This design comes from an exercise in tuning for small area on the open sky130 flow, not from production work. In this exercise RTL edits were held to simulation tests only and were not proved equivalent to the original. Some runs may be left out. An edit can pass the tests and still lose a function that they never use.

[design/flow/run.sh]
#!/bin/bash
# synth_recipe.tcl (not shown) runs the flow's synth.tcl, then flattens the netlist and writes it again
# the make line also repeats each setting of config.mk as NAME=value (left out here)
make -C /OpenROAD-flow-scripts/flow DESIGN_CONFIG=/design/flow/config.mk WORK_HOME=/design/flow/orfs CLKGATE_MAP_FILE= SYNTH_SCRIPT=/design/flow/synth_recipe.tcl finish
[design/flow/config.mk]
export PLATFORM = sky130hd
export DESIGN_NAME = processor
export DESIGN_NICKNAME = processor
export VERILOG_FILES = /design/flow/design.v
export SDC_FILE = /design/flow/constraint.sdc
export NUM_CORES = 4
export LEC_CHECK = 0
export CAP_MARGIN = 20
export CORE_MARGIN = 2
export CORE_UTILIZATION = 40
export SLEW_MARGIN = 20
[design/flow/constraint.sdc]
create_clock -name core_clock -period 7.0 [get_ports {clk}]
set_input_delay 1.4000 -clock core_clock [delete_from_list [all_inputs] [get_ports {clk}]]
set_output_delay 1.4000 -clock core_clock [all_outputs]
set_load 0.01 [all_outputs]
[design/flow/design.v]
module processor
(
	output reg w_en,
	output reg done,
	output reg [7:0] addr,
	output reg [31:0] data_out,
	input clk,
	input rst_n,
	input start,
	input [31:0] data_in
);
	parameter RESET = 3'd0;
	parameter READ_DATA = 3'd1;
	parameter READ_INSTRUCTON = 3'd2;
	parameter DELAY = 3'd3;
	parameter EXECUTE = 3'd4;
	parameter ADD = 3'd0;
	parameter SUB = 3'd1;
	parameter MUL = 3'd2;
	parameter TR = 3'd3;
	parameter DET = 3'd4;
	reg [2:0] cs,ns;
	reg [1:0] read_data_counter;
	reg [3:0] a11,a12,a21,a22,b11,b12,b21,b22;
	always@(posedge clk or negedge rst_n)begin
		if(~rst_n) cs <= RESET;
		else cs <= ns;
	end
	always@(*)begin
		case(cs)
			RESET : ns = (start & rst_n) ? READ_DATA : RESET;
			READ_DATA : ns = (read_data_counter == 2) ? READ_INSTRUCTON : READ_DATA;
			READ_INSTRUCTON : ns = DELAY;
			DELAY : ns = EXECUTE;
			EXECUTE : ns = RESET;
			default : ns = RESET;
		endcase
	end
	always@(posedge clk or negedge rst_n)begin
		if(~rst_n)begin
			done <= 0;
			w_en <= 0;
			addr <= 8'd255;
			data_out <= 0;
			read_data_counter <= 0;
			a11 <= 0;
			a12 <= 0;
			a21 <= 0; 
			a22 <= 0;
			b11 <= 0;
			b12 <= 0;
			b21 <= 0;
			b22 <= 0;	
		end
		else begin
			case(ns)
				RESET : begin
					done <= 0;
					w_en <= 0;
					addr <= 8'd255;
					data_out <= 0;
					read_data_counter <= 0;
					a11 <= 0;
					a12 <= 0;
					a21 <= 0; 
					a22 <= 0;
					b11 <= 0;
					b12 <= 0;
					b21 <= 0;
					b22 <= 0;
				end
				READ_DATA : begin
					done <= 0;
					w_en <= 0;
					addr <= 8'd255;
					data_out <= 0;
					read_data_counter <= read_data_counter + 1;
					a11 <= data_in[3:0];
					a12 <= data_in[7:4];
					a21 <= data_in[11:8]; 
					a22 <= data_in[15:12];
					b11 <= data_in[19:16];
					b12 <= data_in[23:20];
					b21 <= data_in[27:24];
					b22 <= data_in[31:28];
				end
				READ_INSTRUCTON : begin
					done <= 0;
					w_en <= 0;
					addr <= 0;
					data_out <= 0;
					read_data_counter <= 0;
					a11 <= a11;
					a12 <= a12;
					a21 <= a21; 
					a22 <= a22;
					b11 <= b11;
					b12 <= b12;
					b21 <= b21;
					b22 <= b22;
				end
				DELAY : begin
					done <= done;
					w_en <= w_en;
					addr <= addr;
					data_out <= 0;
					read_data_counter <= 0;
					a11 <= a11;
					a12 <= a12;
					a21 <= a21; 
					a22 <= a22;
					b11 <= b11;
					b12 <= b12;
					b21 <= b21;
					b22 <= b22;
				end
				EXECUTE : begin
					addr <= data_in[7:0];
					read_data_counter <= read_data_counter;
					a11 <= a11;
					a12 <= a12;
					a21 <= a21; 
					a22 <= a22;
					b11 <= b11;
					b12 <= b12;
					b21 <= b21;
					b22 <= b22;
					case(data_in[31:29])
						ADD : begin
							done <= 1;
							w_en <= 1;
							data_out [7:0] <= $signed(a11) + $signed(b11);
							data_out [15:8] <= $signed(a12) + $signed(b12);
							data_out [23:16] <= $signed(a21) + $signed(b21);
							data_out [31:24] <= $signed(a22) + $signed(b22);
						end
						SUB : begin
							done <= 1;
							w_en <= 1;
							data_out [7:0] <= $signed(a11) - $signed(b11);
							data_out [15:8] <= $signed(a12) - $signed(b12);
							data_out [23:16] <= $signed(a21) - $signed(b21);
							data_out [31:24] <= $signed(a22) - $signed(b22);
						end
						MUL : begin
							done <= 1;
							w_en <= 1;
							data_out [7:0] <= ($signed(a11) * $signed(b11)) + ($signed(a12) * $signed(b21));
							data_out [15:8] <= ($signed(a11) * $signed(b12)) + ($signed(a12) * $signed(b22));
							data_out [23:16] <= ($signed(a21) * $signed(b11)) + ($signed(a22) * $signed(b21));
							data_out [31:24] <= ($signed(a21) * $signed(b12)) + ($signed(a22) * $signed(b22));
						end
						TR : begin
							done <= 1;
							w_en <= 1;
							data_out [7:0] <= {a11[3],a11[3],a11[3],a11[3],a11};
							data_out [15:8] <= {a21[3],a21[3],a21[3],a21[3],a21};
							data_out [23:16] <= {a12[3],a12[3],a12[3],a12[3],a12};
							data_out [31:24] <= {a22[3],a22[3],a22[3],a22[3],a22};
						end
						DET : begin
							done <= 1;
							w_en <= 1;
							data_out <= ($signed(a11) * $signed(a22)) - ($signed(a12) * $signed(a21));
						end
						default : begin
							done <= 0;
							w_en <= 0;
						end
					endcase
				end
			endcase
		end
	end
endmodule
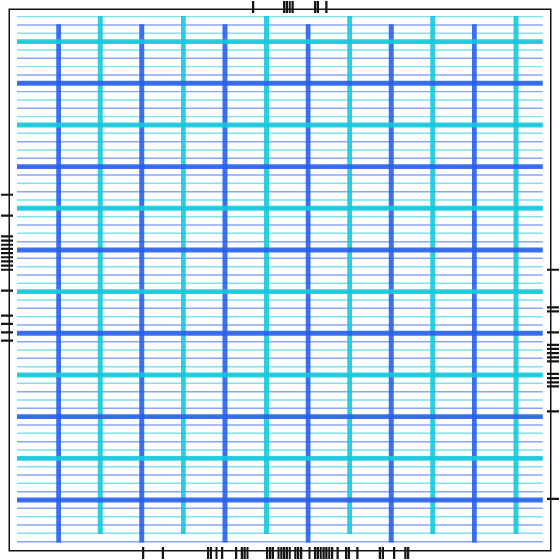
Run 1: power grid
Pins as bars on the die edge.
legend:
  blue:
    net: VSS
  cyan:
    net: VDD
met5 straps: 12
signal pins: 77

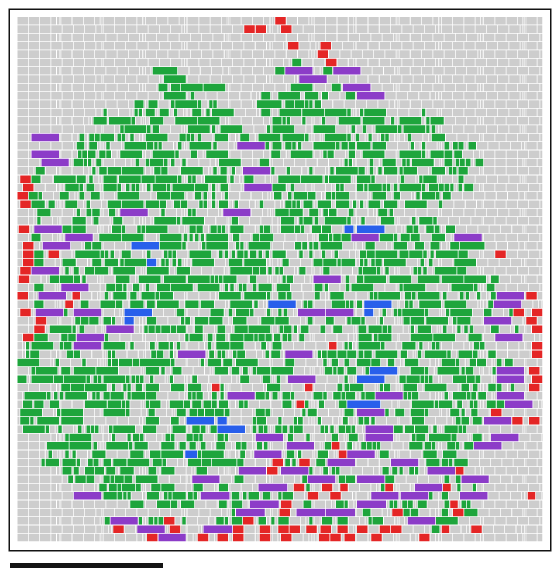
Run 1: cells colored by class
Scale bar: 50 um. Fill, decap, tap and diode cells in gray.
legend:
  red:
    class: remaining buffers and delay cells
    cells: 90
    share_of_their_area: 6.7%
  purple:
    class: sequential cells
    cells: 78
    share_of_their_area: 15%
  blue:
    class: clock drivers and dummy loads
    cells: 16
    share_of_their_area: 2.4%
  green:
    class: combinational and other logic
    cells: 1185
    share_of_their_area: 76%
FP Rows: 63
sequential cell area share: 14.7%
Final Cell Area: 13400 um^2
core outline area: 29400 um^2
fin util: 45.5%

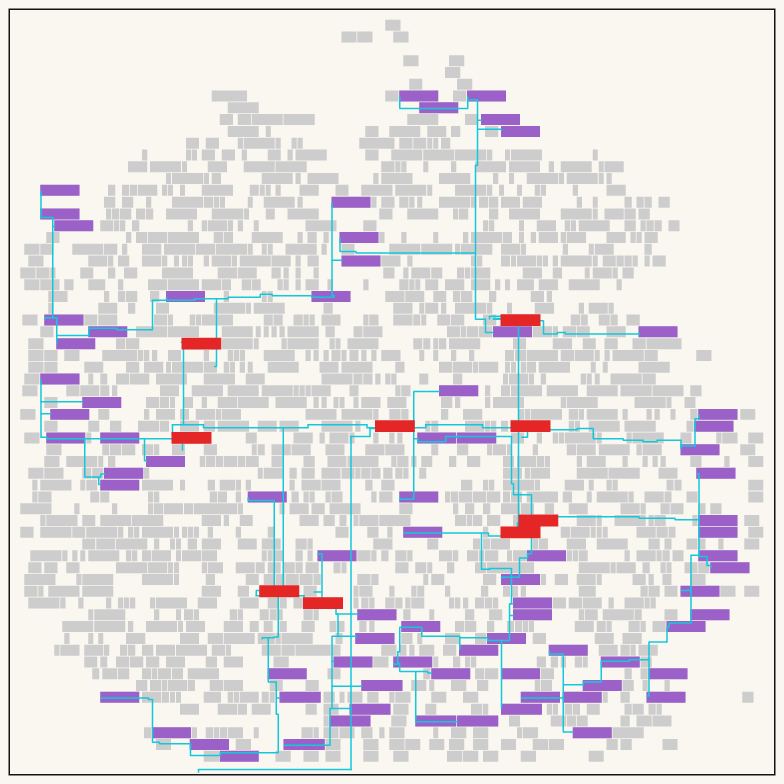
Run 1: clock wires, drivers and flops
legend:
  purple:
    item: flip-flops
    count: 78
  red:
    item: clock drivers
    count: 9
  cyan:
    item: clock wires
    length: 1440 um
routed clock nets: 10
flops lie: all over the die

==> run notes, run 1 <==
Hold EP - data_out[4]
synthesized flop and latch total - 78
drc violations - 0
commonest cells in the netlist - inv_1, ha_1, fa_1
Setup crit end kind - register
ys flop type - dfrtp_1
fraction of registers with async set/reset - 100%
Clock Path Buffers - 2
top-count cell post-synth - inv_1
Worst path top cell family by delay - adder cells
Worst Setup SP - a12[3]
max-slew violation count - 0
# hold bufs at CTS - 0
EDFF count, synth - 0
Crit path buffers/inverters - 2
Worst Setup Slack, final - 1.59 ns
Crit-path slowest cell - dfrtp_1
crit path time final - 5.41 ns
Chip Height - 176 um
setup_tns - 0 ns
vias in the first global route - 9883
area of the multi-input gates - 8840 um^2
Final HPWL DP - 27.2 mm
reg2reg path depth - 15
most used cell, CP - fa_1
Synth Warn # - 1
layer carrying the most global-route usage - met2
Crit Path Max Fanout - 16
GR Overflow Total - 0
met1 WL - 15.3 mm
Max-cap violations - 0
DRT iter0 DRCs - 522
Required @ worst endpoint - 7.20 ns
Final Setup Violations - 0
vias - 9308
Setup Buffers After CTS - 0
FF-to-FF Start - a12[3]
Total Wirelength - 33.6 mm
H-tree levels - 3
Crit Path Category - reg2reg
Die Width - 176 um
antenna violations before repair - 0
startpoint types - register
root buffer cell - clkbuf_16
status - finished clean
sequential-to-total area share from yosys stat - 16.5%
post-synth top area cell - fa_1
non-filler cells, final - 1759
critical-path cell list - nand2_1 > inv_1 > fa_1 > inv_1 > fa_1 > fa_1 > fa_1 > ha_1 > ha_1 > o21ai_0 > a22oi_1 > a31oi_1 > xnor2_4 > a211oi_2 > o211ai_1
num ports - 77
Syn Inst Count - 1309
uppermost layer routed - met4
ant diodes - 0
Hold Path Class - reg2reg
pre-CTS setup slack - 1.64 ns
Worst slew margin - 33.7%
count of cell types in the netlist - 61
Stages on worst setup path - 15
Yosys top cell area share - 24.3%
Antenna Nets Post-Route - 0
f_max - 0.185 GHz
reg2reg setup slack - 1.59 ns
max incr delay on CP - 0.78 ns
Initial Util - 40.4%
period utilisation layout - 77.2%
reg2reg end - data_out[23]
largest net degree at the start of global routing - 65
All-Layer GR Usage - 22.9%
Net Count, Synth - 1635
first-pass GRT wire length - 55.0 mm
fillers - 2865
Area growth, synth to finish - 12.6%
register area - 1960 um^2
CTS buffer count - 9
## run 1: flip-flops by register name (all words and copies together) (netlist names)
name,count
addr,8
a22,4
b11,4
b21,4
a11,4
cs,3
data_out,32
b12,4
a12,4
a21,4
b22,4
done,1
read_data_counter,2
## run 1: logic make-up (layout without fill, tap and decap cells)
| logic type | Yosys count | after routing | synth area share, % |
|---|---|---|---|
| adder cells (fa/ha/maj) | 291 | 291 | 39.8 |
| multiplexers | 17 | 17 | 1.61 |
| buffers and inverters | 287 | 347 | 9.18 |
| flip-flops | 78 | 78 | 16.5 |
| XOR/XNOR | 80 | 80 | 6.53 |
| AO/OA/AOI/OAI | 240 | 240 | 13.9 |
| AND/OR/NAND/NOR | 316 | 316 | 12.4 |
## run 1: layout make-up
class / count / share of cell area [%]
tap: 390 / 3.65
timing repair buffer: 90 / 6.46
multi-input combinational: 944 / 66.1
sequential: 78 / 14.7
clock inverter: 7 / 0.637
inverter: 241 / 6.77
clock buffer: 9 / 1.68
## run 1: stage by stage
step	utilization [%]	hold slack (ns)
5_1_grt	45.5	0.502
2_1_floorplan	-	0.454
4_1_cts	45.4	0.487
6_report	45.5	0.489
3_3_place_gp	44.4	0.464
3_5_place_dp	44.4	0.470
## Run 2: files that changed since run 1, shown whole
==> design/flow/design.v <==
module processor
(
	output w_en,
	output done,
	output [7:0] addr,
	output [31:0] data_out,
	input clk,
	input rst_n,
	input start,
	input [31:0] data_in
);
	reg s0, s1, s2;
	always @(posedge clk or negedge rst_n) begin
		if (~rst_n) begin
			s0 <= 1'b0;
			s1 <= 1'b0;
			s2 <= 1'b0;
		end else begin
			s0 <= ~s2 & (start | s0);
			s1 <= s0;
			s2 <= s1;
		end
	end
	wire ex = s2 & ~s1;
	reg [15:0] rw;    
	reg [15:0] cw;    
	always @(posedge clk) begin
		if (s1) begin
			rw <= {rw[7:0], rw[15:8]};
		end else begin
			rw <= data_in[15:0];
			cw <= {data_in[31:28], data_in[23:20], data_in[27:24], data_in[19:16]};
		end
	end
	reg [7:0] ar;
	reg [2:0] op;
	always @(posedge clk) begin
		ar <= data_in[7:0];
		op <= data_in[31:29];
	end
	wire det_sel = ~s1 & (op == 3'd4);
	wire [3:0] x1 = rw[3:0];
	wire [3:0] x2 = rw[7:4];
	wire [3:0] y1 = det_sel ? ~rw[15:12] : (s0 ? cw[11:8] : cw[3:0]);
	wire [3:0] y2 = det_sel ? rw[11:8] : (s0 ? cw[15:12] : cw[7:4]);
	wire e = det_sel;
	wire [7:0] u;
	wire t0 = x1[0] & y1[0];
	wire t1 = x1[0] & y1[1];
	wire t2 = x1[0] & y1[2];
	wire t3 = x1[1] & y1[0];
	wire t4 = x1[1] & y1[1];
	wire t5 = x1[1] & y1[2];
	wire t6 = x1[2] & y1[0];
	wire t7 = x1[2] & y1[1];
	wire t8 = x1[2] & y1[2];
	wire t9 = ~(x1[3] & y1[0]);
	wire t10 = ~(x1[3] & y1[1]);
	wire t11 = ~(x1[3] & y1[2]);
	wire t12 = ~(x1[0] & y1[3]);
	wire t13 = ~(x1[1] & y1[3]);
	wire t14 = ~(x1[2] & y1[3]);
	wire t15 = x1[3] & y1[3];
	wire t16 = x2[0] & y2[0];
	wire t17 = x2[0] & y2[1];
	wire t18 = x2[0] & y2[2];
	wire t19 = x2[1] & y2[0];
	wire t20 = x2[1] & y2[1];
	wire t21 = x2[1] & y2[2];
	wire t22 = x2[2] & y2[0];
	wire t23 = x2[2] & y2[1];
	wire t24 = x2[2] & y2[2];
	wire t25 = ~(x2[3] & y2[0]);
	wire t26 = ~(x2[3] & y2[1]);
	wire t27 = ~(x2[3] & y2[2]);
	wire t28 = ~(x2[0] & y2[3]);
	wire t29 = ~(x2[1] & y2[3]);
	wire t30 = ~(x2[2] & y2[3]);
	wire t31 = x2[3] & y2[3];
	wire t32 = e & x1[0];
	wire t33 = e & x1[1];
	wire t34 = e & x1[2];
	wire t35 = ~(e & x1[3]);
	wire s36, c36;
	fa f36 (.a(t0), .b(t16), .c(t32), .s(s36), .co(c36));
	wire s37, c37;
	fa f37 (.a(t1), .b(t3), .c(t17), .s(s37), .co(c37));
	wire s38, c38;
	fa f38 (.a(t19), .b(t33), .c(c36), .s(s38), .co(c38));
	wire s39, c39;
	ha h39 (.a(s37), .b(s38), .s(s39), .co(c39));
	wire s40, c40;
	fa f40 (.a(t2), .b(t4), .c(t6), .s(s40), .co(c40));
	wire s41, c41;
	fa f41 (.a(t18), .b(t20), .c(t22), .s(s41), .co(c41));
	wire s42, c42;
	fa f42 (.a(t34), .b(c37), .c(c38), .s(s42), .co(c42));
	wire s43, c43;
	fa f43 (.a(c39), .b(s40), .c(s41), .s(s43), .co(c43));
	wire s44, c44;
	ha h44 (.a(s42), .b(s43), .s(s44), .co(c44));
	wire s45, c45;
	fa f45 (.a(t5), .b(t7), .c(t9), .s(s45), .co(c45));
	wire s46, c46;
	fa f46 (.a(t12), .b(t21), .c(t23), .s(s46), .co(c46));
	wire s47, c47;
	fa f47 (.a(t25), .b(t28), .c(t35), .s(s47), .co(c47));
	wire s48, c48;
	fa f48 (.a(c40), .b(c41), .c(c42), .s(s48), .co(c48));
	wire s49, c49;
	fa f49 (.a(c43), .b(c44), .c(s45), .s(s49), .co(c49));
	wire s50, c50;
	fa f50 (.a(s46), .b(s47), .c(s48), .s(s50), .co(c50));
	wire t51 = ~(s49 ^ s50);
	wire t52 = s49 | s50;
	wire s53, c53;
	fa f53 (.a(t8), .b(t10), .c(t13), .s(s53), .co(c53));
	wire s54, c54;
	fa f54 (.a(t24), .b(t26), .c(t29), .s(s54), .co(c54));
	wire s55, c55;
	fa f55 (.a(c45), .b(c46), .c(c47), .s(s55), .co(c55));
	wire s56, c56;
	fa f56 (.a(c48), .b(c49), .c(c50), .s(s56), .co(c56));
	wire s57, c57;
	fa f57 (.a(t52), .b(s53), .c(s54), .s(s57), .co(c57));
	wire s58, c58;
	fa f58 (.a(s55), .b(s56), .c(s57), .s(s58), .co(c58));
	wire t59 = ~s58;
	wire s60, c60;
	fa f60 (.a(t11), .b(t14), .c(t27), .s(s60), .co(c60));
	wire s61, c61;
	fa f61 (.a(t30), .b(c53), .c(c54), .s(s61), .co(c61));
	wire s62, c62;
	fa f62 (.a(c55), .b(c56), .c(c57), .s(s62), .co(c62));
	wire s63, c63;
	fa f63 (.a(c58), .b(s58), .c(s60), .s(s63), .co(c63));
	wire s64, c64;
	fa f64 (.a(s61), .b(s62), .c(s63), .s(s64), .co(c64));
	wire s65, c65;
	fa f65 (.a(t15), .b(t31), .c(c60), .s(s65), .co(c65));
	wire s66, c66;
	fa f66 (.a(c61), .b(c62), .c(c63), .s(s66), .co(c66));
	wire s67, c67;
	fa f67 (.a(c64), .b(s65), .c(s66), .s(s67), .co(c67));
	wire t68 = c65 ^ c66 ^ c67;
	assign u = {t68, s67, s64, t59, t51, s44, s39, s36};
	reg [7:0] m1, m2, m3;
	always @(posedge clk) begin
		m1 <= u;
		m2 <= m1;
		m3 <= m2;
	end
	wire [3:0] a21 = rw[3:0], a22 = rw[7:4], a11 = rw[11:8], a12 = rw[15:12];
	wire [3:0] b11 = cw[3:0], b21 = cw[7:4], b12 = cw[11:8], b22 = cw[15:12];
	wire sub = op[0];
	wire [3:0] sa0 = a11, sa1 = a12, sa2 = a21, sa3 = a22;
	wire [3:0] sb0 = b11, sb1 = b12, sb2 = b21, sb3 = b22;
	wire [4:0] as0, as1, as2, as3;
	wire t69 = sb0[0] ^ sub;
	wire s70, c70;
	fa f70 (.a(sa0[0]), .b(t69), .c(sub), .s(s70), .co(c70));
	wire t71 = sb0[1] ^ sub;
	wire s72, c72;
	fa f72 (.a(sa0[1]), .b(t71), .c(c70), .s(s72), .co(c72));
	wire t73 = sb0[2] ^ sub;
	wire s74, c74;
	fa f74 (.a(sa0[2]), .b(t73), .c(c72), .s(s74), .co(c74));
	wire t75 = sb0[3] ^ sub;
	wire s76, c76;
	fa f76 (.a(sa0[3]), .b(t75), .c(c74), .s(s76), .co(c76));
	wire t77 = sa0[3] ^ t75 ^ c76;
	assign as0 = {t77, s76, s74, s72, s70};
	wire t78 = sb1[0] ^ sub;
	wire s79, c79;
	fa f79 (.a(sa1[0]), .b(t78), .c(sub), .s(s79), .co(c79));
	wire t80 = sb1[1] ^ sub;
	wire s81, c81;
	fa f81 (.a(sa1[1]), .b(t80), .c(c79), .s(s81), .co(c81));
	wire t82 = sb1[2] ^ sub;
	wire s83, c83;
	fa f83 (.a(sa1[2]), .b(t82), .c(c81), .s(s83), .co(c83));
	wire t84 = sb1[3] ^ sub;
	wire s85, c85;
	fa f85 (.a(sa1[3]), .b(t84), .c(c83), .s(s85), .co(c85));
	wire t86 = sa1[3] ^ t84 ^ c85;
	assign as1 = {t86, s85, s83, s81, s79};
	wire t87 = sb2[0] ^ sub;
	wire s88, c88;
	fa f88 (.a(sa2[0]), .b(t87), .c(sub), .s(s88), .co(c88));
	wire t89 = sb2[1] ^ sub;
	wire s90, c90;
	fa f90 (.a(sa2[1]), .b(t89), .c(c88), .s(s90), .co(c90));
	wire t91 = sb2[2] ^ sub;
	wire s92, c92;
	fa f92 (.a(sa2[2]), .b(t91), .c(c90), .s(s92), .co(c92));
	wire t93 = sb2[3] ^ sub;
	wire s94, c94;
	fa f94 (.a(sa2[3]), .b(t93), .c(c92), .s(s94), .co(c94));
	wire t95 = sa2[3] ^ t93 ^ c94;
	assign as2 = {t95, s94, s92, s90, s88};
	wire t96 = sb3[0] ^ sub;
	wire s97, c97;
	fa f97 (.a(sa3[0]), .b(t96), .c(sub), .s(s97), .co(c97));
	wire t98 = sb3[1] ^ sub;
	wire s99, c99;
	fa f99 (.a(sa3[1]), .b(t98), .c(c97), .s(s99), .co(c99));
	wire t100 = sb3[2] ^ sub;
	wire s101, c101;
	fa f101 (.a(sa3[2]), .b(t100), .c(c99), .s(s101), .co(c101));
	wire t102 = sb3[3] ^ sub;
	wire s103, c103;
	fa f103 (.a(sa3[3]), .b(t102), .c(c101), .s(s103), .co(c103));
	wire t104 = sa3[3] ^ t102 ^ c103;
	assign as3 = {t104, s103, s101, s99, s97};
	wire sel_as  = ex & ~op[2] & ~op[1];
	wire sel_mul = ex & (op == 3'd2);
	wire sel_tr  = ex & (op == 3'd3);
	wire sel_det = ex & (op == 3'd4);
	wire [31:0] r_as  = {{3{as3[4]}}, as3, {3{as2[4]}}, as2, {3{as1[4]}}, as1, {3{as0[4]}}, as0};
	wire [31:0] r_mul = {m2, u, m3, m1};
	wire [31:0] r_tr  = {{4{a22[3]}}, a22, {4{a12[3]}}, a12, {4{a21[3]}}, a21, {4{a11[3]}}, a11};
	wire [31:0] r_det = {{24{u[7]}}, u};
	assign data_out = ({32{sel_as}} & r_as) | ({32{sel_mul}} & r_mul) |
	                  ({32{sel_tr}} & r_tr) | ({32{sel_det}} & r_det);
	assign w_en = ex & ~(op[2] & (op[1] | op[0]));
	assign done = w_en;
	assign addr = s2 ? (s1 ? 8'h00 : ar) : 8'hFF;
endmodule
module fa(input a, input b, input c, output s, output co);
	assign s = a ^ b ^ c;
	assign co = (a & b) | (a & c) | (b & c);
endmodule
module ha(input a, input b, output s, output co);
	assign s = a ^ b;
	assign co = a & b;
endmodule
==> design/flow/config.mk <==
export PLATFORM = sky130hd
export DESIGN_NAME = processor
export DESIGN_NICKNAME = processor
export VERILOG_FILES = /design/flow/design.v
export SDC_FILE = /design/flow/constraint.sdc
export NUM_CORES = 4
export LEC_CHECK = 0
export CAP_MARGIN = 20
export CORE_MARGIN = 2
export CORE_UTILIZATION = 40
export SLEW_MARGIN = 20
export SYNTH_HIERARCHICAL = 1
export SYNTH_MINIMUM_KEEP_SIZE = 0
==> run notes, run 2 <==
ant diodes - 0
Final Setup Violations - 27
non-filler cells, final - 628
uppermost layer routed - met4
Crit path buffers/inverters - 6
Net Count, Synth - 426
synthesized flop and latch total - 70
largest family of logic cells by synthesized area - adder cells
reg2reg path depth - 21
Worst Setup Slack, final - -1.59 ns
DRT iter0 DRCs - 165
reg2reg setup slack - 0.79 ns
Yosys top cell area share - 25.2%
Area growth, synth to finish - 43.6%
antenna violations before repair - 0
max-slew violation count - 0
top-count cell post-synth - dfxtp_1
first-pass GRT wire length - 18.0 mm
vias in the first global route - 3307
period utilisation layout - 123%
Hold EP - m2[7]
root buffer cell - clkbuf_8
Synth Area in Adders - 22.1%
mux share of post-synthesis cell area - 5.43%
Synth Warn # - 7
Synth Area in Compound Gates - 10.5%
FF-to-FF Start - s1
startpoint types - register
Chip Height - 105 um
CTS buffer count - 9
status - finished with violations
Required @ worst endpoint - 5.60 ns
crit path time final - 8.59 ns
Max-cap violations - 0
num ports - 77
count of cell types in the netlist - 44
Clock Path Buffers - 2
Syn Inst Count - 345
Worst path top cell family by delay - adder cells
violated checks - negative setup slack
Hold Path Class - reg2reg
largest net degree at the start of global routing - 33
met1 WL - 4.75 mm
most used cell, CP - fa_2
Die Width - 105 um
GR Overflow Total - 0
Initial Util - 41.3%
Antenna Nets Post-Route - 0
commonest cells in the netlist - dfxtp_1, fa_1, nand2_1
setup_tns - -37.71 ns
Final HPWL DP - 8.44 mm
[run 2: cell count changes after synthesis, moves of 36 or more]
cell,delta
inv_1,-220
ha_1,-144
fa_1,-101
nand2_1,-93
nor2_1,-70
dfrtp_1,-67
xnor2_1,-52
dfxtp_1,+51
and2_1,-39
o21ai_0,-36
[run 2: repair_timing]
item / 4_1_cts / 5_1_grt
resized for setup: 150 / 8
endpoints found under the setup margin: 28 / 28
buffers inserted: 20 / 2
gates cloned: 1 / 0
pin swaps: 13 / 3
[run 2: final cells by class]
class | count | area (um^2) | share of cell area [%]
clock buffers | 9 | 124 | 2.13
clock inverters | 7 | 72.6 | 1.25
inverters | 15 | 56.3 | 0.966
multi-input cells | 239 | 2500 | 42.8
flip-flops and latches | 70 | 1580 | 27.1
well taps | 133 | 166 | 2.86
repair buffers | 155 | 1340 | 22.9
[run 2: per-module statistics from Yosys, one instance, submodules excluded]
module | times used | cells inside | flip-flops and latches | cell area (um^2)
processor | 1 | 300 | 70 | 3170
ha | 2 | 1 | 0 | 12.5
fa | 43 | 1 | 0 | 20.0
[run 2: metal layers]
layer  track usage [%]  vias up
li1                  -     1466
met1              28.2     1555
met2              35.5       83
met3              5.49       18
met4              8.00        0
met5                 0        -
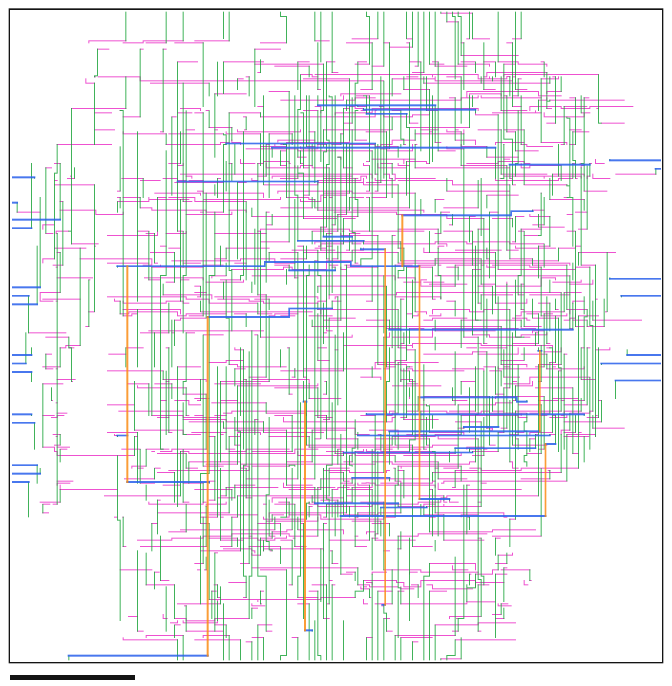
Run 2: signal wires by layer
Scale bar: 20 um.
legend:
  magenta:
    layer: metal 1
    wire_length: 4750 um
  orange:
    layer: metal 4
    wire_length: 253 um
  green:
    layer: metal 2
    wire_length: 5440 um
  blue:
    layer: metal 3
    wire_length: 635 um
vias: 3122
Total Wirelength: 11.1 mm

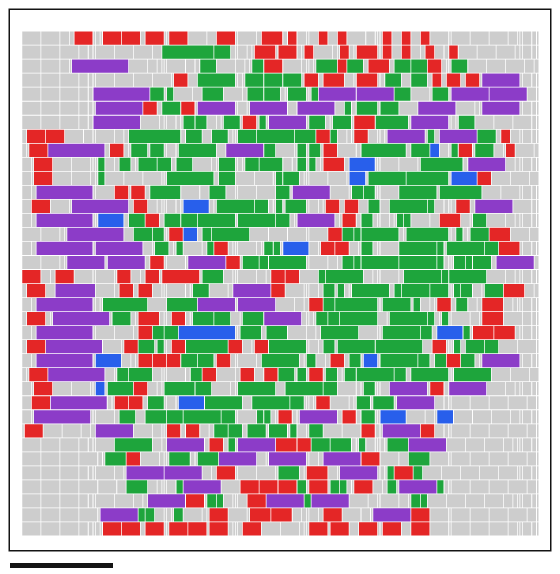
Run 2: cells colored by class
Scale bar: 20 um. Fill, decap, tap and diode cells in gray.
core outline area: 9820 um^2
fin util: 59.4%
sequential cell area share: 27.1%
Final Cell Area: 5830 um^2
FP Rows: 36

==> run 3: a larger rewrite; changed files in full <==
==> design/flow/design.v <==
module processor
(
	output w_en,
	output done,
	output [7:0] addr,
	output [31:0] data_out,
	input clk,
	input rst_n,
	input start,
	input [31:0] data_in
);
	reg s0, s1, s2;
	always @(posedge clk or negedge rst_n) begin
		if (~rst_n) begin
			s0 <= 1'b0;
			s1 <= 1'b0;
			s2 <= 1'b0;
		end else begin
			s0 <= ~s2 & (start | s0);
			s1 <= s0;
			s2 <= s1;
		end
	end
	reg [15:0] rw;    
	reg [15:0] cw;    
	always @(posedge clk) begin
		if (s1) begin
			rw <= {rw[7:0], rw[15:8]};
		end else begin
			rw <= {data_in[7:0], data_in[15:8]};
			cw <= {data_in[31:28], data_in[23:20], data_in[27:24], data_in[19:16]};
		end
	end
	reg [7:0] ar;
	reg q_sub, q_as, q_mul, q_tr, q_det;
	wire in_delay = s1 & ~s0;
	always @(posedge clk) begin
		ar <= data_in[7:0];
		q_sub <= data_in[29];
		q_as  <= in_delay & (data_in[31:30] == 2'd0);
		q_mul <= in_delay & (data_in[31:29] == 3'd2);
		q_tr  <= in_delay & (data_in[31:29] == 3'd3);
		q_det <= in_delay & (data_in[31:29] == 3'd4);
	end
	wire det_sel = q_det;
	wire [3:0] x1 = rw[3:0];
	wire [3:0] x2 = rw[7:4];
	wire [3:0] y1 = s0 ? cw[11:8] : (det_sel ? rw[15:12] : cw[3:0]);
	wire [3:0] y2 = s0 ? cw[15:12] : (det_sel ? ~rw[11:8] : cw[7:4]);
	wire e = det_sel;
	wire [7:0] u;
	wire t0 = x1[0] & y1[0];
	wire t1 = x1[0] & y1[1];
	wire t2 = x1[0] & y1[2];
	wire t3 = x1[1] & y1[0];
	wire t4 = x1[1] & y1[1];
	wire t5 = ~(x1[1] & y1[2]);
	wire t6 = x1[1] & y1[2];
	wire t7 = x1[2] & y1[0];
	wire t8 = x1[2] & y1[1];
	wire t9 = ~(x1[2] & y1[2]);
	wire t10 = x1[2] & y1[2];
	wire t11 = ~(x1[3] & y1[0]);
	wire t12 = ~(x1[3] & y1[1]);
	wire t13 = ~(x1[3] & y1[2]);
	wire t14 = ~(x1[0] & y1[3]);
	wire t15 = ~(x1[1] & y1[3]);
	wire t16 = ~(x1[2] & y1[3]);
	wire t17 = x1[3] & y1[3];
	wire t18 = x2[0] & y2[0];
	wire t19 = x2[0] & y2[1];
	wire t20 = x2[0] & y2[2];
	wire t21 = x2[1] & y2[0];
	wire t22 = x2[1] & y2[1];
	wire t23 = x2[1] & y2[2];
	wire t24 = x2[2] & y2[0];
	wire t25 = x2[2] & y2[1];
	wire t26 = x2[2] & y2[2];
	wire t27 = ~(x2[3] & y2[0]);
	wire t28 = ~(x2[3] & y2[1]);
	wire t29 = ~(x2[3] & y2[2]);
	wire t30 = ~(x2[0] & y2[3]);
	wire t31 = ~(x2[1] & y2[3]);
	wire t32 = ~(x2[2] & y2[3]);
	wire t33 = x2[3] & y2[3];
	wire t34 = e & x2[0];
	wire t35 = e & x2[1];
	wire t36 = e & x2[2];
	wire t37 = ~(e & x2[3]);
	wire s38, c38;
	fa f38 (.a(t0), .b(t18), .c(t34), .s(s38), .co(c38));
	wire s39, c39;
	fa f39 (.a(t1), .b(t19), .c(t21), .s(s39), .co(c39));
	wire s40, c40;
	fa f40 (.a(t3), .b(t35), .c(c38), .s(s40), .co(c40));
	wire s41, c41;
	ha h41 (.a(s39), .b(s40), .s(s41), .co(c41));
	wire s42, c42;
	fa f42 (.a(t2), .b(t20), .c(t22), .s(s42), .co(c42));
	wire s43, c43;
	fa f43 (.a(t24), .b(t36), .c(t4), .s(s43), .co(c43));
	wire s44, c44;
	fa f44 (.a(t7), .b(c39), .c(s42), .s(s44), .co(c44));
	wire s45, c45;
	fa f45 (.a(s43), .b(c40), .c(s44), .s(s45), .co(c45));
	wire s46, c46;
	ha h46 (.a(c41), .b(s45), .s(s46), .co(c46));
	wire s47, c47;
	fa f47 (.a(t11), .b(t14), .c(t23), .s(s47), .co(c47));
	wire s48, c48;
	fa f48 (.a(t25), .b(t27), .c(t30), .s(s48), .co(c48));
	wire s49, c49;
	fa f49 (.a(t37), .b(t5), .c(t8), .s(s49), .co(c49));
	wire s50, c50;
	fa f50 (.a(c42), .b(c43), .c(s47), .s(s50), .co(c50));
	wire s51, c51;
	fa f51 (.a(s48), .b(s49), .c(c44), .s(s51), .co(c51));
	wire s52, c52;
	fa f52 (.a(s50), .b(c45), .c(s51), .s(s52), .co(c52));
	wire s53, c53;
	ha h53 (.a(c46), .b(s52), .s(s53), .co(c53));
	wire s54, c54;
	fa f54 (.a(t12), .b(t15), .c(t26), .s(s54), .co(c54));
	wire s55, c55;
	fa f55 (.a(t28), .b(t31), .c(t6), .s(s55), .co(c55));
	wire s56, c56;
	fa f56 (.a(t9), .b(c47), .c(c48), .s(s56), .co(c56));
	wire s57, c57;
	fa f57 (.a(c49), .b(s54), .c(s55), .s(s57), .co(c57));
	wire s58, c58;
	fa f58 (.a(s56), .b(c50), .c(s57), .s(s58), .co(c58));
	wire s59, c59;
	fa f59 (.a(c51), .b(s58), .c(c52), .s(s59), .co(c59));
	wire s60, c60;
	ha h60 (.a(c53), .b(s59), .s(s60), .co(c60));
	wire s61, c61;
	fa f61 (.a(t10), .b(t13), .c(t16), .s(s61), .co(c61));
	wire s62, c62;
	fa f62 (.a(t29), .b(t32), .c(c54), .s(s62), .co(c62));
	wire s63, c63;
	fa f63 (.a(c55), .b(s61), .c(c56), .s(s63), .co(c63));
	wire s64, c64;
	fa f64 (.a(s62), .b(c57), .c(s63), .s(s64), .co(c64));
	wire s65, c65;
	fa f65 (.a(c58), .b(s64), .c(c59), .s(s65), .co(c65));
	wire s66, c66;
	ha h66 (.a(c60), .b(s65), .s(s66), .co(c66));
	wire s67, c67;
	fa f67 (.a(t17), .b(t33), .c(c61), .s(s67), .co(c67));
	wire s68, c68;
	fa f68 (.a(c62), .b(s67), .c(c63), .s(s68), .co(c68));
	wire s69, c69;
	fa f69 (.a(c64), .b(s68), .c(c65), .s(s69), .co(c69));
	wire s70, c70;
	ha h70 (.a(c66), .b(s69), .s(s70), .co(c70));
	wire t71 = c67 ^ c68 ^ c69;
	wire t72 = c70 ^ t71;
	assign u = {t72, s70, s66, s60, s53, s46, s41, s38};
	reg [7:0] m1, m2, m3;
	always @(posedge clk) begin
		m1 <= u;
		m2 <= m1;
		m3 <= m2;
	end
	wire [3:0] a11 = rw[3:0], a12 = rw[7:4], a21 = rw[11:8], a22 = rw[15:12];
	wire [3:0] b11 = cw[3:0], b21 = cw[7:4], b12 = cw[11:8], b22 = cw[15:12];
	wire sub = q_sub;
	wire [3:0] sa0 = a11, sa1 = a12, sa2 = a21, sa3 = a22;
	wire [3:0] sb0 = b11, sb1 = b12, sb2 = b21, sb3 = b22;
	wire [4:0] as0, as1, as2, as3;
	wire t73 = sb0[0] ^ sub;
	wire s74, c74;
	fa f74 (.a(sa0[0]), .b(t73), .c(sub), .s(s74), .co(c74));
	wire t75 = sb0[1] ^ sub;
	wire s76, c76;
	fa f76 (.a(sa0[1]), .b(t75), .c(c74), .s(s76), .co(c76));
	wire t77 = sb0[2] ^ sub;
	wire s78, c78;
	fa f78 (.a(sa0[2]), .b(t77), .c(c76), .s(s78), .co(c78));
	wire t79 = sb0[3] ^ sub;
	wire s80, c80;
	fa f80 (.a(sa0[3]), .b(t79), .c(c78), .s(s80), .co(c80));
	wire t81 = sa0[3] ^ t79 ^ c80;
	assign as0 = {t81, s80, s78, s76, s74};
	wire t82 = sb1[0] ^ sub;
	wire s83, c83;
	fa f83 (.a(sa1[0]), .b(t82), .c(sub), .s(s83), .co(c83));
	wire t84 = sb1[1] ^ sub;
	wire s85, c85;
	fa f85 (.a(sa1[1]), .b(t84), .c(c83), .s(s85), .co(c85));
	wire t86 = sb1[2] ^ sub;
	wire s87, c87;
	fa f87 (.a(sa1[2]), .b(t86), .c(c85), .s(s87), .co(c87));
	wire t88 = sb1[3] ^ sub;
	wire s89, c89;
	fa f89 (.a(sa1[3]), .b(t88), .c(c87), .s(s89), .co(c89));
	wire t90 = sa1[3] ^ t88 ^ c89;
	assign as1 = {t90, s89, s87, s85, s83};
	wire t91 = sb2[0] ^ sub;
	wire s92, c92;
	fa f92 (.a(sa2[0]), .b(t91), .c(sub), .s(s92), .co(c92));
	wire t93 = sb2[1] ^ sub;
	wire s94, c94;
	fa f94 (.a(sa2[1]), .b(t93), .c(c92), .s(s94), .co(c94));
	wire t95 = sb2[2] ^ sub;
	wire s96, c96;
	fa f96 (.a(sa2[2]), .b(t95), .c(c94), .s(s96), .co(c96));
	wire t97 = sb2[3] ^ sub;
	wire s98, c98;
	fa f98 (.a(sa2[3]), .b(t97), .c(c96), .s(s98), .co(c98));
	wire t99 = sa2[3] ^ t97 ^ c98;
	assign as2 = {t99, s98, s96, s94, s92};
	wire t100 = sb3[0] ^ sub;
	wire s101, c101;
	fa f101 (.a(sa3[0]), .b(t100), .c(sub), .s(s101), .co(c101));
	wire t102 = sb3[1] ^ sub;
	wire s103, c103;
	fa f103 (.a(sa3[1]), .b(t102), .c(c101), .s(s103), .co(c103));
	wire t104 = sb3[2] ^ sub;
	wire s105, c105;
	fa f105 (.a(sa3[2]), .b(t104), .c(c103), .s(s105), .co(c105));
	wire t106 = sb3[3] ^ sub;
	wire s107, c107;
	fa f107 (.a(sa3[3]), .b(t106), .c(c105), .s(s107), .co(c107));
	wire t108 = sa3[3] ^ t106 ^ c107;
	assign as3 = {t108, s107, s105, s103, s101};
	wire sel_as  = s2 & q_as;
	wire sel_mul = s2 & q_mul;
	wire sel_tr  = s2 & q_tr;
	wire sel_det = s2 & q_det;
	wire [31:0] r_as  = {{3{as3[4]}}, as3, {3{as2[4]}}, as2, {3{as1[4]}}, as1, {3{as0[4]}}, as0};
	wire [31:0] r_tr  = {{4{a22[3]}}, a22, {4{a12[3]}}, a12, {4{a21[3]}}, a21, {4{a11[3]}}, a11};
	assign data_out = ({32{sel_as}} & r_as) | ({32{sel_tr}} & r_tr) |
	                  ({32{sel_mul}} & {m3, m1, m2, 8'd0}) |
	                  ({32{sel_mul | sel_det}} & {24'd0, u}) |
	                  ({32{sel_det}} & {{24{u[7]}}, 8'd0});
	assign w_en = s2 & (q_as | q_mul | q_tr | q_det);
	assign done = w_en;
	assign addr = s2 ? (s1 ? 8'h00 : ar) : 8'hFF;
endmodule
module fa(input a, input b, input c, output s, output co);
	assign s = a ^ b ^ c;
	assign co = (a & b) | (a & c) | (b & c);
endmodule
module ha(input a, input b, output s, output co);
	assign s = a ^ b;
	assign co = a & b;
endmodule
==> run notes, run 3 <==
max incr delay on CP - 0.56 ns
Stages on worst setup path - 18
Setup crit end kind - output pin
Layout non-clock buf frac - 16.4%
n_taps - 133
Worst slew margin - 39.2%
f_max - 0.146 GHz
pre-CTS setup slack - -0.262 ns
H-tree levels - 3
sequential cell area share - 30.4%
uppermost layer routed - met4
nonclk inv count - 9
#MultiIn Comb - 243
top-count cell post-synth - dfxtp_1
Net Count, Synth - 428
fraction of registers with async set/reset - 4.17%
largest class - multi-input gates
area of the multi-input gates - 2450 um^2
Signal buffers - 106
FP Rows - 36
first-pass GRT wire length - 16.7 mm
EDFF count, synth - 16
Die Width - 105 um
Synth Warn # - 7
fillers - 903
GR Overflow Total - 0
Hold Path Class - reg2reg
sequential-to-total area share from yosys stat - 39.6%
Total Wirelength - 10.6 mm
reg2reg setup slack - 2.35 ns
status - finished clean
largest net degree at the start of global routing - 25
multi-input combinational area share - 45.8%
Final Setup Violations - 0
period utilisation layout - 97.6%
root buffer cell - clkbuf_8
startpoint types - register
synthesized flop and latch total - 72
vias in the first global route - 3083
ys flop type - dfxtp_1
DRT iter0 DRCs - 210
commonest cells in the netlist - dfxtp_1, fa_1, nand2_1
Syn Inst Count - 344
[run 3: cell count changes in the layout (fill, tap and decap cells not counted), sizes merged, moves of 12 or more]
cell and change:
buf -74, a222oi +16, a22oi -17, clkbuf +24, a21o +12
[run 3: cell families (layout without fill, tap and decap cells)]
kind of cell | count (synthesis) | after routing | synth area share, %
simple gates | 90 | 90 | 11.1
flops | 72 | 72 | 39.6
compound gates | 56 | 56 | 10.5
fa+ha+maj | 49 | 49 | 22.9
buf+inv | 29 | 131 | 3.22
xor+xnor | 27 | 27 | 6.99
mux | 21 | 21 | 5.64
[run 3: path summary, 6_finish.rpt]
path / startpoint / endpoint
worst min register to register: m2[7] / m3[7]
worst max register to register: s0 / m1[7]
min in group asynchronous: rst_n / s1
worst max-delay path: s0 / data_out[13]
worst min-delay path: m2[7] / m3[7]
max in group asynchronous: rst_n / s0
[run 3: what timing repair did]
| action | CTS | global route |
|---|---|---|
| buffers inserted | 1 | 3 |
| pin swaps | 4 | 9 |
| gates resized for setup | 52 | 56 |
| endpoints found under the setup margin | 25 | 25 |
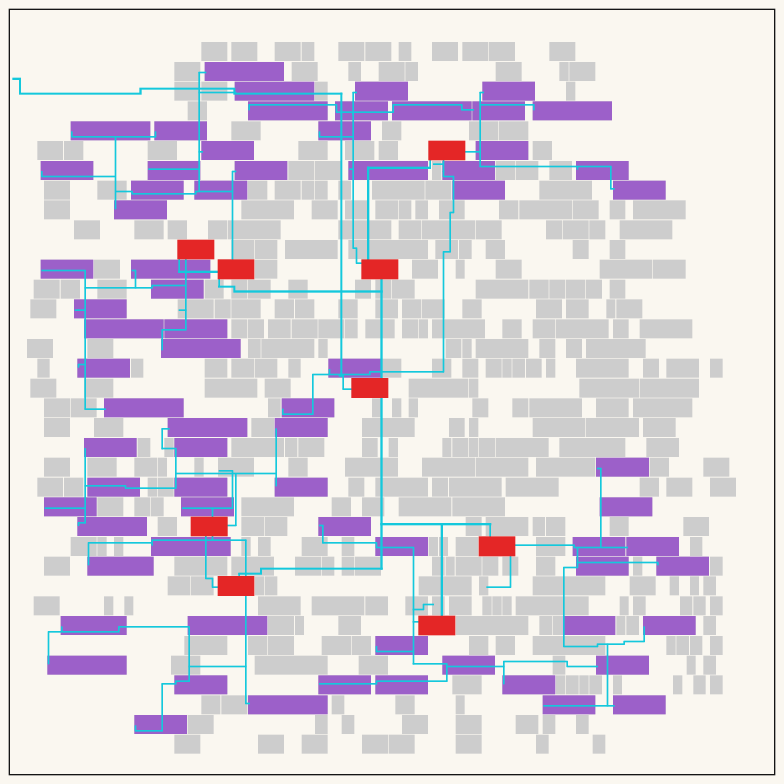
Run 3: clock wires, drivers and flops
legend:
  red:
    item: clock drivers
    count: 9
  purple:
    item: flip-flops
    count: 72
  cyan:
    item: clock wires
    length: 996 um
flops lie: all over the die
clk_skew: 0.0111 ns
clock latency on the worst-skew pair: 0.35 ns

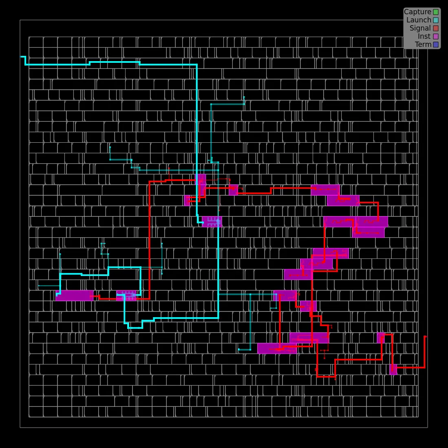
Run 3: worst path highlighted
fin util: 54.4%
crit path time final: 6.83 ns
setup_tns: 0 ns
Worst Setup Slack, final: 0.168 ns
non-filler cells, final: 579

==> run 4, diff against run 3 <==
==> design/flow/flow/run.sh (new file) <==
#!/bin/bash
# The standard layout (standard.sh: the standard flow's synthesis and ORFS flow), with two
# changes to how the layout is made:
#  - every input and output port still gets its own buffer, but a buf_1
#    rather than the delay cell that buffer_ports picks by default;
#  - clock tree synthesis does not add dummy loads at the tree's leaves.
set -euo pipefail
export BUFFER_PORTS_ARGS="-buffer_cell sky130_fd_sc_hd__buf_1"
export CTS_ARGS="-sink_clustering_enable -repair_clock_nets -dont_use_dummy_load"
bash standard.sh synth > synth.log 2>&1
bash standard.sh finish > layout.log 2>&1
==> design/flow/standard.sh (new file) <==
#!/bin/bash
# synth_recipe.tcl (not shown) runs the flow's synth.tcl, then flattens the netlist and writes it again
# the make line also repeats each setting of config.mk as NAME=value (left out here)
make -C /OpenROAD-flow-scripts/flow DESIGN_CONFIG=/design/flow/config.mk WORK_HOME=/design/flow/orfs CLKGATE_MAP_FILE= SYNTH_SCRIPT=/design/flow/synth_recipe.tcl "${@:-finish}"
removed: design/flow/run.sh
==> run notes, run 4 <==
status - finished clean
mux share of post-synthesis cell area - 5.64%
fraction of registers with async set/reset - 4.17%
largest net degree at the start of global routing - 25
top flop regs - cw: 16 flops, rw: 16 flops
Worst slew margin - 40.4%
ys flop type - dfxtp_1
Synth Warn # - 7
clock latency on the worst-skew pair - 0.35 ns
FF-to-FF Start - s0
Syn Inst Count - 344
Worst path top cell family by delay - adder cells
Crit Path Max Fanout - 6
startpoint types - register
FP Rows - 36
CTS buffer count - 9
Synth Area in Compound Gates - 10.5%
Max-cap violations - 0
Yosys top cell area share - 26.0%
met2 Use GR - 28.0%
# hold bufs at CTS - 0
critical-path cell list - clkbuf_4 > a21oi_1 > a21oi_2 > buf_4 > nand2b_1 > fa_1 > fa_1 > fa_1 > fa_2 > fa_2 > fa_1 > ha_2 > xor2_2 > xnor2_2 > buf_4 > a32oi_4 > nand3_1 > clkbuf_2
Hold Path Class - reg2reg
Antenna Nets Post-Route - 0
Die Width - 105 um
hold slack - 0.343 ns
Clock Path Buffers - 2
top-count cell post-synth - dfxtp_1
largest family of logic cells by synthesized area - adder cells
pre-CTS setup slack - 0.0251 ns
uppermost layer routed - met4
first-pass GRT wire length - 15.8 mm
EDFF count, synth - 16
H-tree levels - 3
Post-Synth XOR/XNOR Area - 6.99%
Setup crit end kind - output pin
period utilisation layout - 97.6%
reg2reg setup slack - 2.35 ns
Required @ worst endpoint - 5.60 ns
Hold EP - m3[7]
Final HPWL DP - 7.78 mm
synthesized flop and latch total - 72
Synth Area in Adders - 22.9%
Crit-path slowest cell - fa_1
All-Layer GR Usage - 18.8%
Area growth, synth to finish - 18.2%
vias - 2935
M1 GR Usage - 26.8%
Initial Util - 41.6%
f_max - 0.146 GHz
commonest cells in the netlist - dfxtp_1, fa_1, nand2_1
Total Wirelength - 10.2 mm
Net Count, Synth - 428
vias in the first global route - 2906
setup_tns - 0 ns
-- run 4: cell count changes in the layout (fill, tap and decap cells not counted), sizes merged --
cell           previous run  this run
bufinv                    1         0
clkdlybuf4s50            51         0
buf                      32        90
clkinv                    4         1
clkbuf                   34        14
dlygate4sd2               1         0
-- run 4: timing repair --
action | in CTS | in global routing
resized for setup | 5 | 27
setup endpoints to repair | 24 | 25
pin swaps | 1 | 8
buffers inserted | 2 | 3
-- run 4: worst max-delay path by stage --
stage          startpoint            to  slack, ns  cells after the start
2_1_floorplan          s0  data_out[10]       0.44                     17
3_3_place_gp        q_det  data_out[10]       0.22                     17
3_5_place_dp        q_det   data_out[8]       0.03                     17
4_1_cts             rw[9]  data_out[14]      -0.04                     19
5_1_grt             cw[5]  data_out[15]      -0.04                     19
6_report               s0  data_out[12]       0.17                     18
-- run 4: area by class of cell --
cell class                      instances  area (um^2)  share of cell area [%]
Clock buffer                            9          124                    2.57
Inverter                                9         33.8                   0.701
Multi-Input combinational cell        243         2420                    50.1
Sequential cell                        72         1630                    33.7
Tap cell                              133          166                    3.45
Timing Repair Buffer                   95          454                    9.42
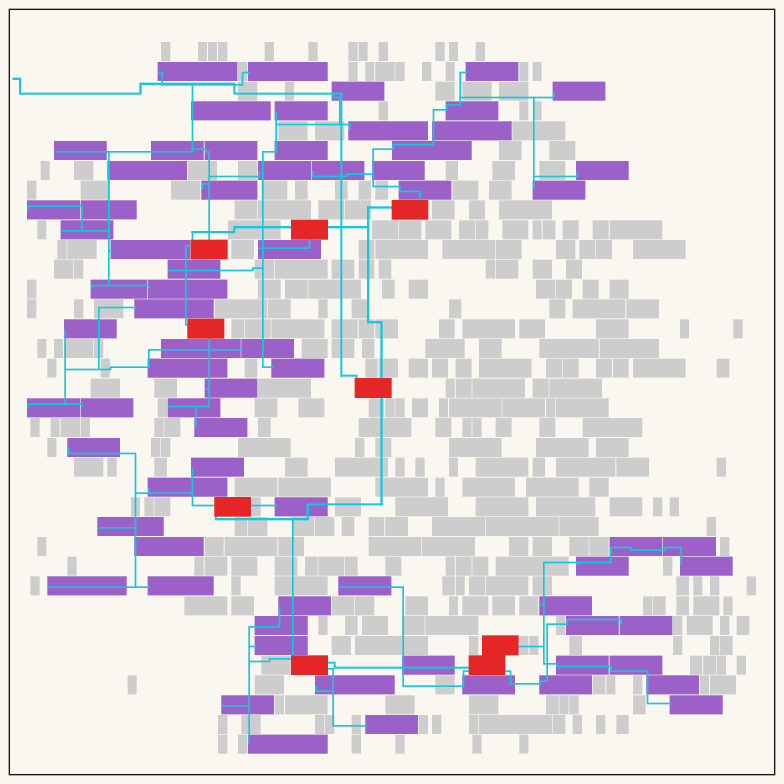
Run 4: clock wires, drivers and flops
legend:
  purple:
    item: flip-flops
    count: 72
  red:
    item: clock drivers
    count: 9
  cyan:
    item: clock wires
    length: 867 um
flops lie: all over the die
routed clock nets: 10
clk_skew: 0.0299 ns

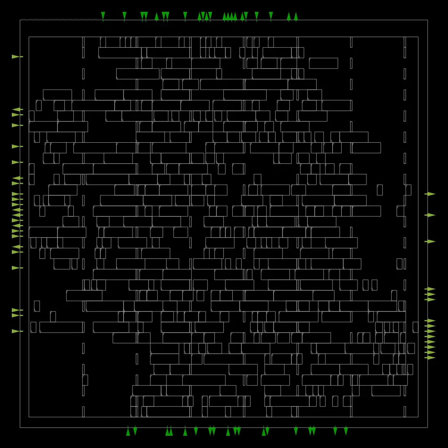
Run 4: cell outlines without signal wires
non-filler cells, final: 561
sequential cell area share: 33.7%

## Run 5: files that changed since run 4, shown whole
==> design/flow/design.v <==
module processor
(
	output w_en,
	output done,
	output [7:0] addr,
	output [31:0] data_out,
	input clk,
	input rst_n,
	input start,
	input [31:0] data_in
);
	reg s0, s1, s2;
	always @(posedge clk or negedge rst_n) begin
		if (~rst_n) begin
			s0 <= 1'b0;
			s1 <= 1'b0;
			s2 <= 1'b0;
		end else begin
			s0 <= ~s2 & (start | s0);
			s1 <= s0;
			s2 <= s1;
		end
	end
	reg [15:0] rw;    
	reg [15:0] cw;    
	wire det_load = s1 & ~s0 & (data_in[31:29] == 3'd4);
	wire mul_load = s1 & ~s0 & (data_in[31:29] == 3'd2);
	always @(posedge clk) begin
		if (s1) begin
			rw <= {rw[7:0], rw[15:8]};
		end else begin
			rw <= {data_in[7:0], data_in[15:8]};
		end
		if (~s1) begin
			cw <= {data_in[31:28], data_in[23:20], data_in[27:24], data_in[19:16]};
		end else begin
			if (det_load)
				cw[7:0] <= {~rw[3:0], rw[7:4]};
			if (mul_load)
				cw[15:8] <= m2;
		end
	end
	reg [7:0] ar;
	reg q_sub, q_as, q_mul, q_tr, q_det;
	wire in_delay = s1 & ~s0;
	always @(posedge clk) begin
		ar <= data_in[7:0];
		q_sub <= data_in[29];
		q_as  <= in_delay & (data_in[31:30] == 2'd0);
		q_mul <= mul_load;
		q_tr  <= in_delay & (data_in[31:29] == 3'd3);
		q_det <= det_load;
	end
	wire det_sel = q_det;
	wire [3:0] x1 = rw[3:0];
	wire [3:0] x2 = rw[7:4];
	wire [3:0] y1 = s0 ? cw[11:8] : cw[3:0];
	wire [3:0] y2 = s0 ? cw[15:12] : cw[7:4];
	wire e = det_sel;
	wire [7:0] u;
	wire t0 = x1[0] & y1[0];
	wire t1 = x1[0] & y1[1];
	wire t2 = x1[0] & y1[2];
	wire t3 = x1[1] & y1[0];
	wire t4 = x1[1] & y1[1];
	wire t5 = ~(x1[1] & y1[2]);
	wire t6 = x1[1] & y1[2];
	wire t7 = x1[2] & y1[0];
	wire t8 = x1[2] & y1[1];
	wire t9 = ~(x1[2] & y1[2]);
	wire t10 = x1[2] & y1[2];
	wire t11 = ~(x1[3] & y1[0]);
	wire t12 = ~(x1[3] & y1[1]);
	wire t13 = ~(x1[3] & y1[2]);
	wire t14 = ~(x1[0] & y1[3]);
	wire t15 = ~(x1[1] & y1[3]);
	wire t16 = ~(x1[2] & y1[3]);
	wire t17 = x1[3] & y1[3];
	wire t18 = x2[0] & y2[0];
	wire t19 = x2[0] & y2[1];
	wire t20 = x2[0] & y2[2];
	wire t21 = x2[1] & y2[0];
	wire t22 = x2[1] & y2[1];
	wire t23 = x2[1] & y2[2];
	wire t24 = x2[2] & y2[0];
	wire t25 = x2[2] & y2[1];
	wire t26 = x2[2] & y2[2];
	wire t27 = ~(x2[3] & y2[0]);
	wire t28 = ~(x2[3] & y2[1]);
	wire t29 = ~(x2[3] & y2[2]);
	wire t30 = ~(x2[0] & y2[3]);
	wire t31 = ~(x2[1] & y2[3]);
	wire t32 = ~(x2[2] & y2[3]);
	wire t33 = x2[3] & y2[3];
	wire t34 = e & x2[0];
	wire t35 = e & x2[1];
	wire t36 = e & x2[2];
	wire t37 = ~(e & x2[3]);
	wire s38, c38;
	fa f38 (.a(t0), .b(t18), .c(t34), .s(s38), .co(c38));
	wire s39, c39;
	fa f39 (.a(t1), .b(t19), .c(t21), .s(s39), .co(c39));
	wire s40, c40;
	fa f40 (.a(t3), .b(t35), .c(c38), .s(s40), .co(c40));
	wire s41, c41;
	fa f41 (.a(t2), .b(t20), .c(t22), .s(s41), .co(c41));
	wire s42, c42;
	fa f42 (.a(t24), .b(t36), .c(t4), .s(s42), .co(c42));
	wire s43, c43;
	fa f43 (.a(t7), .b(c39), .c(s41), .s(s43), .co(c43));
	wire s44, c44;
	fa f44 (.a(s42), .b(c40), .c(s43), .s(s44), .co(c44));
	wire s45, c45;
	fa f45 (.a(t11), .b(t14), .c(t23), .s(s45), .co(c45));
	wire s46, c46;
	fa f46 (.a(t25), .b(t27), .c(t30), .s(s46), .co(c46));
	wire s47, c47;
	fa f47 (.a(t37), .b(t5), .c(t8), .s(s47), .co(c47));
	wire s48, c48;
	fa f48 (.a(c41), .b(c42), .c(s45), .s(s48), .co(c48));
	wire s49, c49;
	fa f49 (.a(s46), .b(s47), .c(c43), .s(s49), .co(c49));
	wire s50, c50;
	fa f50 (.a(s48), .b(c44), .c(s49), .s(s50), .co(c50));
	wire s51, c51;
	fa f51 (.a(t12), .b(t15), .c(t26), .s(s51), .co(c51));
	wire s52, c52;
	fa f52 (.a(t28), .b(t31), .c(t6), .s(s52), .co(c52));
	wire s53, c53;
	fa f53 (.a(t9), .b(c45), .c(c46), .s(s53), .co(c53));
	wire s54, c54;
	fa f54 (.a(c47), .b(s51), .c(s52), .s(s54), .co(c54));
	wire s55, c55;
	fa f55 (.a(s53), .b(c48), .c(s54), .s(s55), .co(c55));
	wire s56, c56;
	fa f56 (.a(c49), .b(s55), .c(c50), .s(s56), .co(c56));
	wire s57, c57;
	fa f57 (.a(t10), .b(t13), .c(t16), .s(s57), .co(c57));
	wire s58, c58;
	fa f58 (.a(t29), .b(t32), .c(c51), .s(s58), .co(c58));
	wire s59, c59;
	fa f59 (.a(c52), .b(s57), .c(c53), .s(s59), .co(c59));
	wire s60, c60;
	fa f60 (.a(s58), .b(c54), .c(s59), .s(s60), .co(c60));
	wire s61, c61;
	fa f61 (.a(c55), .b(s60), .c(c56), .s(s61), .co(c61));
	wire s62, c62;
	fa f62 (.a(t17), .b(t33), .c(c57), .s(s62), .co(c62));
	wire s63, c63;
	fa f63 (.a(c58), .b(s62), .c(c59), .s(s63), .co(c63));
	wire s64, c64;
	fa f64 (.a(c60), .b(s63), .c(c61), .s(s64), .co(c64));
	wire t65 = c62 ^ c63 ^ c64;
	wire [7:0] ra = {t65, s64, s61, s56, s50, s44, s39, s38};
	wire [7:0] rb = {1'b0, 1'b0, 1'b0, 1'b0, 1'b0, 1'b0, s40, 1'b0};
	assign u = ra + rb;
	reg [7:0] m1, m2;
	always @(posedge clk) begin
		m1 <= u;
		m2 <= m1;
	end
	wire [3:0] a11 = rw[3:0], a12 = rw[7:4], a21 = rw[11:8], a22 = rw[15:12];
	wire [3:0] b11 = cw[3:0], b21 = cw[7:4], b12 = cw[11:8], b22 = cw[15:12];
	wire sub = q_sub;
	wire [3:0] sa0 = a11, sa1 = a12, sa2 = a21, sa3 = a22;
	wire [3:0] sb0 = b11, sb1 = b12, sb2 = b21, sb3 = b22;
	wire [4:0] as0, as1, as2, as3;
	wire t66 = sb0[0] ^ sub;
	wire s67, c67;
	fa f67 (.a(sa0[0]), .b(t66), .c(sub), .s(s67), .co(c67));
	wire t68 = sb0[1] ^ sub;
	wire s69, c69;
	fa f69 (.a(sa0[1]), .b(t68), .c(c67), .s(s69), .co(c69));
	wire t70 = sb0[2] ^ sub;
	wire s71, c71;
	fa f71 (.a(sa0[2]), .b(t70), .c(c69), .s(s71), .co(c71));
	wire t72 = sb0[3] ^ sub;
	wire s73, c73;
	fa f73 (.a(sa0[3]), .b(t72), .c(c71), .s(s73), .co(c73));
	wire t74 = sa0[3] ^ t72 ^ c73;
	assign as0 = {t74, s73, s71, s69, s67};
	wire t75 = sb1[0] ^ sub;
	wire s76, c76;
	fa f76 (.a(sa1[0]), .b(t75), .c(sub), .s(s76), .co(c76));
	wire t77 = sb1[1] ^ sub;
	wire s78, c78;
	fa f78 (.a(sa1[1]), .b(t77), .c(c76), .s(s78), .co(c78));
	wire t79 = sb1[2] ^ sub;
	wire s80, c80;
	fa f80 (.a(sa1[2]), .b(t79), .c(c78), .s(s80), .co(c80));
	wire t81 = sb1[3] ^ sub;
	wire s82, c82;
	fa f82 (.a(sa1[3]), .b(t81), .c(c80), .s(s82), .co(c82));
	wire t83 = sa1[3] ^ t81 ^ c82;
	assign as1 = {t83, s82, s80, s78, s76};
	wire t84 = sb2[0] ^ sub;
	wire s85, c85;
	fa f85 (.a(sa2[0]), .b(t84), .c(sub), .s(s85), .co(c85));
	wire t86 = sb2[1] ^ sub;
	wire s87, c87;
	fa f87 (.a(sa2[1]), .b(t86), .c(c85), .s(s87), .co(c87));
	wire t88 = sb2[2] ^ sub;
	wire s89, c89;
	fa f89 (.a(sa2[2]), .b(t88), .c(c87), .s(s89), .co(c89));
	wire t90 = sb2[3] ^ sub;
	wire s91, c91;
	fa f91 (.a(sa2[3]), .b(t90), .c(c89), .s(s91), .co(c91));
	wire t92 = sa2[3] ^ t90 ^ c91;
	assign as2 = {t92, s91, s89, s87, s85};
	wire t93 = sb3[0] ^ sub;
	wire s94, c94;
	fa f94 (.a(sa3[0]), .b(t93), .c(sub), .s(s94), .co(c94));
	wire t95 = sb3[1] ^ sub;
	wire s96, c96;
	fa f96 (.a(sa3[1]), .b(t95), .c(c94), .s(s96), .co(c96));
	wire t97 = sb3[2] ^ sub;
	wire s98, c98;
	fa f98 (.a(sa3[2]), .b(t97), .c(c96), .s(s98), .co(c98));
	wire t99 = sb3[3] ^ sub;
	wire s100, c100;
	fa f100 (.a(sa3[3]), .b(t99), .c(c98), .s(s100), .co(c100));
	wire t101 = sa3[3] ^ t99 ^ c100;
	assign as3 = {t101, s100, s98, s96, s94};
	wire sel_as  = s2 & q_as;
	wire sel_mul = s2 & q_mul;
	wire sel_tr  = s2 & q_tr;
	wire sel_det = s2 & q_det;
	wire [31:0] r_as  = {{3{as3[4]}}, as3, {3{as2[4]}}, as2, {3{as1[4]}}, as1, {3{as0[4]}}, as0};
	wire [31:0] r_tr  = {{4{a22[3]}}, a22, {4{a12[3]}}, a12, {4{a21[3]}}, a21, {4{a11[3]}}, a11};
	assign data_out = ({32{sel_as}} & r_as) | ({32{sel_tr}} & r_tr) |
	                  ({32{sel_mul}} & {cw[15:8], m1, m2, 8'd0}) |
	                  ({32{sel_mul | sel_det}} & {24'd0, u}) |
	                  ({32{sel_det}} & {{24{u[7]}}, 8'd0});
	assign w_en = s2 & (q_as | q_mul | q_tr | q_det);
	assign done = w_en;
	assign addr = s2 ? (s1 ? 8'h00 : ar) : 8'hFF;
endmodule
module fa(input a, input b, input c, output s, output co);
	assign s = a ^ b ^ c;
	assign co = (a & b) | (a & c) | (b & c);
endmodule
module ha(input a, input b, output s, output co);
	assign s = a ^ b;
	assign co = a & b;
endmodule
==> design/flow/flow/run.sh <==
#!/bin/bash
# The standard layout (standard.sh: the standard flow's synthesis and ORFS flow), with two
# changes to how the layout is made:
#  - every input and output port still gets its own buffer, but a buf_1
#    rather than the delay cell that buffer_ports picks by default;
#  - clock tree synthesis does not add dummy loads at the tree's leaves.
set -euo pipefail
export BUFFER_PORTS_ARGS="-buffer_cell sky130_fd_sc_hd__buf_1"
export CTS_ARGS="-sink_clustering_enable -repair_clock_nets -dont_use_dummy_load -buf_list {sky130_fd_sc_hd__clkbuf_4 sky130_fd_sc_hd__clkbuf_8}"
bash standard.sh synth > synth.log 2>&1
bash standard.sh finish > layout.log 2>&1
==> run notes, run 5 <==
status - finished clean
Crit Path Category - reg2out
met3 Usage GRT - 3.63%
Required @ worst endpoint - 5.60 ns
vias - 2979
Antenna Nets Post-Route - 0
num ports - 77
Worst Setup Slack, final - 0.208 ns
first-pass GRT wire length - 16.2 mm
Worst slew margin - 37.9%
ant diodes - 0
root buffer cell - clkbuf_8
M1 GR Usage - 26.7%
Final Setup Violations - 0
H-tree levels - 3
Worst path top cell family by delay - adder cells
count of cell types in the netlist - 41
Crit Path Max Fanout - 12
clk_skew - 0.0265 ns
EDFF count, synth - 16
Hold Path Class - reg2reg
area of the multi-input gates - 2440 um^2
pre-CTS setup slack - 0.233 ns
# hold bufs at CTS - 0
met2 Use GR - 31.4%
FP Rows - 36
GR Overflow Total - 0
synthesized flop and latch total - 64
setup_tns - 0 ns
top-count cell post-synth - dfxtp_1
max-slew violation count - 0
DRT iter0 DRCs - 204
Crit path buffers/inverters - 2
fraction of registers with async set/reset - 4.69%
sequential-to-total area share from yosys stat - 36.1%
Synth Warn # - 7
drc violations - 0
max incr delay on CP - 0.55 ns
commonest cells in the netlist - dfxtp_1, fa_1, nand2_1
Clock Path Buffers - 2
fin util - 47.6%
crit path time final - 6.79 ns
uppermost layer routed - met4
All-Layer GR Usage - 19.6%
Net Count, Synth - 445
critical-path cell list - mux2_4 > and2_1 > fa_1 > fa_1 > fa_2 > fa_1 > fa_1 > fa_1 > fa_1 > xnor3_2 > a31oi_4 > o211ai_4 > buf_12 > o21ai_1 > clkbuf_2
largest net degree at the start of global routing - 50
f_max - 0.147 GHz
startpoint types - register
antenna violations before repair - 0
==> run 5: worst paths after layout <==
kind / slack, ns / endpoint / depth (start not counted) / startpoint
min: 0.34 / m2[2] / 0 / m1[2]
min in group asynchronous: 0.88 / s2 / 1 / rst_n
max in group asynchronous: 5.89 / s0 / 1 / rst_n
max reg2reg: 2.19 / m1[7] / 12 / s0
min reg2reg: 0.34 / m2[2] / 0 / m1[2]
max: 0.21 / data_out[26] / 15 / s0
==> run 5: layout make-up <==
cell class / instances / area share [%]
multi-input combinational: 255 / 52.5
sequential: 64 / 31.4
timing repair buffer: 82 / 7.69
tap: 133 / 3.58
clock buffer: 9 / 2.66
inverter: 27 / 2.18
==> run 5: cell families (layout without fill, tap and decap cells) <==
logic type	after synthesis	count (layout)	share of synthesized area, %
adders and majority gates	45	45	22.0
AOI/OAI and AO/OA	54	55	9.75
xor gates and xnor gates	29	29	6.83
muxes	31	31	8.39
buffers and inverters	47	118	5.06
DFF	64	64	36.1
and+or+nand+nor	95	95	11.8
==> run 5: repair_timing <==
item,CTS,global route
buffers inserted,0,3
gates cloned,1,0
endpoints found under the setup margin,24,25
pin swaps,1,2
gates resized for setup,2,21
endpoints found under the hold margin,0,0
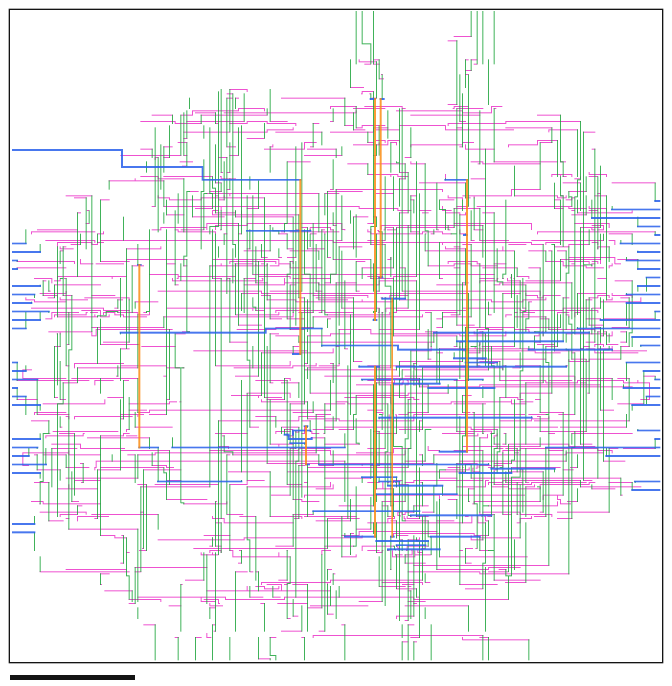
Run 5: signal wires by layer
Scale bar: 20 um.
legend:
  magenta:
    layer: metal 1
    wire_length: 4700 um
  blue:
    layer: metal 3
    wire_length: 703 um
  green:
    layer: metal 2
    wire_length: 4730 um
  orange:
    layer: metal 4
    wire_length: 236 um

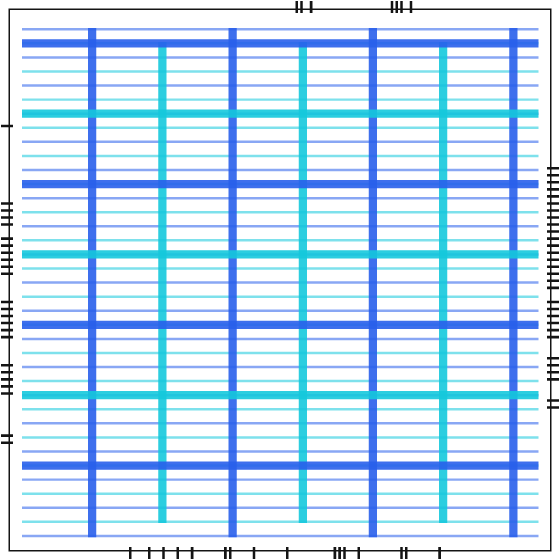
Run 5: power grid
Pins as bars on the die edge.
Die Width: 104 um
core outline area: 9770 um^2
Chip Height: 104 um

==> run 6, diff against run 5 <==
--- a/design/flow/flow/run.sh
+++ b/design/flow/flow/run.sh
@@ -7,5 +7,5 @@
 set -euo pipefail
 export BUFFER_PORTS_ARGS="-buffer_cell sky130_fd_sc_hd__buf_1"
-export CTS_ARGS="-sink_clustering_enable -repair_clock_nets -dont_use_dummy_load -buf_list {sky130_fd_sc_hd__clkbuf_4 sky130_fd_sc_hd__clkbuf_8}"
+export CTS_ARGS="-sink_clustering_enable -repair_clock_nets -dont_use_dummy_load"
 bash standard.sh synth > synth.log 2>&1
 bash standard.sh finish > layout.log 2>&1
==> run notes, run 6 <==
startpoint types - register
Max-cap violations - 0
FP Rows - 36
Total Wirelength - 10.4 mm
Clock Path Buffers - 2
count of cell types in the netlist - 41
# hold bufs at CTS - 0
mux share of post-synthesis cell area - 8.39%
critical-path cell list - mux2_4 > and2_1 > fa_1 > fa_1 > fa_2 > fa_1 > fa_1 > fa_1 > fa_1 > xnor3_2 > a31oi_4 > o211ai_4 > buf_12 > o21ai_1 > clkbuf_2
ant diodes - 0
vias per cell - 5.23
Worst slew margin - 37.9%
Clock transition at path regs - 0.07 ns
Setup Buffers After CTS - 0
Chip Height - 104 um
largest family of logic cells by synthesized area - adder cells
Final HPWL DP - 7.85 mm
top-count cell post-synth - dfxtp_1
core outline area - 9770 um^2
met1 WL - 4.70 mm
first-pass GRT wire length - 16.2 mm
Crit Path Max Fanout - 12
Worst path top cell family by delay - adder cells
synthesized flop and latch total - 64
reg2reg end - m1[7]
CP endpoint - data_out[26]
uppermost layer routed - met4
Synth area leaders - dfxtp_1, fa_1, edfxtp_1
vias in the first global route - 3040
routability cong. - 0.866
most used cell, CP - fa_1
GR Overflow Total - 0
root buffer cell - clkbuf_8
commonest non-fill, non-tap cell in the layout - buf_1
vias - 2979
crit path time final - 6.79 ns
Worst Setup SP - s0
fraction of registers with async set/reset - 4.69%
Hold EP - m2[2]
CTS Sinks - 64
Synth Area in Compound Gates - 9.75%
Crit path buffers/inverters - 2
Yosys top cell area share - 22.4%
f_max - 0.147 GHz
Net Count, Synth - 445
max-slew violation count - 0
max incr delay on CP - 0.55 ns
Post-Synth XOR/XNOR Area - 6.83%
Synth Warn # - 7
sequential-to-total area share from yosys stat - 36.1%
Post-Synth Simple-Gate Area - 11.8%
top flop regs - cw: 16 flops, rw: 16 flops
Initial Util - 41.2%
non-filler cells, final - 570
Final Setup Violations - 0
post-cts sizing count - 2
most frequent cells in the layout - buf_1, dfxtp_1, fa_1, nand2_1, inv_1
WHS Path Cells - 0
Crit-path slowest cell - fa_1
status - finished clean
clk_skew - 0.0265 ns
CTS buffer count - 9
ys flop type - dfxtp_1
Area growth, synth to finish - 15.5%
clock latency on the worst-skew pair - 0.35 ns
Crit Path Category - reg2out
period utilisation layout - 97.0%
EDFF count, synth - 16
Die Width - 104 um
antenna violations before repair - 0
reg2reg setup slack - 2.19 ns
largest net degree at the start of global routing - 50
Synth Area in Adders - 22.0%
drc violations - 0
FF-to-FF Start - s0
num ports - 77
Antenna Nets Post-Route - 0
Hold Path Class - reg2reg
All-Layer GR Usage - 19.6%
Setup crit end kind - output pin
hold slack - 0.340 ns
Syn Inst Count - 365
Required @ worst endpoint - 5.60 ns
reg2reg path depth - 12
Stages on worst setup path - 15
Hold Startpoint - m1[2]
post-synth top area cell - dfxtp_1
commonest cells in the netlist - dfxtp_1, fa_1, nand2_1
DRT iter0 DRCs - 204
## run 6: stage by stage
stage / setup TNS [ns] / setup WS [ns]
floorplan: 0 / 0.734
global placement: 0 / 0.358
detailed placement: 0 / 0.233
CTS: -0.00997 / -0.00997
global route: 0 / 0.00683
finish: 0 / 0.208
## run 6: final cells by class
| type | count | area (um^2) |
|---|---|---|
| clock buffer | 9 | 124 |
| fill | 964 | 5120 |
| inverter | 27 | 101 |
| multi-input combinational | 255 | 2440 |
| sequential | 64 | 1460 |
| tap | 133 | 166 |
| timing repair buffer | 82 | 358 |
## run 6: layer usage
layer  global-route usage (%)  vias to the layer above
met1                     26.7                     1432
met4                     6.47                        0
met3                     3.63                       20
met2                     31.4                      136
li1                         -                     1391
met5                        0                        -
## run 6: Yosys stat by module, one instance, submodules excluded
module	area (um^2)	times used	cells inside
processor	3170	1	322
fa	20.0	43	1
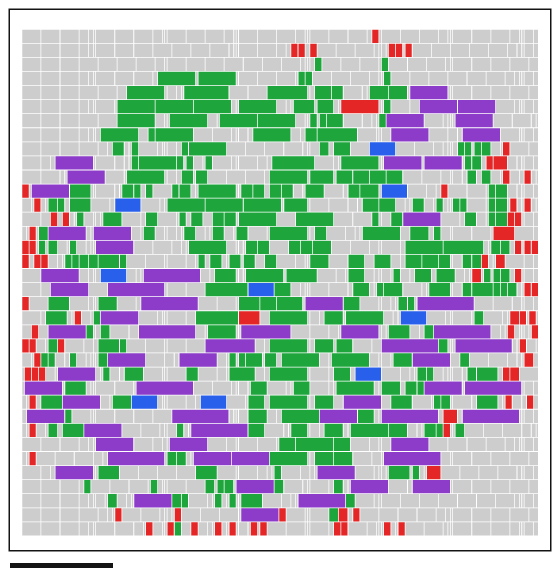
Run 6: cells colored by class
Scale bar: 20 um. Fill, decap, tap and diode cells in gray.
fin util: 47.6%
Final Cell Area: 4650 um^2
sequential cell area share: 31.4%

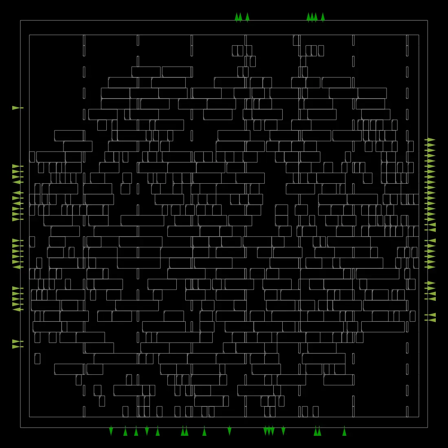
Run 6: cell outlines without signal wires
fillers: 964
sequential cell count: 64

==> run 7, diff against run 6 <==
--- a/design/flow/design.v
+++ b/design/flow/design.v
@@ -166,10 +166,9 @@
 	wire [3:0] sb0 = b11, sb1 = b12, sb2 = b21, sb3 = b22;
 	wire [4:0] as0, as1, as2, as3;
-	wire t66 = sb0[0] ^ sub;
-	wire s67, c67;
-	fa f67 (.a(sa0[0]), .b(t66), .c(sub), .s(s67), .co(c67));
+	wire t66 = sa0[0] ^ sb0[0];
+	wire t67 = sub ? (sa0[0] | ~sb0[0]) : (sa0[0] & sb0[0]);
 	wire t68 = sb0[1] ^ sub;
 	wire s69, c69;
-	fa f69 (.a(sa0[1]), .b(t68), .c(c67), .s(s69), .co(c69));
+	fa f69 (.a(sa0[1]), .b(t68), .c(t67), .s(s69), .co(c69));
 	wire t70 = sb0[2] ^ sub;
 	wire s71, c71;
@@ -178,12 +177,11 @@
 	wire s73, c73;
 	fa f73 (.a(sa0[3]), .b(t72), .c(c71), .s(s73), .co(c73));
-	wire t74 = sa0[3] ^ t72 ^ c73;
-	assign as0 = {t74, s73, s71, s69, s67};
-	wire t75 = sb1[0] ^ sub;
-	wire s76, c76;
-	fa f76 (.a(sa1[0]), .b(t75), .c(sub), .s(s76), .co(c76));
+	wire t74 = (sa0[3] & t72) | ((sa0[3] | t72) & ~c71);
+	assign as0 = {t74, s73, s71, s69, t66};
+	wire t75 = sa1[0] ^ sb1[0];
+	wire t76 = sub ? (sa1[0] | ~sb1[0]) : (sa1[0] & sb1[0]);
 	wire t77 = sb1[1] ^ sub;
 	wire s78, c78;
-	fa f78 (.a(sa1[1]), .b(t77), .c(c76), .s(s78), .co(c78));
+	fa f78 (.a(sa1[1]), .b(t77), .c(t76), .s(s78), .co(c78));
 	wire t79 = sb1[2] ^ sub;
 	wire s80, c80;
@@ -192,12 +190,11 @@
 	wire s82, c82;
 	fa f82 (.a(sa1[3]), .b(t81), .c(c80), .s(s82), .co(c82));
-	wire t83 = sa1[3] ^ t81 ^ c82;
-	assign as1 = {t83, s82, s80, s78, s76};
-	wire t84 = sb2[0] ^ sub;
-	wire s85, c85;
-	fa f85 (.a(sa2[0]), .b(t84), .c(sub), .s(s85), .co(c85));
+	wire t83 = (sa1[3] & t81) | ((sa1[3] | t81) & ~c80);
+	assign as1 = {t83, s82, s80, s78, t75};
+	wire t84 = sa2[0] ^ sb2[0];
+	wire t85 = sub ? (sa2[0] | ~sb2[0]) : (sa2[0] & sb2[0]);
 	wire t86 = sb2[1] ^ sub;
 	wire s87, c87;
-	fa f87 (.a(sa2[1]), .b(t86), .c(c85), .s(s87), .co(c87));
+	fa f87 (.a(sa2[1]), .b(t86), .c(t85), .s(s87), .co(c87));
 	wire t88 = sb2[2] ^ sub;
 	wire s89, c89;
@@ -206,12 +203,11 @@
 	wire s91, c91;
 	fa f91 (.a(sa2[3]), .b(t90), .c(c89), .s(s91), .co(c91));
-	wire t92 = sa2[3] ^ t90 ^ c91;
-	assign as2 = {t92, s91, s89, s87, s85};
-	wire t93 = sb3[0] ^ sub;
-	wire s94, c94;
-	fa f94 (.a(sa3[0]), .b(t93), .c(sub), .s(s94), .co(c94));
+	wire t92 = (sa2[3] & t90) | ((sa2[3] | t90) & ~c89);
+	assign as2 = {t92, s91, s89, s87, t84};
+	wire t93 = sa3[0] ^ sb3[0];
+	wire t94 = sub ? (sa3[0] | ~sb3[0]) : (sa3[0] & sb3[0]);
 	wire t95 = sb3[1] ^ sub;
 	wire s96, c96;
-	fa f96 (.a(sa3[1]), .b(t95), .c(c94), .s(s96), .co(c96));
+	fa f96 (.a(sa3[1]), .b(t95), .c(t94), .s(s96), .co(c96));
 	wire t97 = sb3[2] ^ sub;
 	wire s98, c98;
@@ -220,6 +216,6 @@
 	wire s100, c100;
 	fa f100 (.a(sa3[3]), .b(t99), .c(c98), .s(s100), .co(c100));
-	wire t101 = sa3[3] ^ t99 ^ c100;
-	assign as3 = {t101, s100, s98, s96, s94};
+	wire t101 = (sa3[3] & t99) | ((sa3[3] | t99) & ~c98);
+	assign as3 = {t101, s100, s98, s96, t93};
 	wire sel_as  = s2 & q_as;
 	wire sel_mul = s2 & q_mul;
--- a/design/flow/flow/run.sh
+++ b/design/flow/flow/run.sh
@@ -7,5 +7,5 @@
 set -euo pipefail
 export BUFFER_PORTS_ARGS="-buffer_cell sky130_fd_sc_hd__buf_1"
-export CTS_ARGS="-sink_clustering_enable -repair_clock_nets -dont_use_dummy_load"
+export CTS_ARGS="-sink_clustering_enable -repair_clock_nets -dont_use_dummy_load -buf_list sky130_fd_sc_hd__clkbuf_4 -sink_clustering_size 10 -sink_clustering_max_diameter 60"
 bash standard.sh synth > synth.log 2>&1
 bash standard.sh finish > layout.log 2>&1
==> run notes, run 7 <==
Worst slew margin - 38.2%
most frequent cells in the layout - buf_1, dfxtp_1, nand2_1, fa_1, inv_1
Hold Startpoint - m1[2]
max-slew violation count - 0
Total Wirelength - 10.8 mm
first-pass GRT wire length - 16.9 mm
reg2reg setup slack - 2.26 ns
sequential-to-total area share from yosys stat - 36.5%
Syn Inst Count - 377
f_max - 0.147 GHz
Hold Path Class - reg2reg
largest net degree at the start of global routing - 50
Clock transition at path regs - 0.11 ns
H-tree levels - 3
# hold bufs at CTS - 0
Final HPWL DP - 8.15 mm
num ports - 77
Worst Setup SP - s0
Max-cap violations - 0
count of cell types in the netlist - 40
Net Count, Synth - 453
pre-CTS setup slack - 0.0414 ns
GR Overflow Total - 0
Post-Synth Simple-Gate Area - 13.1%
mux share of post-synthesis cell area - 9.60%
FF-to-FF Start - s0
reg2reg path depth - 12
clock latency on the worst-skew pair - 0.41 ns
antenna violations before repair - 0
fillers - 957
startpoint types - register
Required @ worst endpoint - 5.60 ns
commonest cells in the netlist - dfxtp_1, nand2_1, fa_1
first-pass iteration count of the detailed router - 8
EDFF count, synth - 16
drc violations - 0
largest family of logic cells by synthesized area - adder cells
commonest non-fill, non-tap cell in the layout - buf_1
synthesized flop and latch total - 64
clk_skew - 0.0380 ns
Crit Path Category - reg2out
setup_tns - 0 ns
Setup crit end kind - output pin
ys flop type - dfxtp_1
post-synth top area cell - dfxtp_1
CTS buffer count - 9
Synth area leaders - dfxtp_1, fa_1, edfxtp_1
ant diodes - 0
Final Setup Violations - 0
reg2reg end - m1[7]
Antenna Nets Post-Route - 0
Hold EP - m2[2]
Final Cell Area - 4590 um^2
period utilisation layout - 97.4%
All-Layer GR Usage - 20.5%
status - finished clean
Synth Area in Adders - 20.2%
top flop regs - cw: 16 flops, rw: 16 flops
root buffer cell - clkbuf_4
FP Rows - 36
hold slack - 0.328 ns
routability cong. - 0.893
Clock Path Buffers - 2
Synth Warn # - 7
CTS Sinks - 64
vias - 3109
vias in the first global route - 3070
Initial Util - 41.0%
vias per cell - 5.33
WHS Path Cells - 0
core outline area - 9730 um^2
DRT iter0 DRCs - 260
Crit Path Max Fanout - 5
top-count cell post-synth - dfxtp_1
Post-Synth XOR/XNOR Area - 4.70%
Area growth, synth to finish - 15.0%
Synth Area in Compound Gates - 10.7%
Yosys top cell area share - 22.6%
fraction of registers with async set/reset - 4.69%
[run 7: changes by cell type after synthesis, sizes merged, moves of 5 or more]
cell / before / now
xnor2: 6 / 1
xor2: 22 / 17
a21oi: 1 / 8
a222oi: 15 / 9
[run 7: final cells by class]
type,instances,area [um^2],area share (%)
tap,133,166,3.63
multi-input combinational,263,2410,52.5
clock buffer,9,67.6,1.47
inverter,28,105,2.29
sequential,64,1460,31.8
timing repair buffer,86,380,8.29
[run 7: layer usage]
metal	part of all wire, %	up-vias	routed length (um)	global-route usage [%]
met5	0	-	0	0
met4	1.6	0	177	6.18
met3	7.6	15	816	4.51
met2	47	150	5050	31.7
met1	44	1517	4730	28.9
li1	-	1427	-	-
[run 7: critical path: stages (launching register included)]
cell and delay (ns):
dfrtp_2 0.46, mux2_4 0.34, and2_1 0.19, fa_1 0.55
fa_1 0.43, fa_1 0.40, fa_2 0.37, fa_2 0.35
fa_2 0.35, fa_1 0.37, xnor3_2 0.27, and4_4 0.23
o211ai_4 0.29, buf_6 0.17, o21ai_0 0.09, buf_1 0.16
[run 7: timing repair]
item                       4_1_cts  5_1_grt
cloned                           0        1
setup endpoints to repair       24       25
setup buffers                    2        3
pin swaps                        1        1
gates resized for setup          7       20
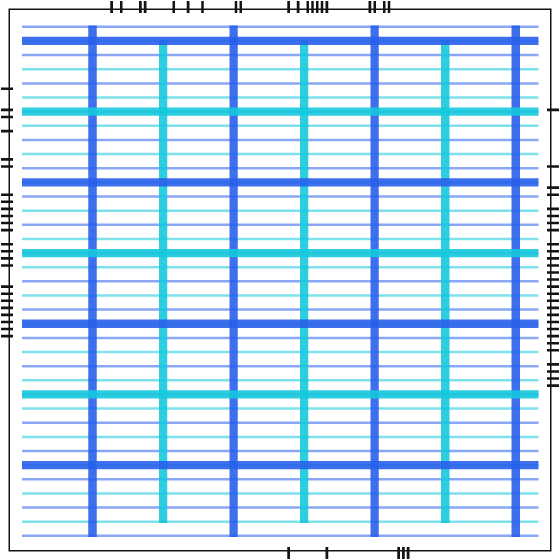
Run 7: power grid
Pins as bars on the die edge.
legend:
  cyan:
    net: VDD
  blue:
    net: VSS
met1 rails: 37
rows: 36
met5 straps: 7
met4 straps: 7
Die Width: 104 um

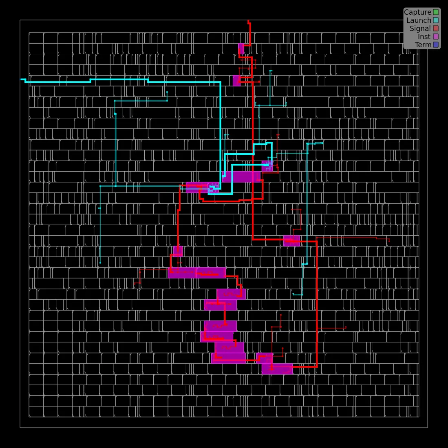
Run 7: worst path highlighted
Worst Setup Slack, final: 0.181 ns
fin util: 47.2%
non-filler cells, final: 583
crit path time final: 6.82 ns

==> run 8, diff against run 7 <==
--- a/design/flow/flow/run.sh
+++ b/design/flow/flow/run.sh
@@ -7,5 +7,5 @@
 set -euo pipefail
 export BUFFER_PORTS_ARGS="-buffer_cell sky130_fd_sc_hd__buf_1"
-export CTS_ARGS="-sink_clustering_enable -repair_clock_nets -dont_use_dummy_load -buf_list sky130_fd_sc_hd__clkbuf_4 -sink_clustering_size 10 -sink_clustering_max_diameter 60"
+export CTS_ARGS="-sink_clustering_enable -repair_clock_nets -dont_use_dummy_load"
 bash standard.sh synth > synth.log 2>&1
 bash standard.sh finish > layout.log 2>&1
==> run notes, run 8 <==
M1 GR Usage - 28.7%
Net Count, Synth - 453
Final Setup Violations - 0
metal2 WL - 5.01 mm
first-pass GRT wire length - 16.9 mm
top-count cell post-synth - dfxtp_1
first-pass iteration count of the detailed router - 9
Crit-path slowest cell - fa_1
DRT iter0 DRCs - 248
f_max - 0.145 GHz
CTS buffer count - 9
Chip Height - 104 um
Crit path buffers/inverters - 2
num ports - 77
FP Rows - 36
uppermost layer routed - met4
layer carrying the most global-route usage - met2
Final HPWL DP - 8.15 mm
pre-CTS setup slack - 0.0414 ns
met1 WL - 4.75 mm
met3 Usage GRT - 4.64%
ys flop type - dfxtp_1
max incr delay on CP - 0.55 ns
post-synth top area cell - dfxtp_1
commonest non-fill, non-tap cell in the layout - buf_1
vias per cell - 5.32
vias in the first global route - 3057
hold slack - 0.337 ns
non-filler cells, final - 580
CTS Sinks - 64
crit path time final - 6.88 ns
Synth Warn # - 7
critical-path cell list - mux2_2 > and2_1 > fa_1 > fa_1 > fa_1 > fa_1 > fa_1 > fa_1 > fa_1 > xnor3_1 > and4_4 > o211ai_4 > buf_4 > o21ai_0 > buf_1
Crit Path Category - reg2out
Crit Path Max Fanout - 5
routability cong. - 0.893
sequential-to-total area share from yosys stat - 36.5%
WL met3 - 764 um
arrival time worst endpoint - 5.48 ns
core outline area - 9730 um^2
count of cell types in the netlist - 40
period utilisation layout - 98.3%
Yosys top cell area share - 22.6%
synthesized flop and latch total - 64
Area growth, synth to finish - 14.7%
Clock Path Buffers - 2
status - finished clean
ant diodes - 0
max-slew violation count - 0
Worst Setup Slack, final - 0.122 ns
most used cell, CP - fa_1
commonest cells in the netlist - dfxtp_1, nand2_1, fa_1
met2 Use GR - 31.8%
Max-cap violations - 0
top flop regs - cw: 16 flops, rw: 16 flops
Worst slew margin - 39.2%
startpoint types - register
Hold Path Class - reg2reg
Synth area leaders - dfxtp_1, fa_1, edfxtp_1
Final Cell Area - 4580 um^2
Antenna Nets Post-Route - 0
Die Width - 104 um
fraction of registers with async set/reset - 4.69%
most frequent cells in the layout - buf_1, dfxtp_1, nand2_1, fa_1, inv_1
Initial Util - 41.0%
setup_tns - 0 ns
GR Overflow Total - 0
fillers - 960
largest net degree at the start of global routing - 50
Setup crit end kind - output pin
## run 8: timing repair
item                                    4_1_cts  5_1_grt
gates cloned                                  0        0
pin swaps                                     0        1
endpoints found under the setup margin       18       18
resized for setup                             7        5
hold buffers                                  0        0
buffers inserted                              0        3
## run 8: path summary, 6_finish.rpt
path,end,cells past startpoint,slack [ns],startpoint
min in group asynchronous,s2,1,0.87,rst_n
setup / recovery,data_out[17],15,0.12,s0
hold reg to reg,m2[2],0,0.34,m1[2]
setup reg to reg,m1[7],12,2.16,s0
hold / removal,m2[2],0,0.34,m1[2]
max in group asynchronous,s0,1,5.91,rst_n
## run 8: layout make-up
type,instances,area [um^2],share of cell area [%]
clock buffer,9,124,2.71
sequential,64,1460,31.9
multi-input combinational,263,2380,52.0
tap,133,166,3.64
inverter,28,105,2.30
timing repair buffer,83,342,7.46
## run 8: cells by family after synthesis
| group | share of synthesized area [%] |
|---|---|
| AND/OR/NAND/NOR | 13.1 |
| XOR/XNOR | 4.70 |
| AO/OA/AOI/OAI | 10.7 |
| adder cells (fa/ha/maj) | 20.2 |
| buffers and inverters | 5.24 |
| flip-flops | 36.5 |
| multiplexers | 9.60 |
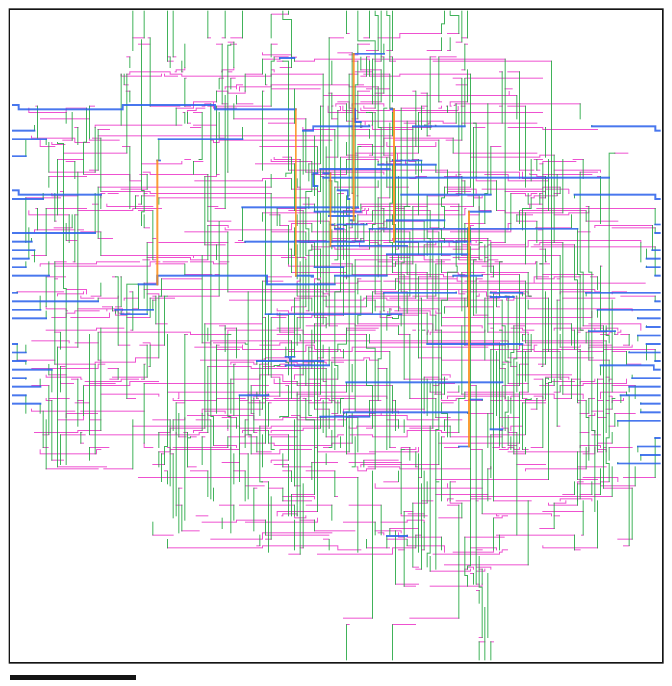
Run 8: signal wires by layer
Scale bar: 20 um.
legend:
  orange:
    layer: metal 4
    wire_length: 143 um
  blue:
    layer: metal 3
    wire_length: 764 um
  green:
    layer: metal 2
    wire_length: 5010 um
  magenta:
    layer: metal 1
    wire_length: 4750 um
vias: 3087
All-Layer GR Usage: 20.4%
Total Wirelength: 10.7 mm
wire per inst: 18.4 um

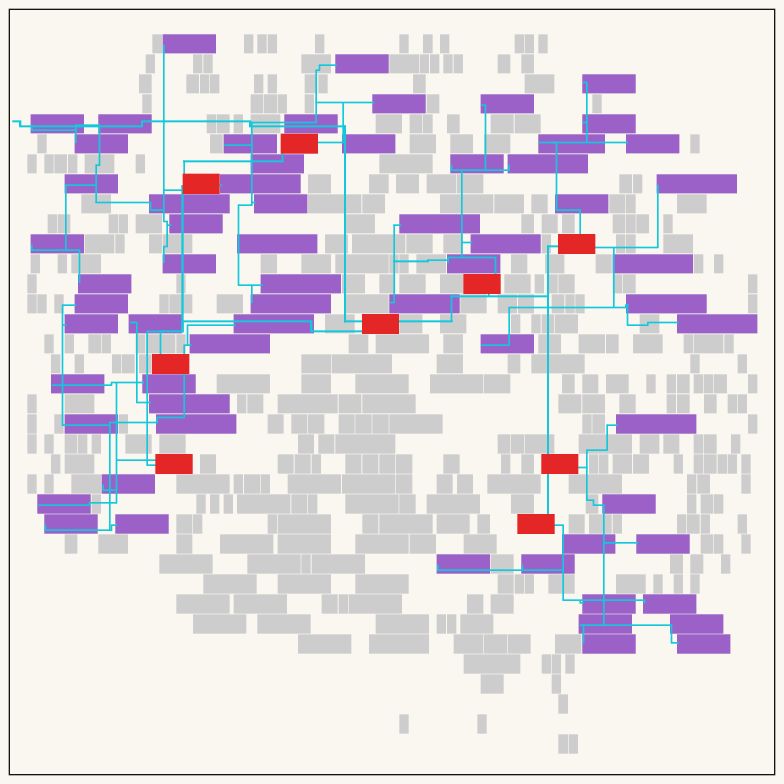
Run 8: clock wires, drivers and flops
legend:
  purple:
    item: flip-flops
    count: 64
  cyan:
    item: clock wires
    length: 837 um
  red:
    item: clock drivers
    count: 9
routed clock nets: 10
clk_skew: 0.0243 ns
clock latency on the worst-skew pair: 0.34 ns

==> run 9, diff against run 8 <==
--- a/design/flow/design.v
+++ b/design/flow/design.v
@@ -134,5 +134,5 @@
 	fa f55 (.a(s53), .b(c48), .c(s54), .s(s55), .co(c55));
 	wire s56, c56;
-	fa f56 (.a(c49), .b(s55), .c(c50), .s(s56), .co(c56));
+	ha h56 (.a(c49), .b(s55), .s(s56), .co(c56));
 	wire s57, c57;
 	fa f57 (.a(t10), .b(t13), .c(t16), .s(s57), .co(c57));
@@ -144,5 +144,5 @@
 	fa f60 (.a(s58), .b(c54), .c(s59), .s(s60), .co(c60));
 	wire s61, c61;
-	fa f61 (.a(c55), .b(s60), .c(c56), .s(s61), .co(c61));
+	ha h61 (.a(c55), .b(s60), .s(s61), .co(c61));
 	wire s62, c62;
 	fa f62 (.a(t17), .b(t33), .c(c57), .s(s62), .co(c62));
@@ -150,8 +150,8 @@
 	fa f63 (.a(c58), .b(s62), .c(c59), .s(s63), .co(c63));
 	wire s64, c64;
-	fa f64 (.a(c60), .b(s63), .c(c61), .s(s64), .co(c64));
-	wire t65 = c62 ^ c63 ^ c64;
-	wire [7:0] ra = {t65, s64, s61, s56, s50, s44, s39, s38};
-	wire [7:0] rb = {1'b0, 1'b0, 1'b0, 1'b0, 1'b0, 1'b0, s40, 1'b0};
+	ha h64 (.a(c60), .b(s63), .s(s64), .co(c64));
+	wire t65 = c62 ^ c63;
+	wire [7:0] ra = {t65, s64, c56, c50, s50, s44, s39, s38};
+	wire [7:0] rb = {c64, c61, s61, s56, 1'b0, 1'b0, s40, 1'b0};
 	assign u = ra + rb;
 	reg [7:0] m1, m2;
--- a/design/flow/flow/run.sh
+++ b/design/flow/flow/run.sh
@@ -7,5 +7,5 @@
 set -euo pipefail
 export BUFFER_PORTS_ARGS="-buffer_cell sky130_fd_sc_hd__buf_1"
-export CTS_ARGS="-sink_clustering_enable -repair_clock_nets -dont_use_dummy_load"
+export CTS_ARGS="-sink_clustering_enable -repair_clock_nets -dont_use_dummy_load -buf_list sky130_fd_sc_hd__clkbuf_4 -sink_clustering_size 10 -sink_clustering_max_diameter 60"
 bash standard.sh synth > synth.log 2>&1
 bash standard.sh finish > layout.log 2>&1
==> run notes, run 9 <==
Worst path top cell family by delay - adder cells
Final HPWL DP - 7.63 mm
CTS buffer count - 9
pre-CTS setup slack - 0.763 ns
ys flop type - dfxtp_1
Antenna Nets Post-Route - 0
area of the multi-input gates - 2370 um^2
Area growth, synth to finish - 10.3%
met2 Use GR - 30.1%
first-pass iteration count of the detailed router - 5
Net Count, Synth - 464
Synth area leaders - dfxtp_1, fa_1, edfxtp_1
Clock Path Buffers - 2
Required @ worst endpoint - 5.60 ns
Synth Area in Compound Gates - 7.45%
Setup Buffers After CTS - 0
status - finished clean
Synth Warn # - 7
Setup crit end kind - output pin
Clock transition at path regs - 0.10 ns
Crit Path Max Fanout - 24
synthesized flop and latch total - 64
vias per cell - 5.05
EDFF count, synth - 16
num ports - 77
startpoint types - register
first-pass GRT wire length - 15.9 mm
root buffer cell - clkbuf_4
WL met3 - 594 um
period utilisation layout - 95.5%
Post-Synth Simple-Gate Area - 15.6%
commonest cells in the netlist - nand2_1, dfxtp_1, fa_1
reg2reg setup slack - 2.74 ns
Crit Path Category - reg2out
max incr delay on CP - 0.63 ns
fraction of registers with async set/reset - 4.69%
commonest non-fill, non-tap cell in the layout - buf_1
max-slew violation count - 0
fin util - 45.7%
fillers - 1000
mux share of post-synthesis cell area - 9.46%
critical-path cell list - mux2i_1 > nor2b_1 > fa_1 > fa_1 > fa_1 > fa_1 > ha_1 > ha_1 > o21ai_0 > a22oi_2 > xnor2_2 > nand3_4 > o2111ai_1 > buf_1
largest family of logic cells by synthesized area - adder cells
Post-Synth XOR/XNOR Area - 4.73%
drc violations - 0
FP Rows - 36
most frequent cells in the layout - buf_1, nand2_1, dfxtp_1, fa_1, inv_1
core outline area - 9770 um^2
post-synth top area cell - dfxtp_1
Synth Area in Adders - 21.3%
routability cong. - 0.910
layer carrying the most global-route usage - met2
Yosys top cell area share - 22.3%
met3 Usage GRT - 3.49%
Max-cap violations - 0
non-filler cells, final - 583
post-cts sizing count - 0
crit path time final - 6.68 ns
uppermost layer routed - met4
Final Cell Area - 4460 um^2
met1 WL - 4.52 mm
metal2 WL - 4.55 mm
hold slack - 0.351 ns
top-count cell post-synth - nand2_1
clock latency on the worst-skew pair - 0.40 ns
Worst slew margin - 45.0%
Crit-path slowest cell - dfrtp_1
vias in the first global route - 3045
-- run 9: changes by cell type in the layout (fill, tap and decap cells not counted), moves of 5 or more --
cell / before / now
nand2_1: 40 / 57
clkbuf_4: 0 / 9
o21ai_0: 27 / 20
ha_1: 2 / 8
clkbuf_8: 9 / 0
a222oi_1: 9 / 4
a21oi_1: 8 / 1
nand3_2: 0 / 6
buf_4: 6 / 1
nand4_1: 0 / 12
nand3_1: 13 / 5
a22oi_1: 2 / 10
-- run 9: area by class of cell --
cell class / instances / area share (%)
clock buffer: 9 / 1.51
inverter: 30 / 2.52
multi-input combinational: 270 / 53.0
timing repair buffer: 77 / 6.56
sequential: 64 / 32.6
tap: 133 / 3.73
-- run 9: final timing paths --
path                       startpoint      endpoint  cells past startpoint
max                                s0  data_out[24]                     14
min in group asynchronous       rst_n            s2                      1
max in group asynchronous       rst_n            s0                      1
min reg2reg                     m1[2]         m2[2]                      0
max reg2reg                        s0         m1[7]                     11
min                             m1[2]         m2[2]                      0
-- run 9: per-module statistics from Yosys (local to each module, per instance) --
module	copies in the design	flip-flops and latches	cells inside
processor	1	64	346
fa	36	0	1
ha	3	0	1
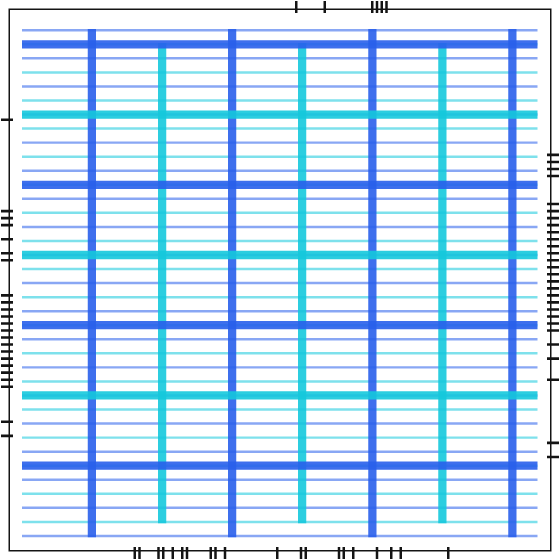
Run 9: power grid
Pins as bars on the die edge.
Chip Height: 105 um

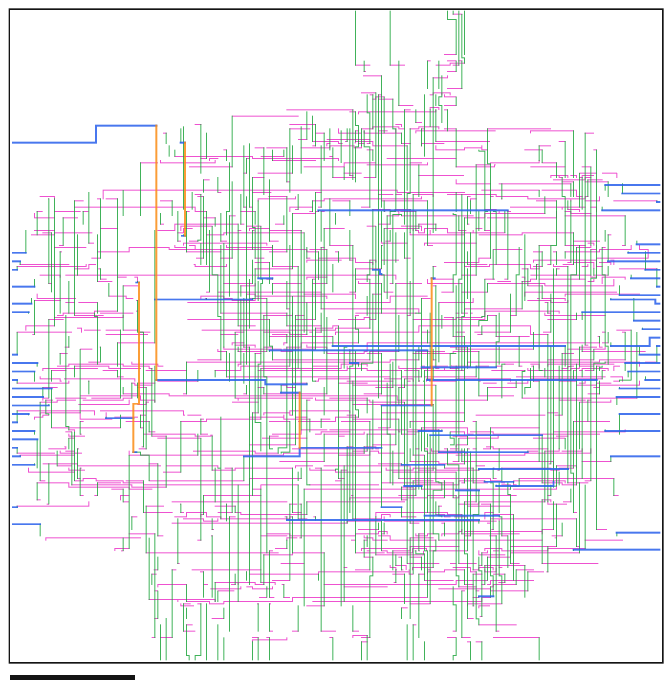
Run 9: signal wires by layer
Scale bar: 20 um.
vias: 2946
All-Layer GR Usage: 18.8%
Total Wirelength: 9.78 mm
wire per inst: 16.8 um

[static timing again, ports no longer ideal]
No port has a modelled driver above. Below, the same layouts with a new extraction and two added sets of constraints.
Step 1: set_driving_cell puts a clkbuf_16 on clk and a buf_2 on each other input, an assumption about the parent block.
Step 2, shift: input delay + t, output delay - t, t = (earliest + latest rising clock arrival at the registers) / 2. This alone moves slack from input paths to output paths.
Slacks: ideal ports / drivers / drivers and shift; pairs: ideal ports / drivers.
| run | t (ns) | setup slack, ns | worst setup path at the end | worst data-port slew with drivers (ns) |
|---|---|---|---|---|
| run 1 | 0.392 | 1.593 / 1.593 / 1.593 | register to register | 0.04 |
| run 2 | 0.391 | -1.592 / -1.628 / -1.237 | register to output | 0.04 |
| run 3 | 0.378 | 0.168 / 0.135 / 0.513 | register to output | 0.04 |
| run 4 | 0.369 | 0.170 / 0.137 / 0.507 | register to output | 0.04 |
| run 5 | 0.367 | 0.208 / 0.177 / 0.544 | register to output | 0.05 |
| run 6 | 0.367 | 0.208 / 0.177 / 0.544 | register to output | 0.05 |
| run 7 | 0.424 | 0.181 / 0.151 / 0.575 | register to output | 0.04 |
| run 8 | 0.362 | 0.122 / 0.091 / 0.453 | register to output | 0.04 |
| run 9 | 0.418 | 0.317 / 0.288 / 0.706 | register to output | 0.04 |
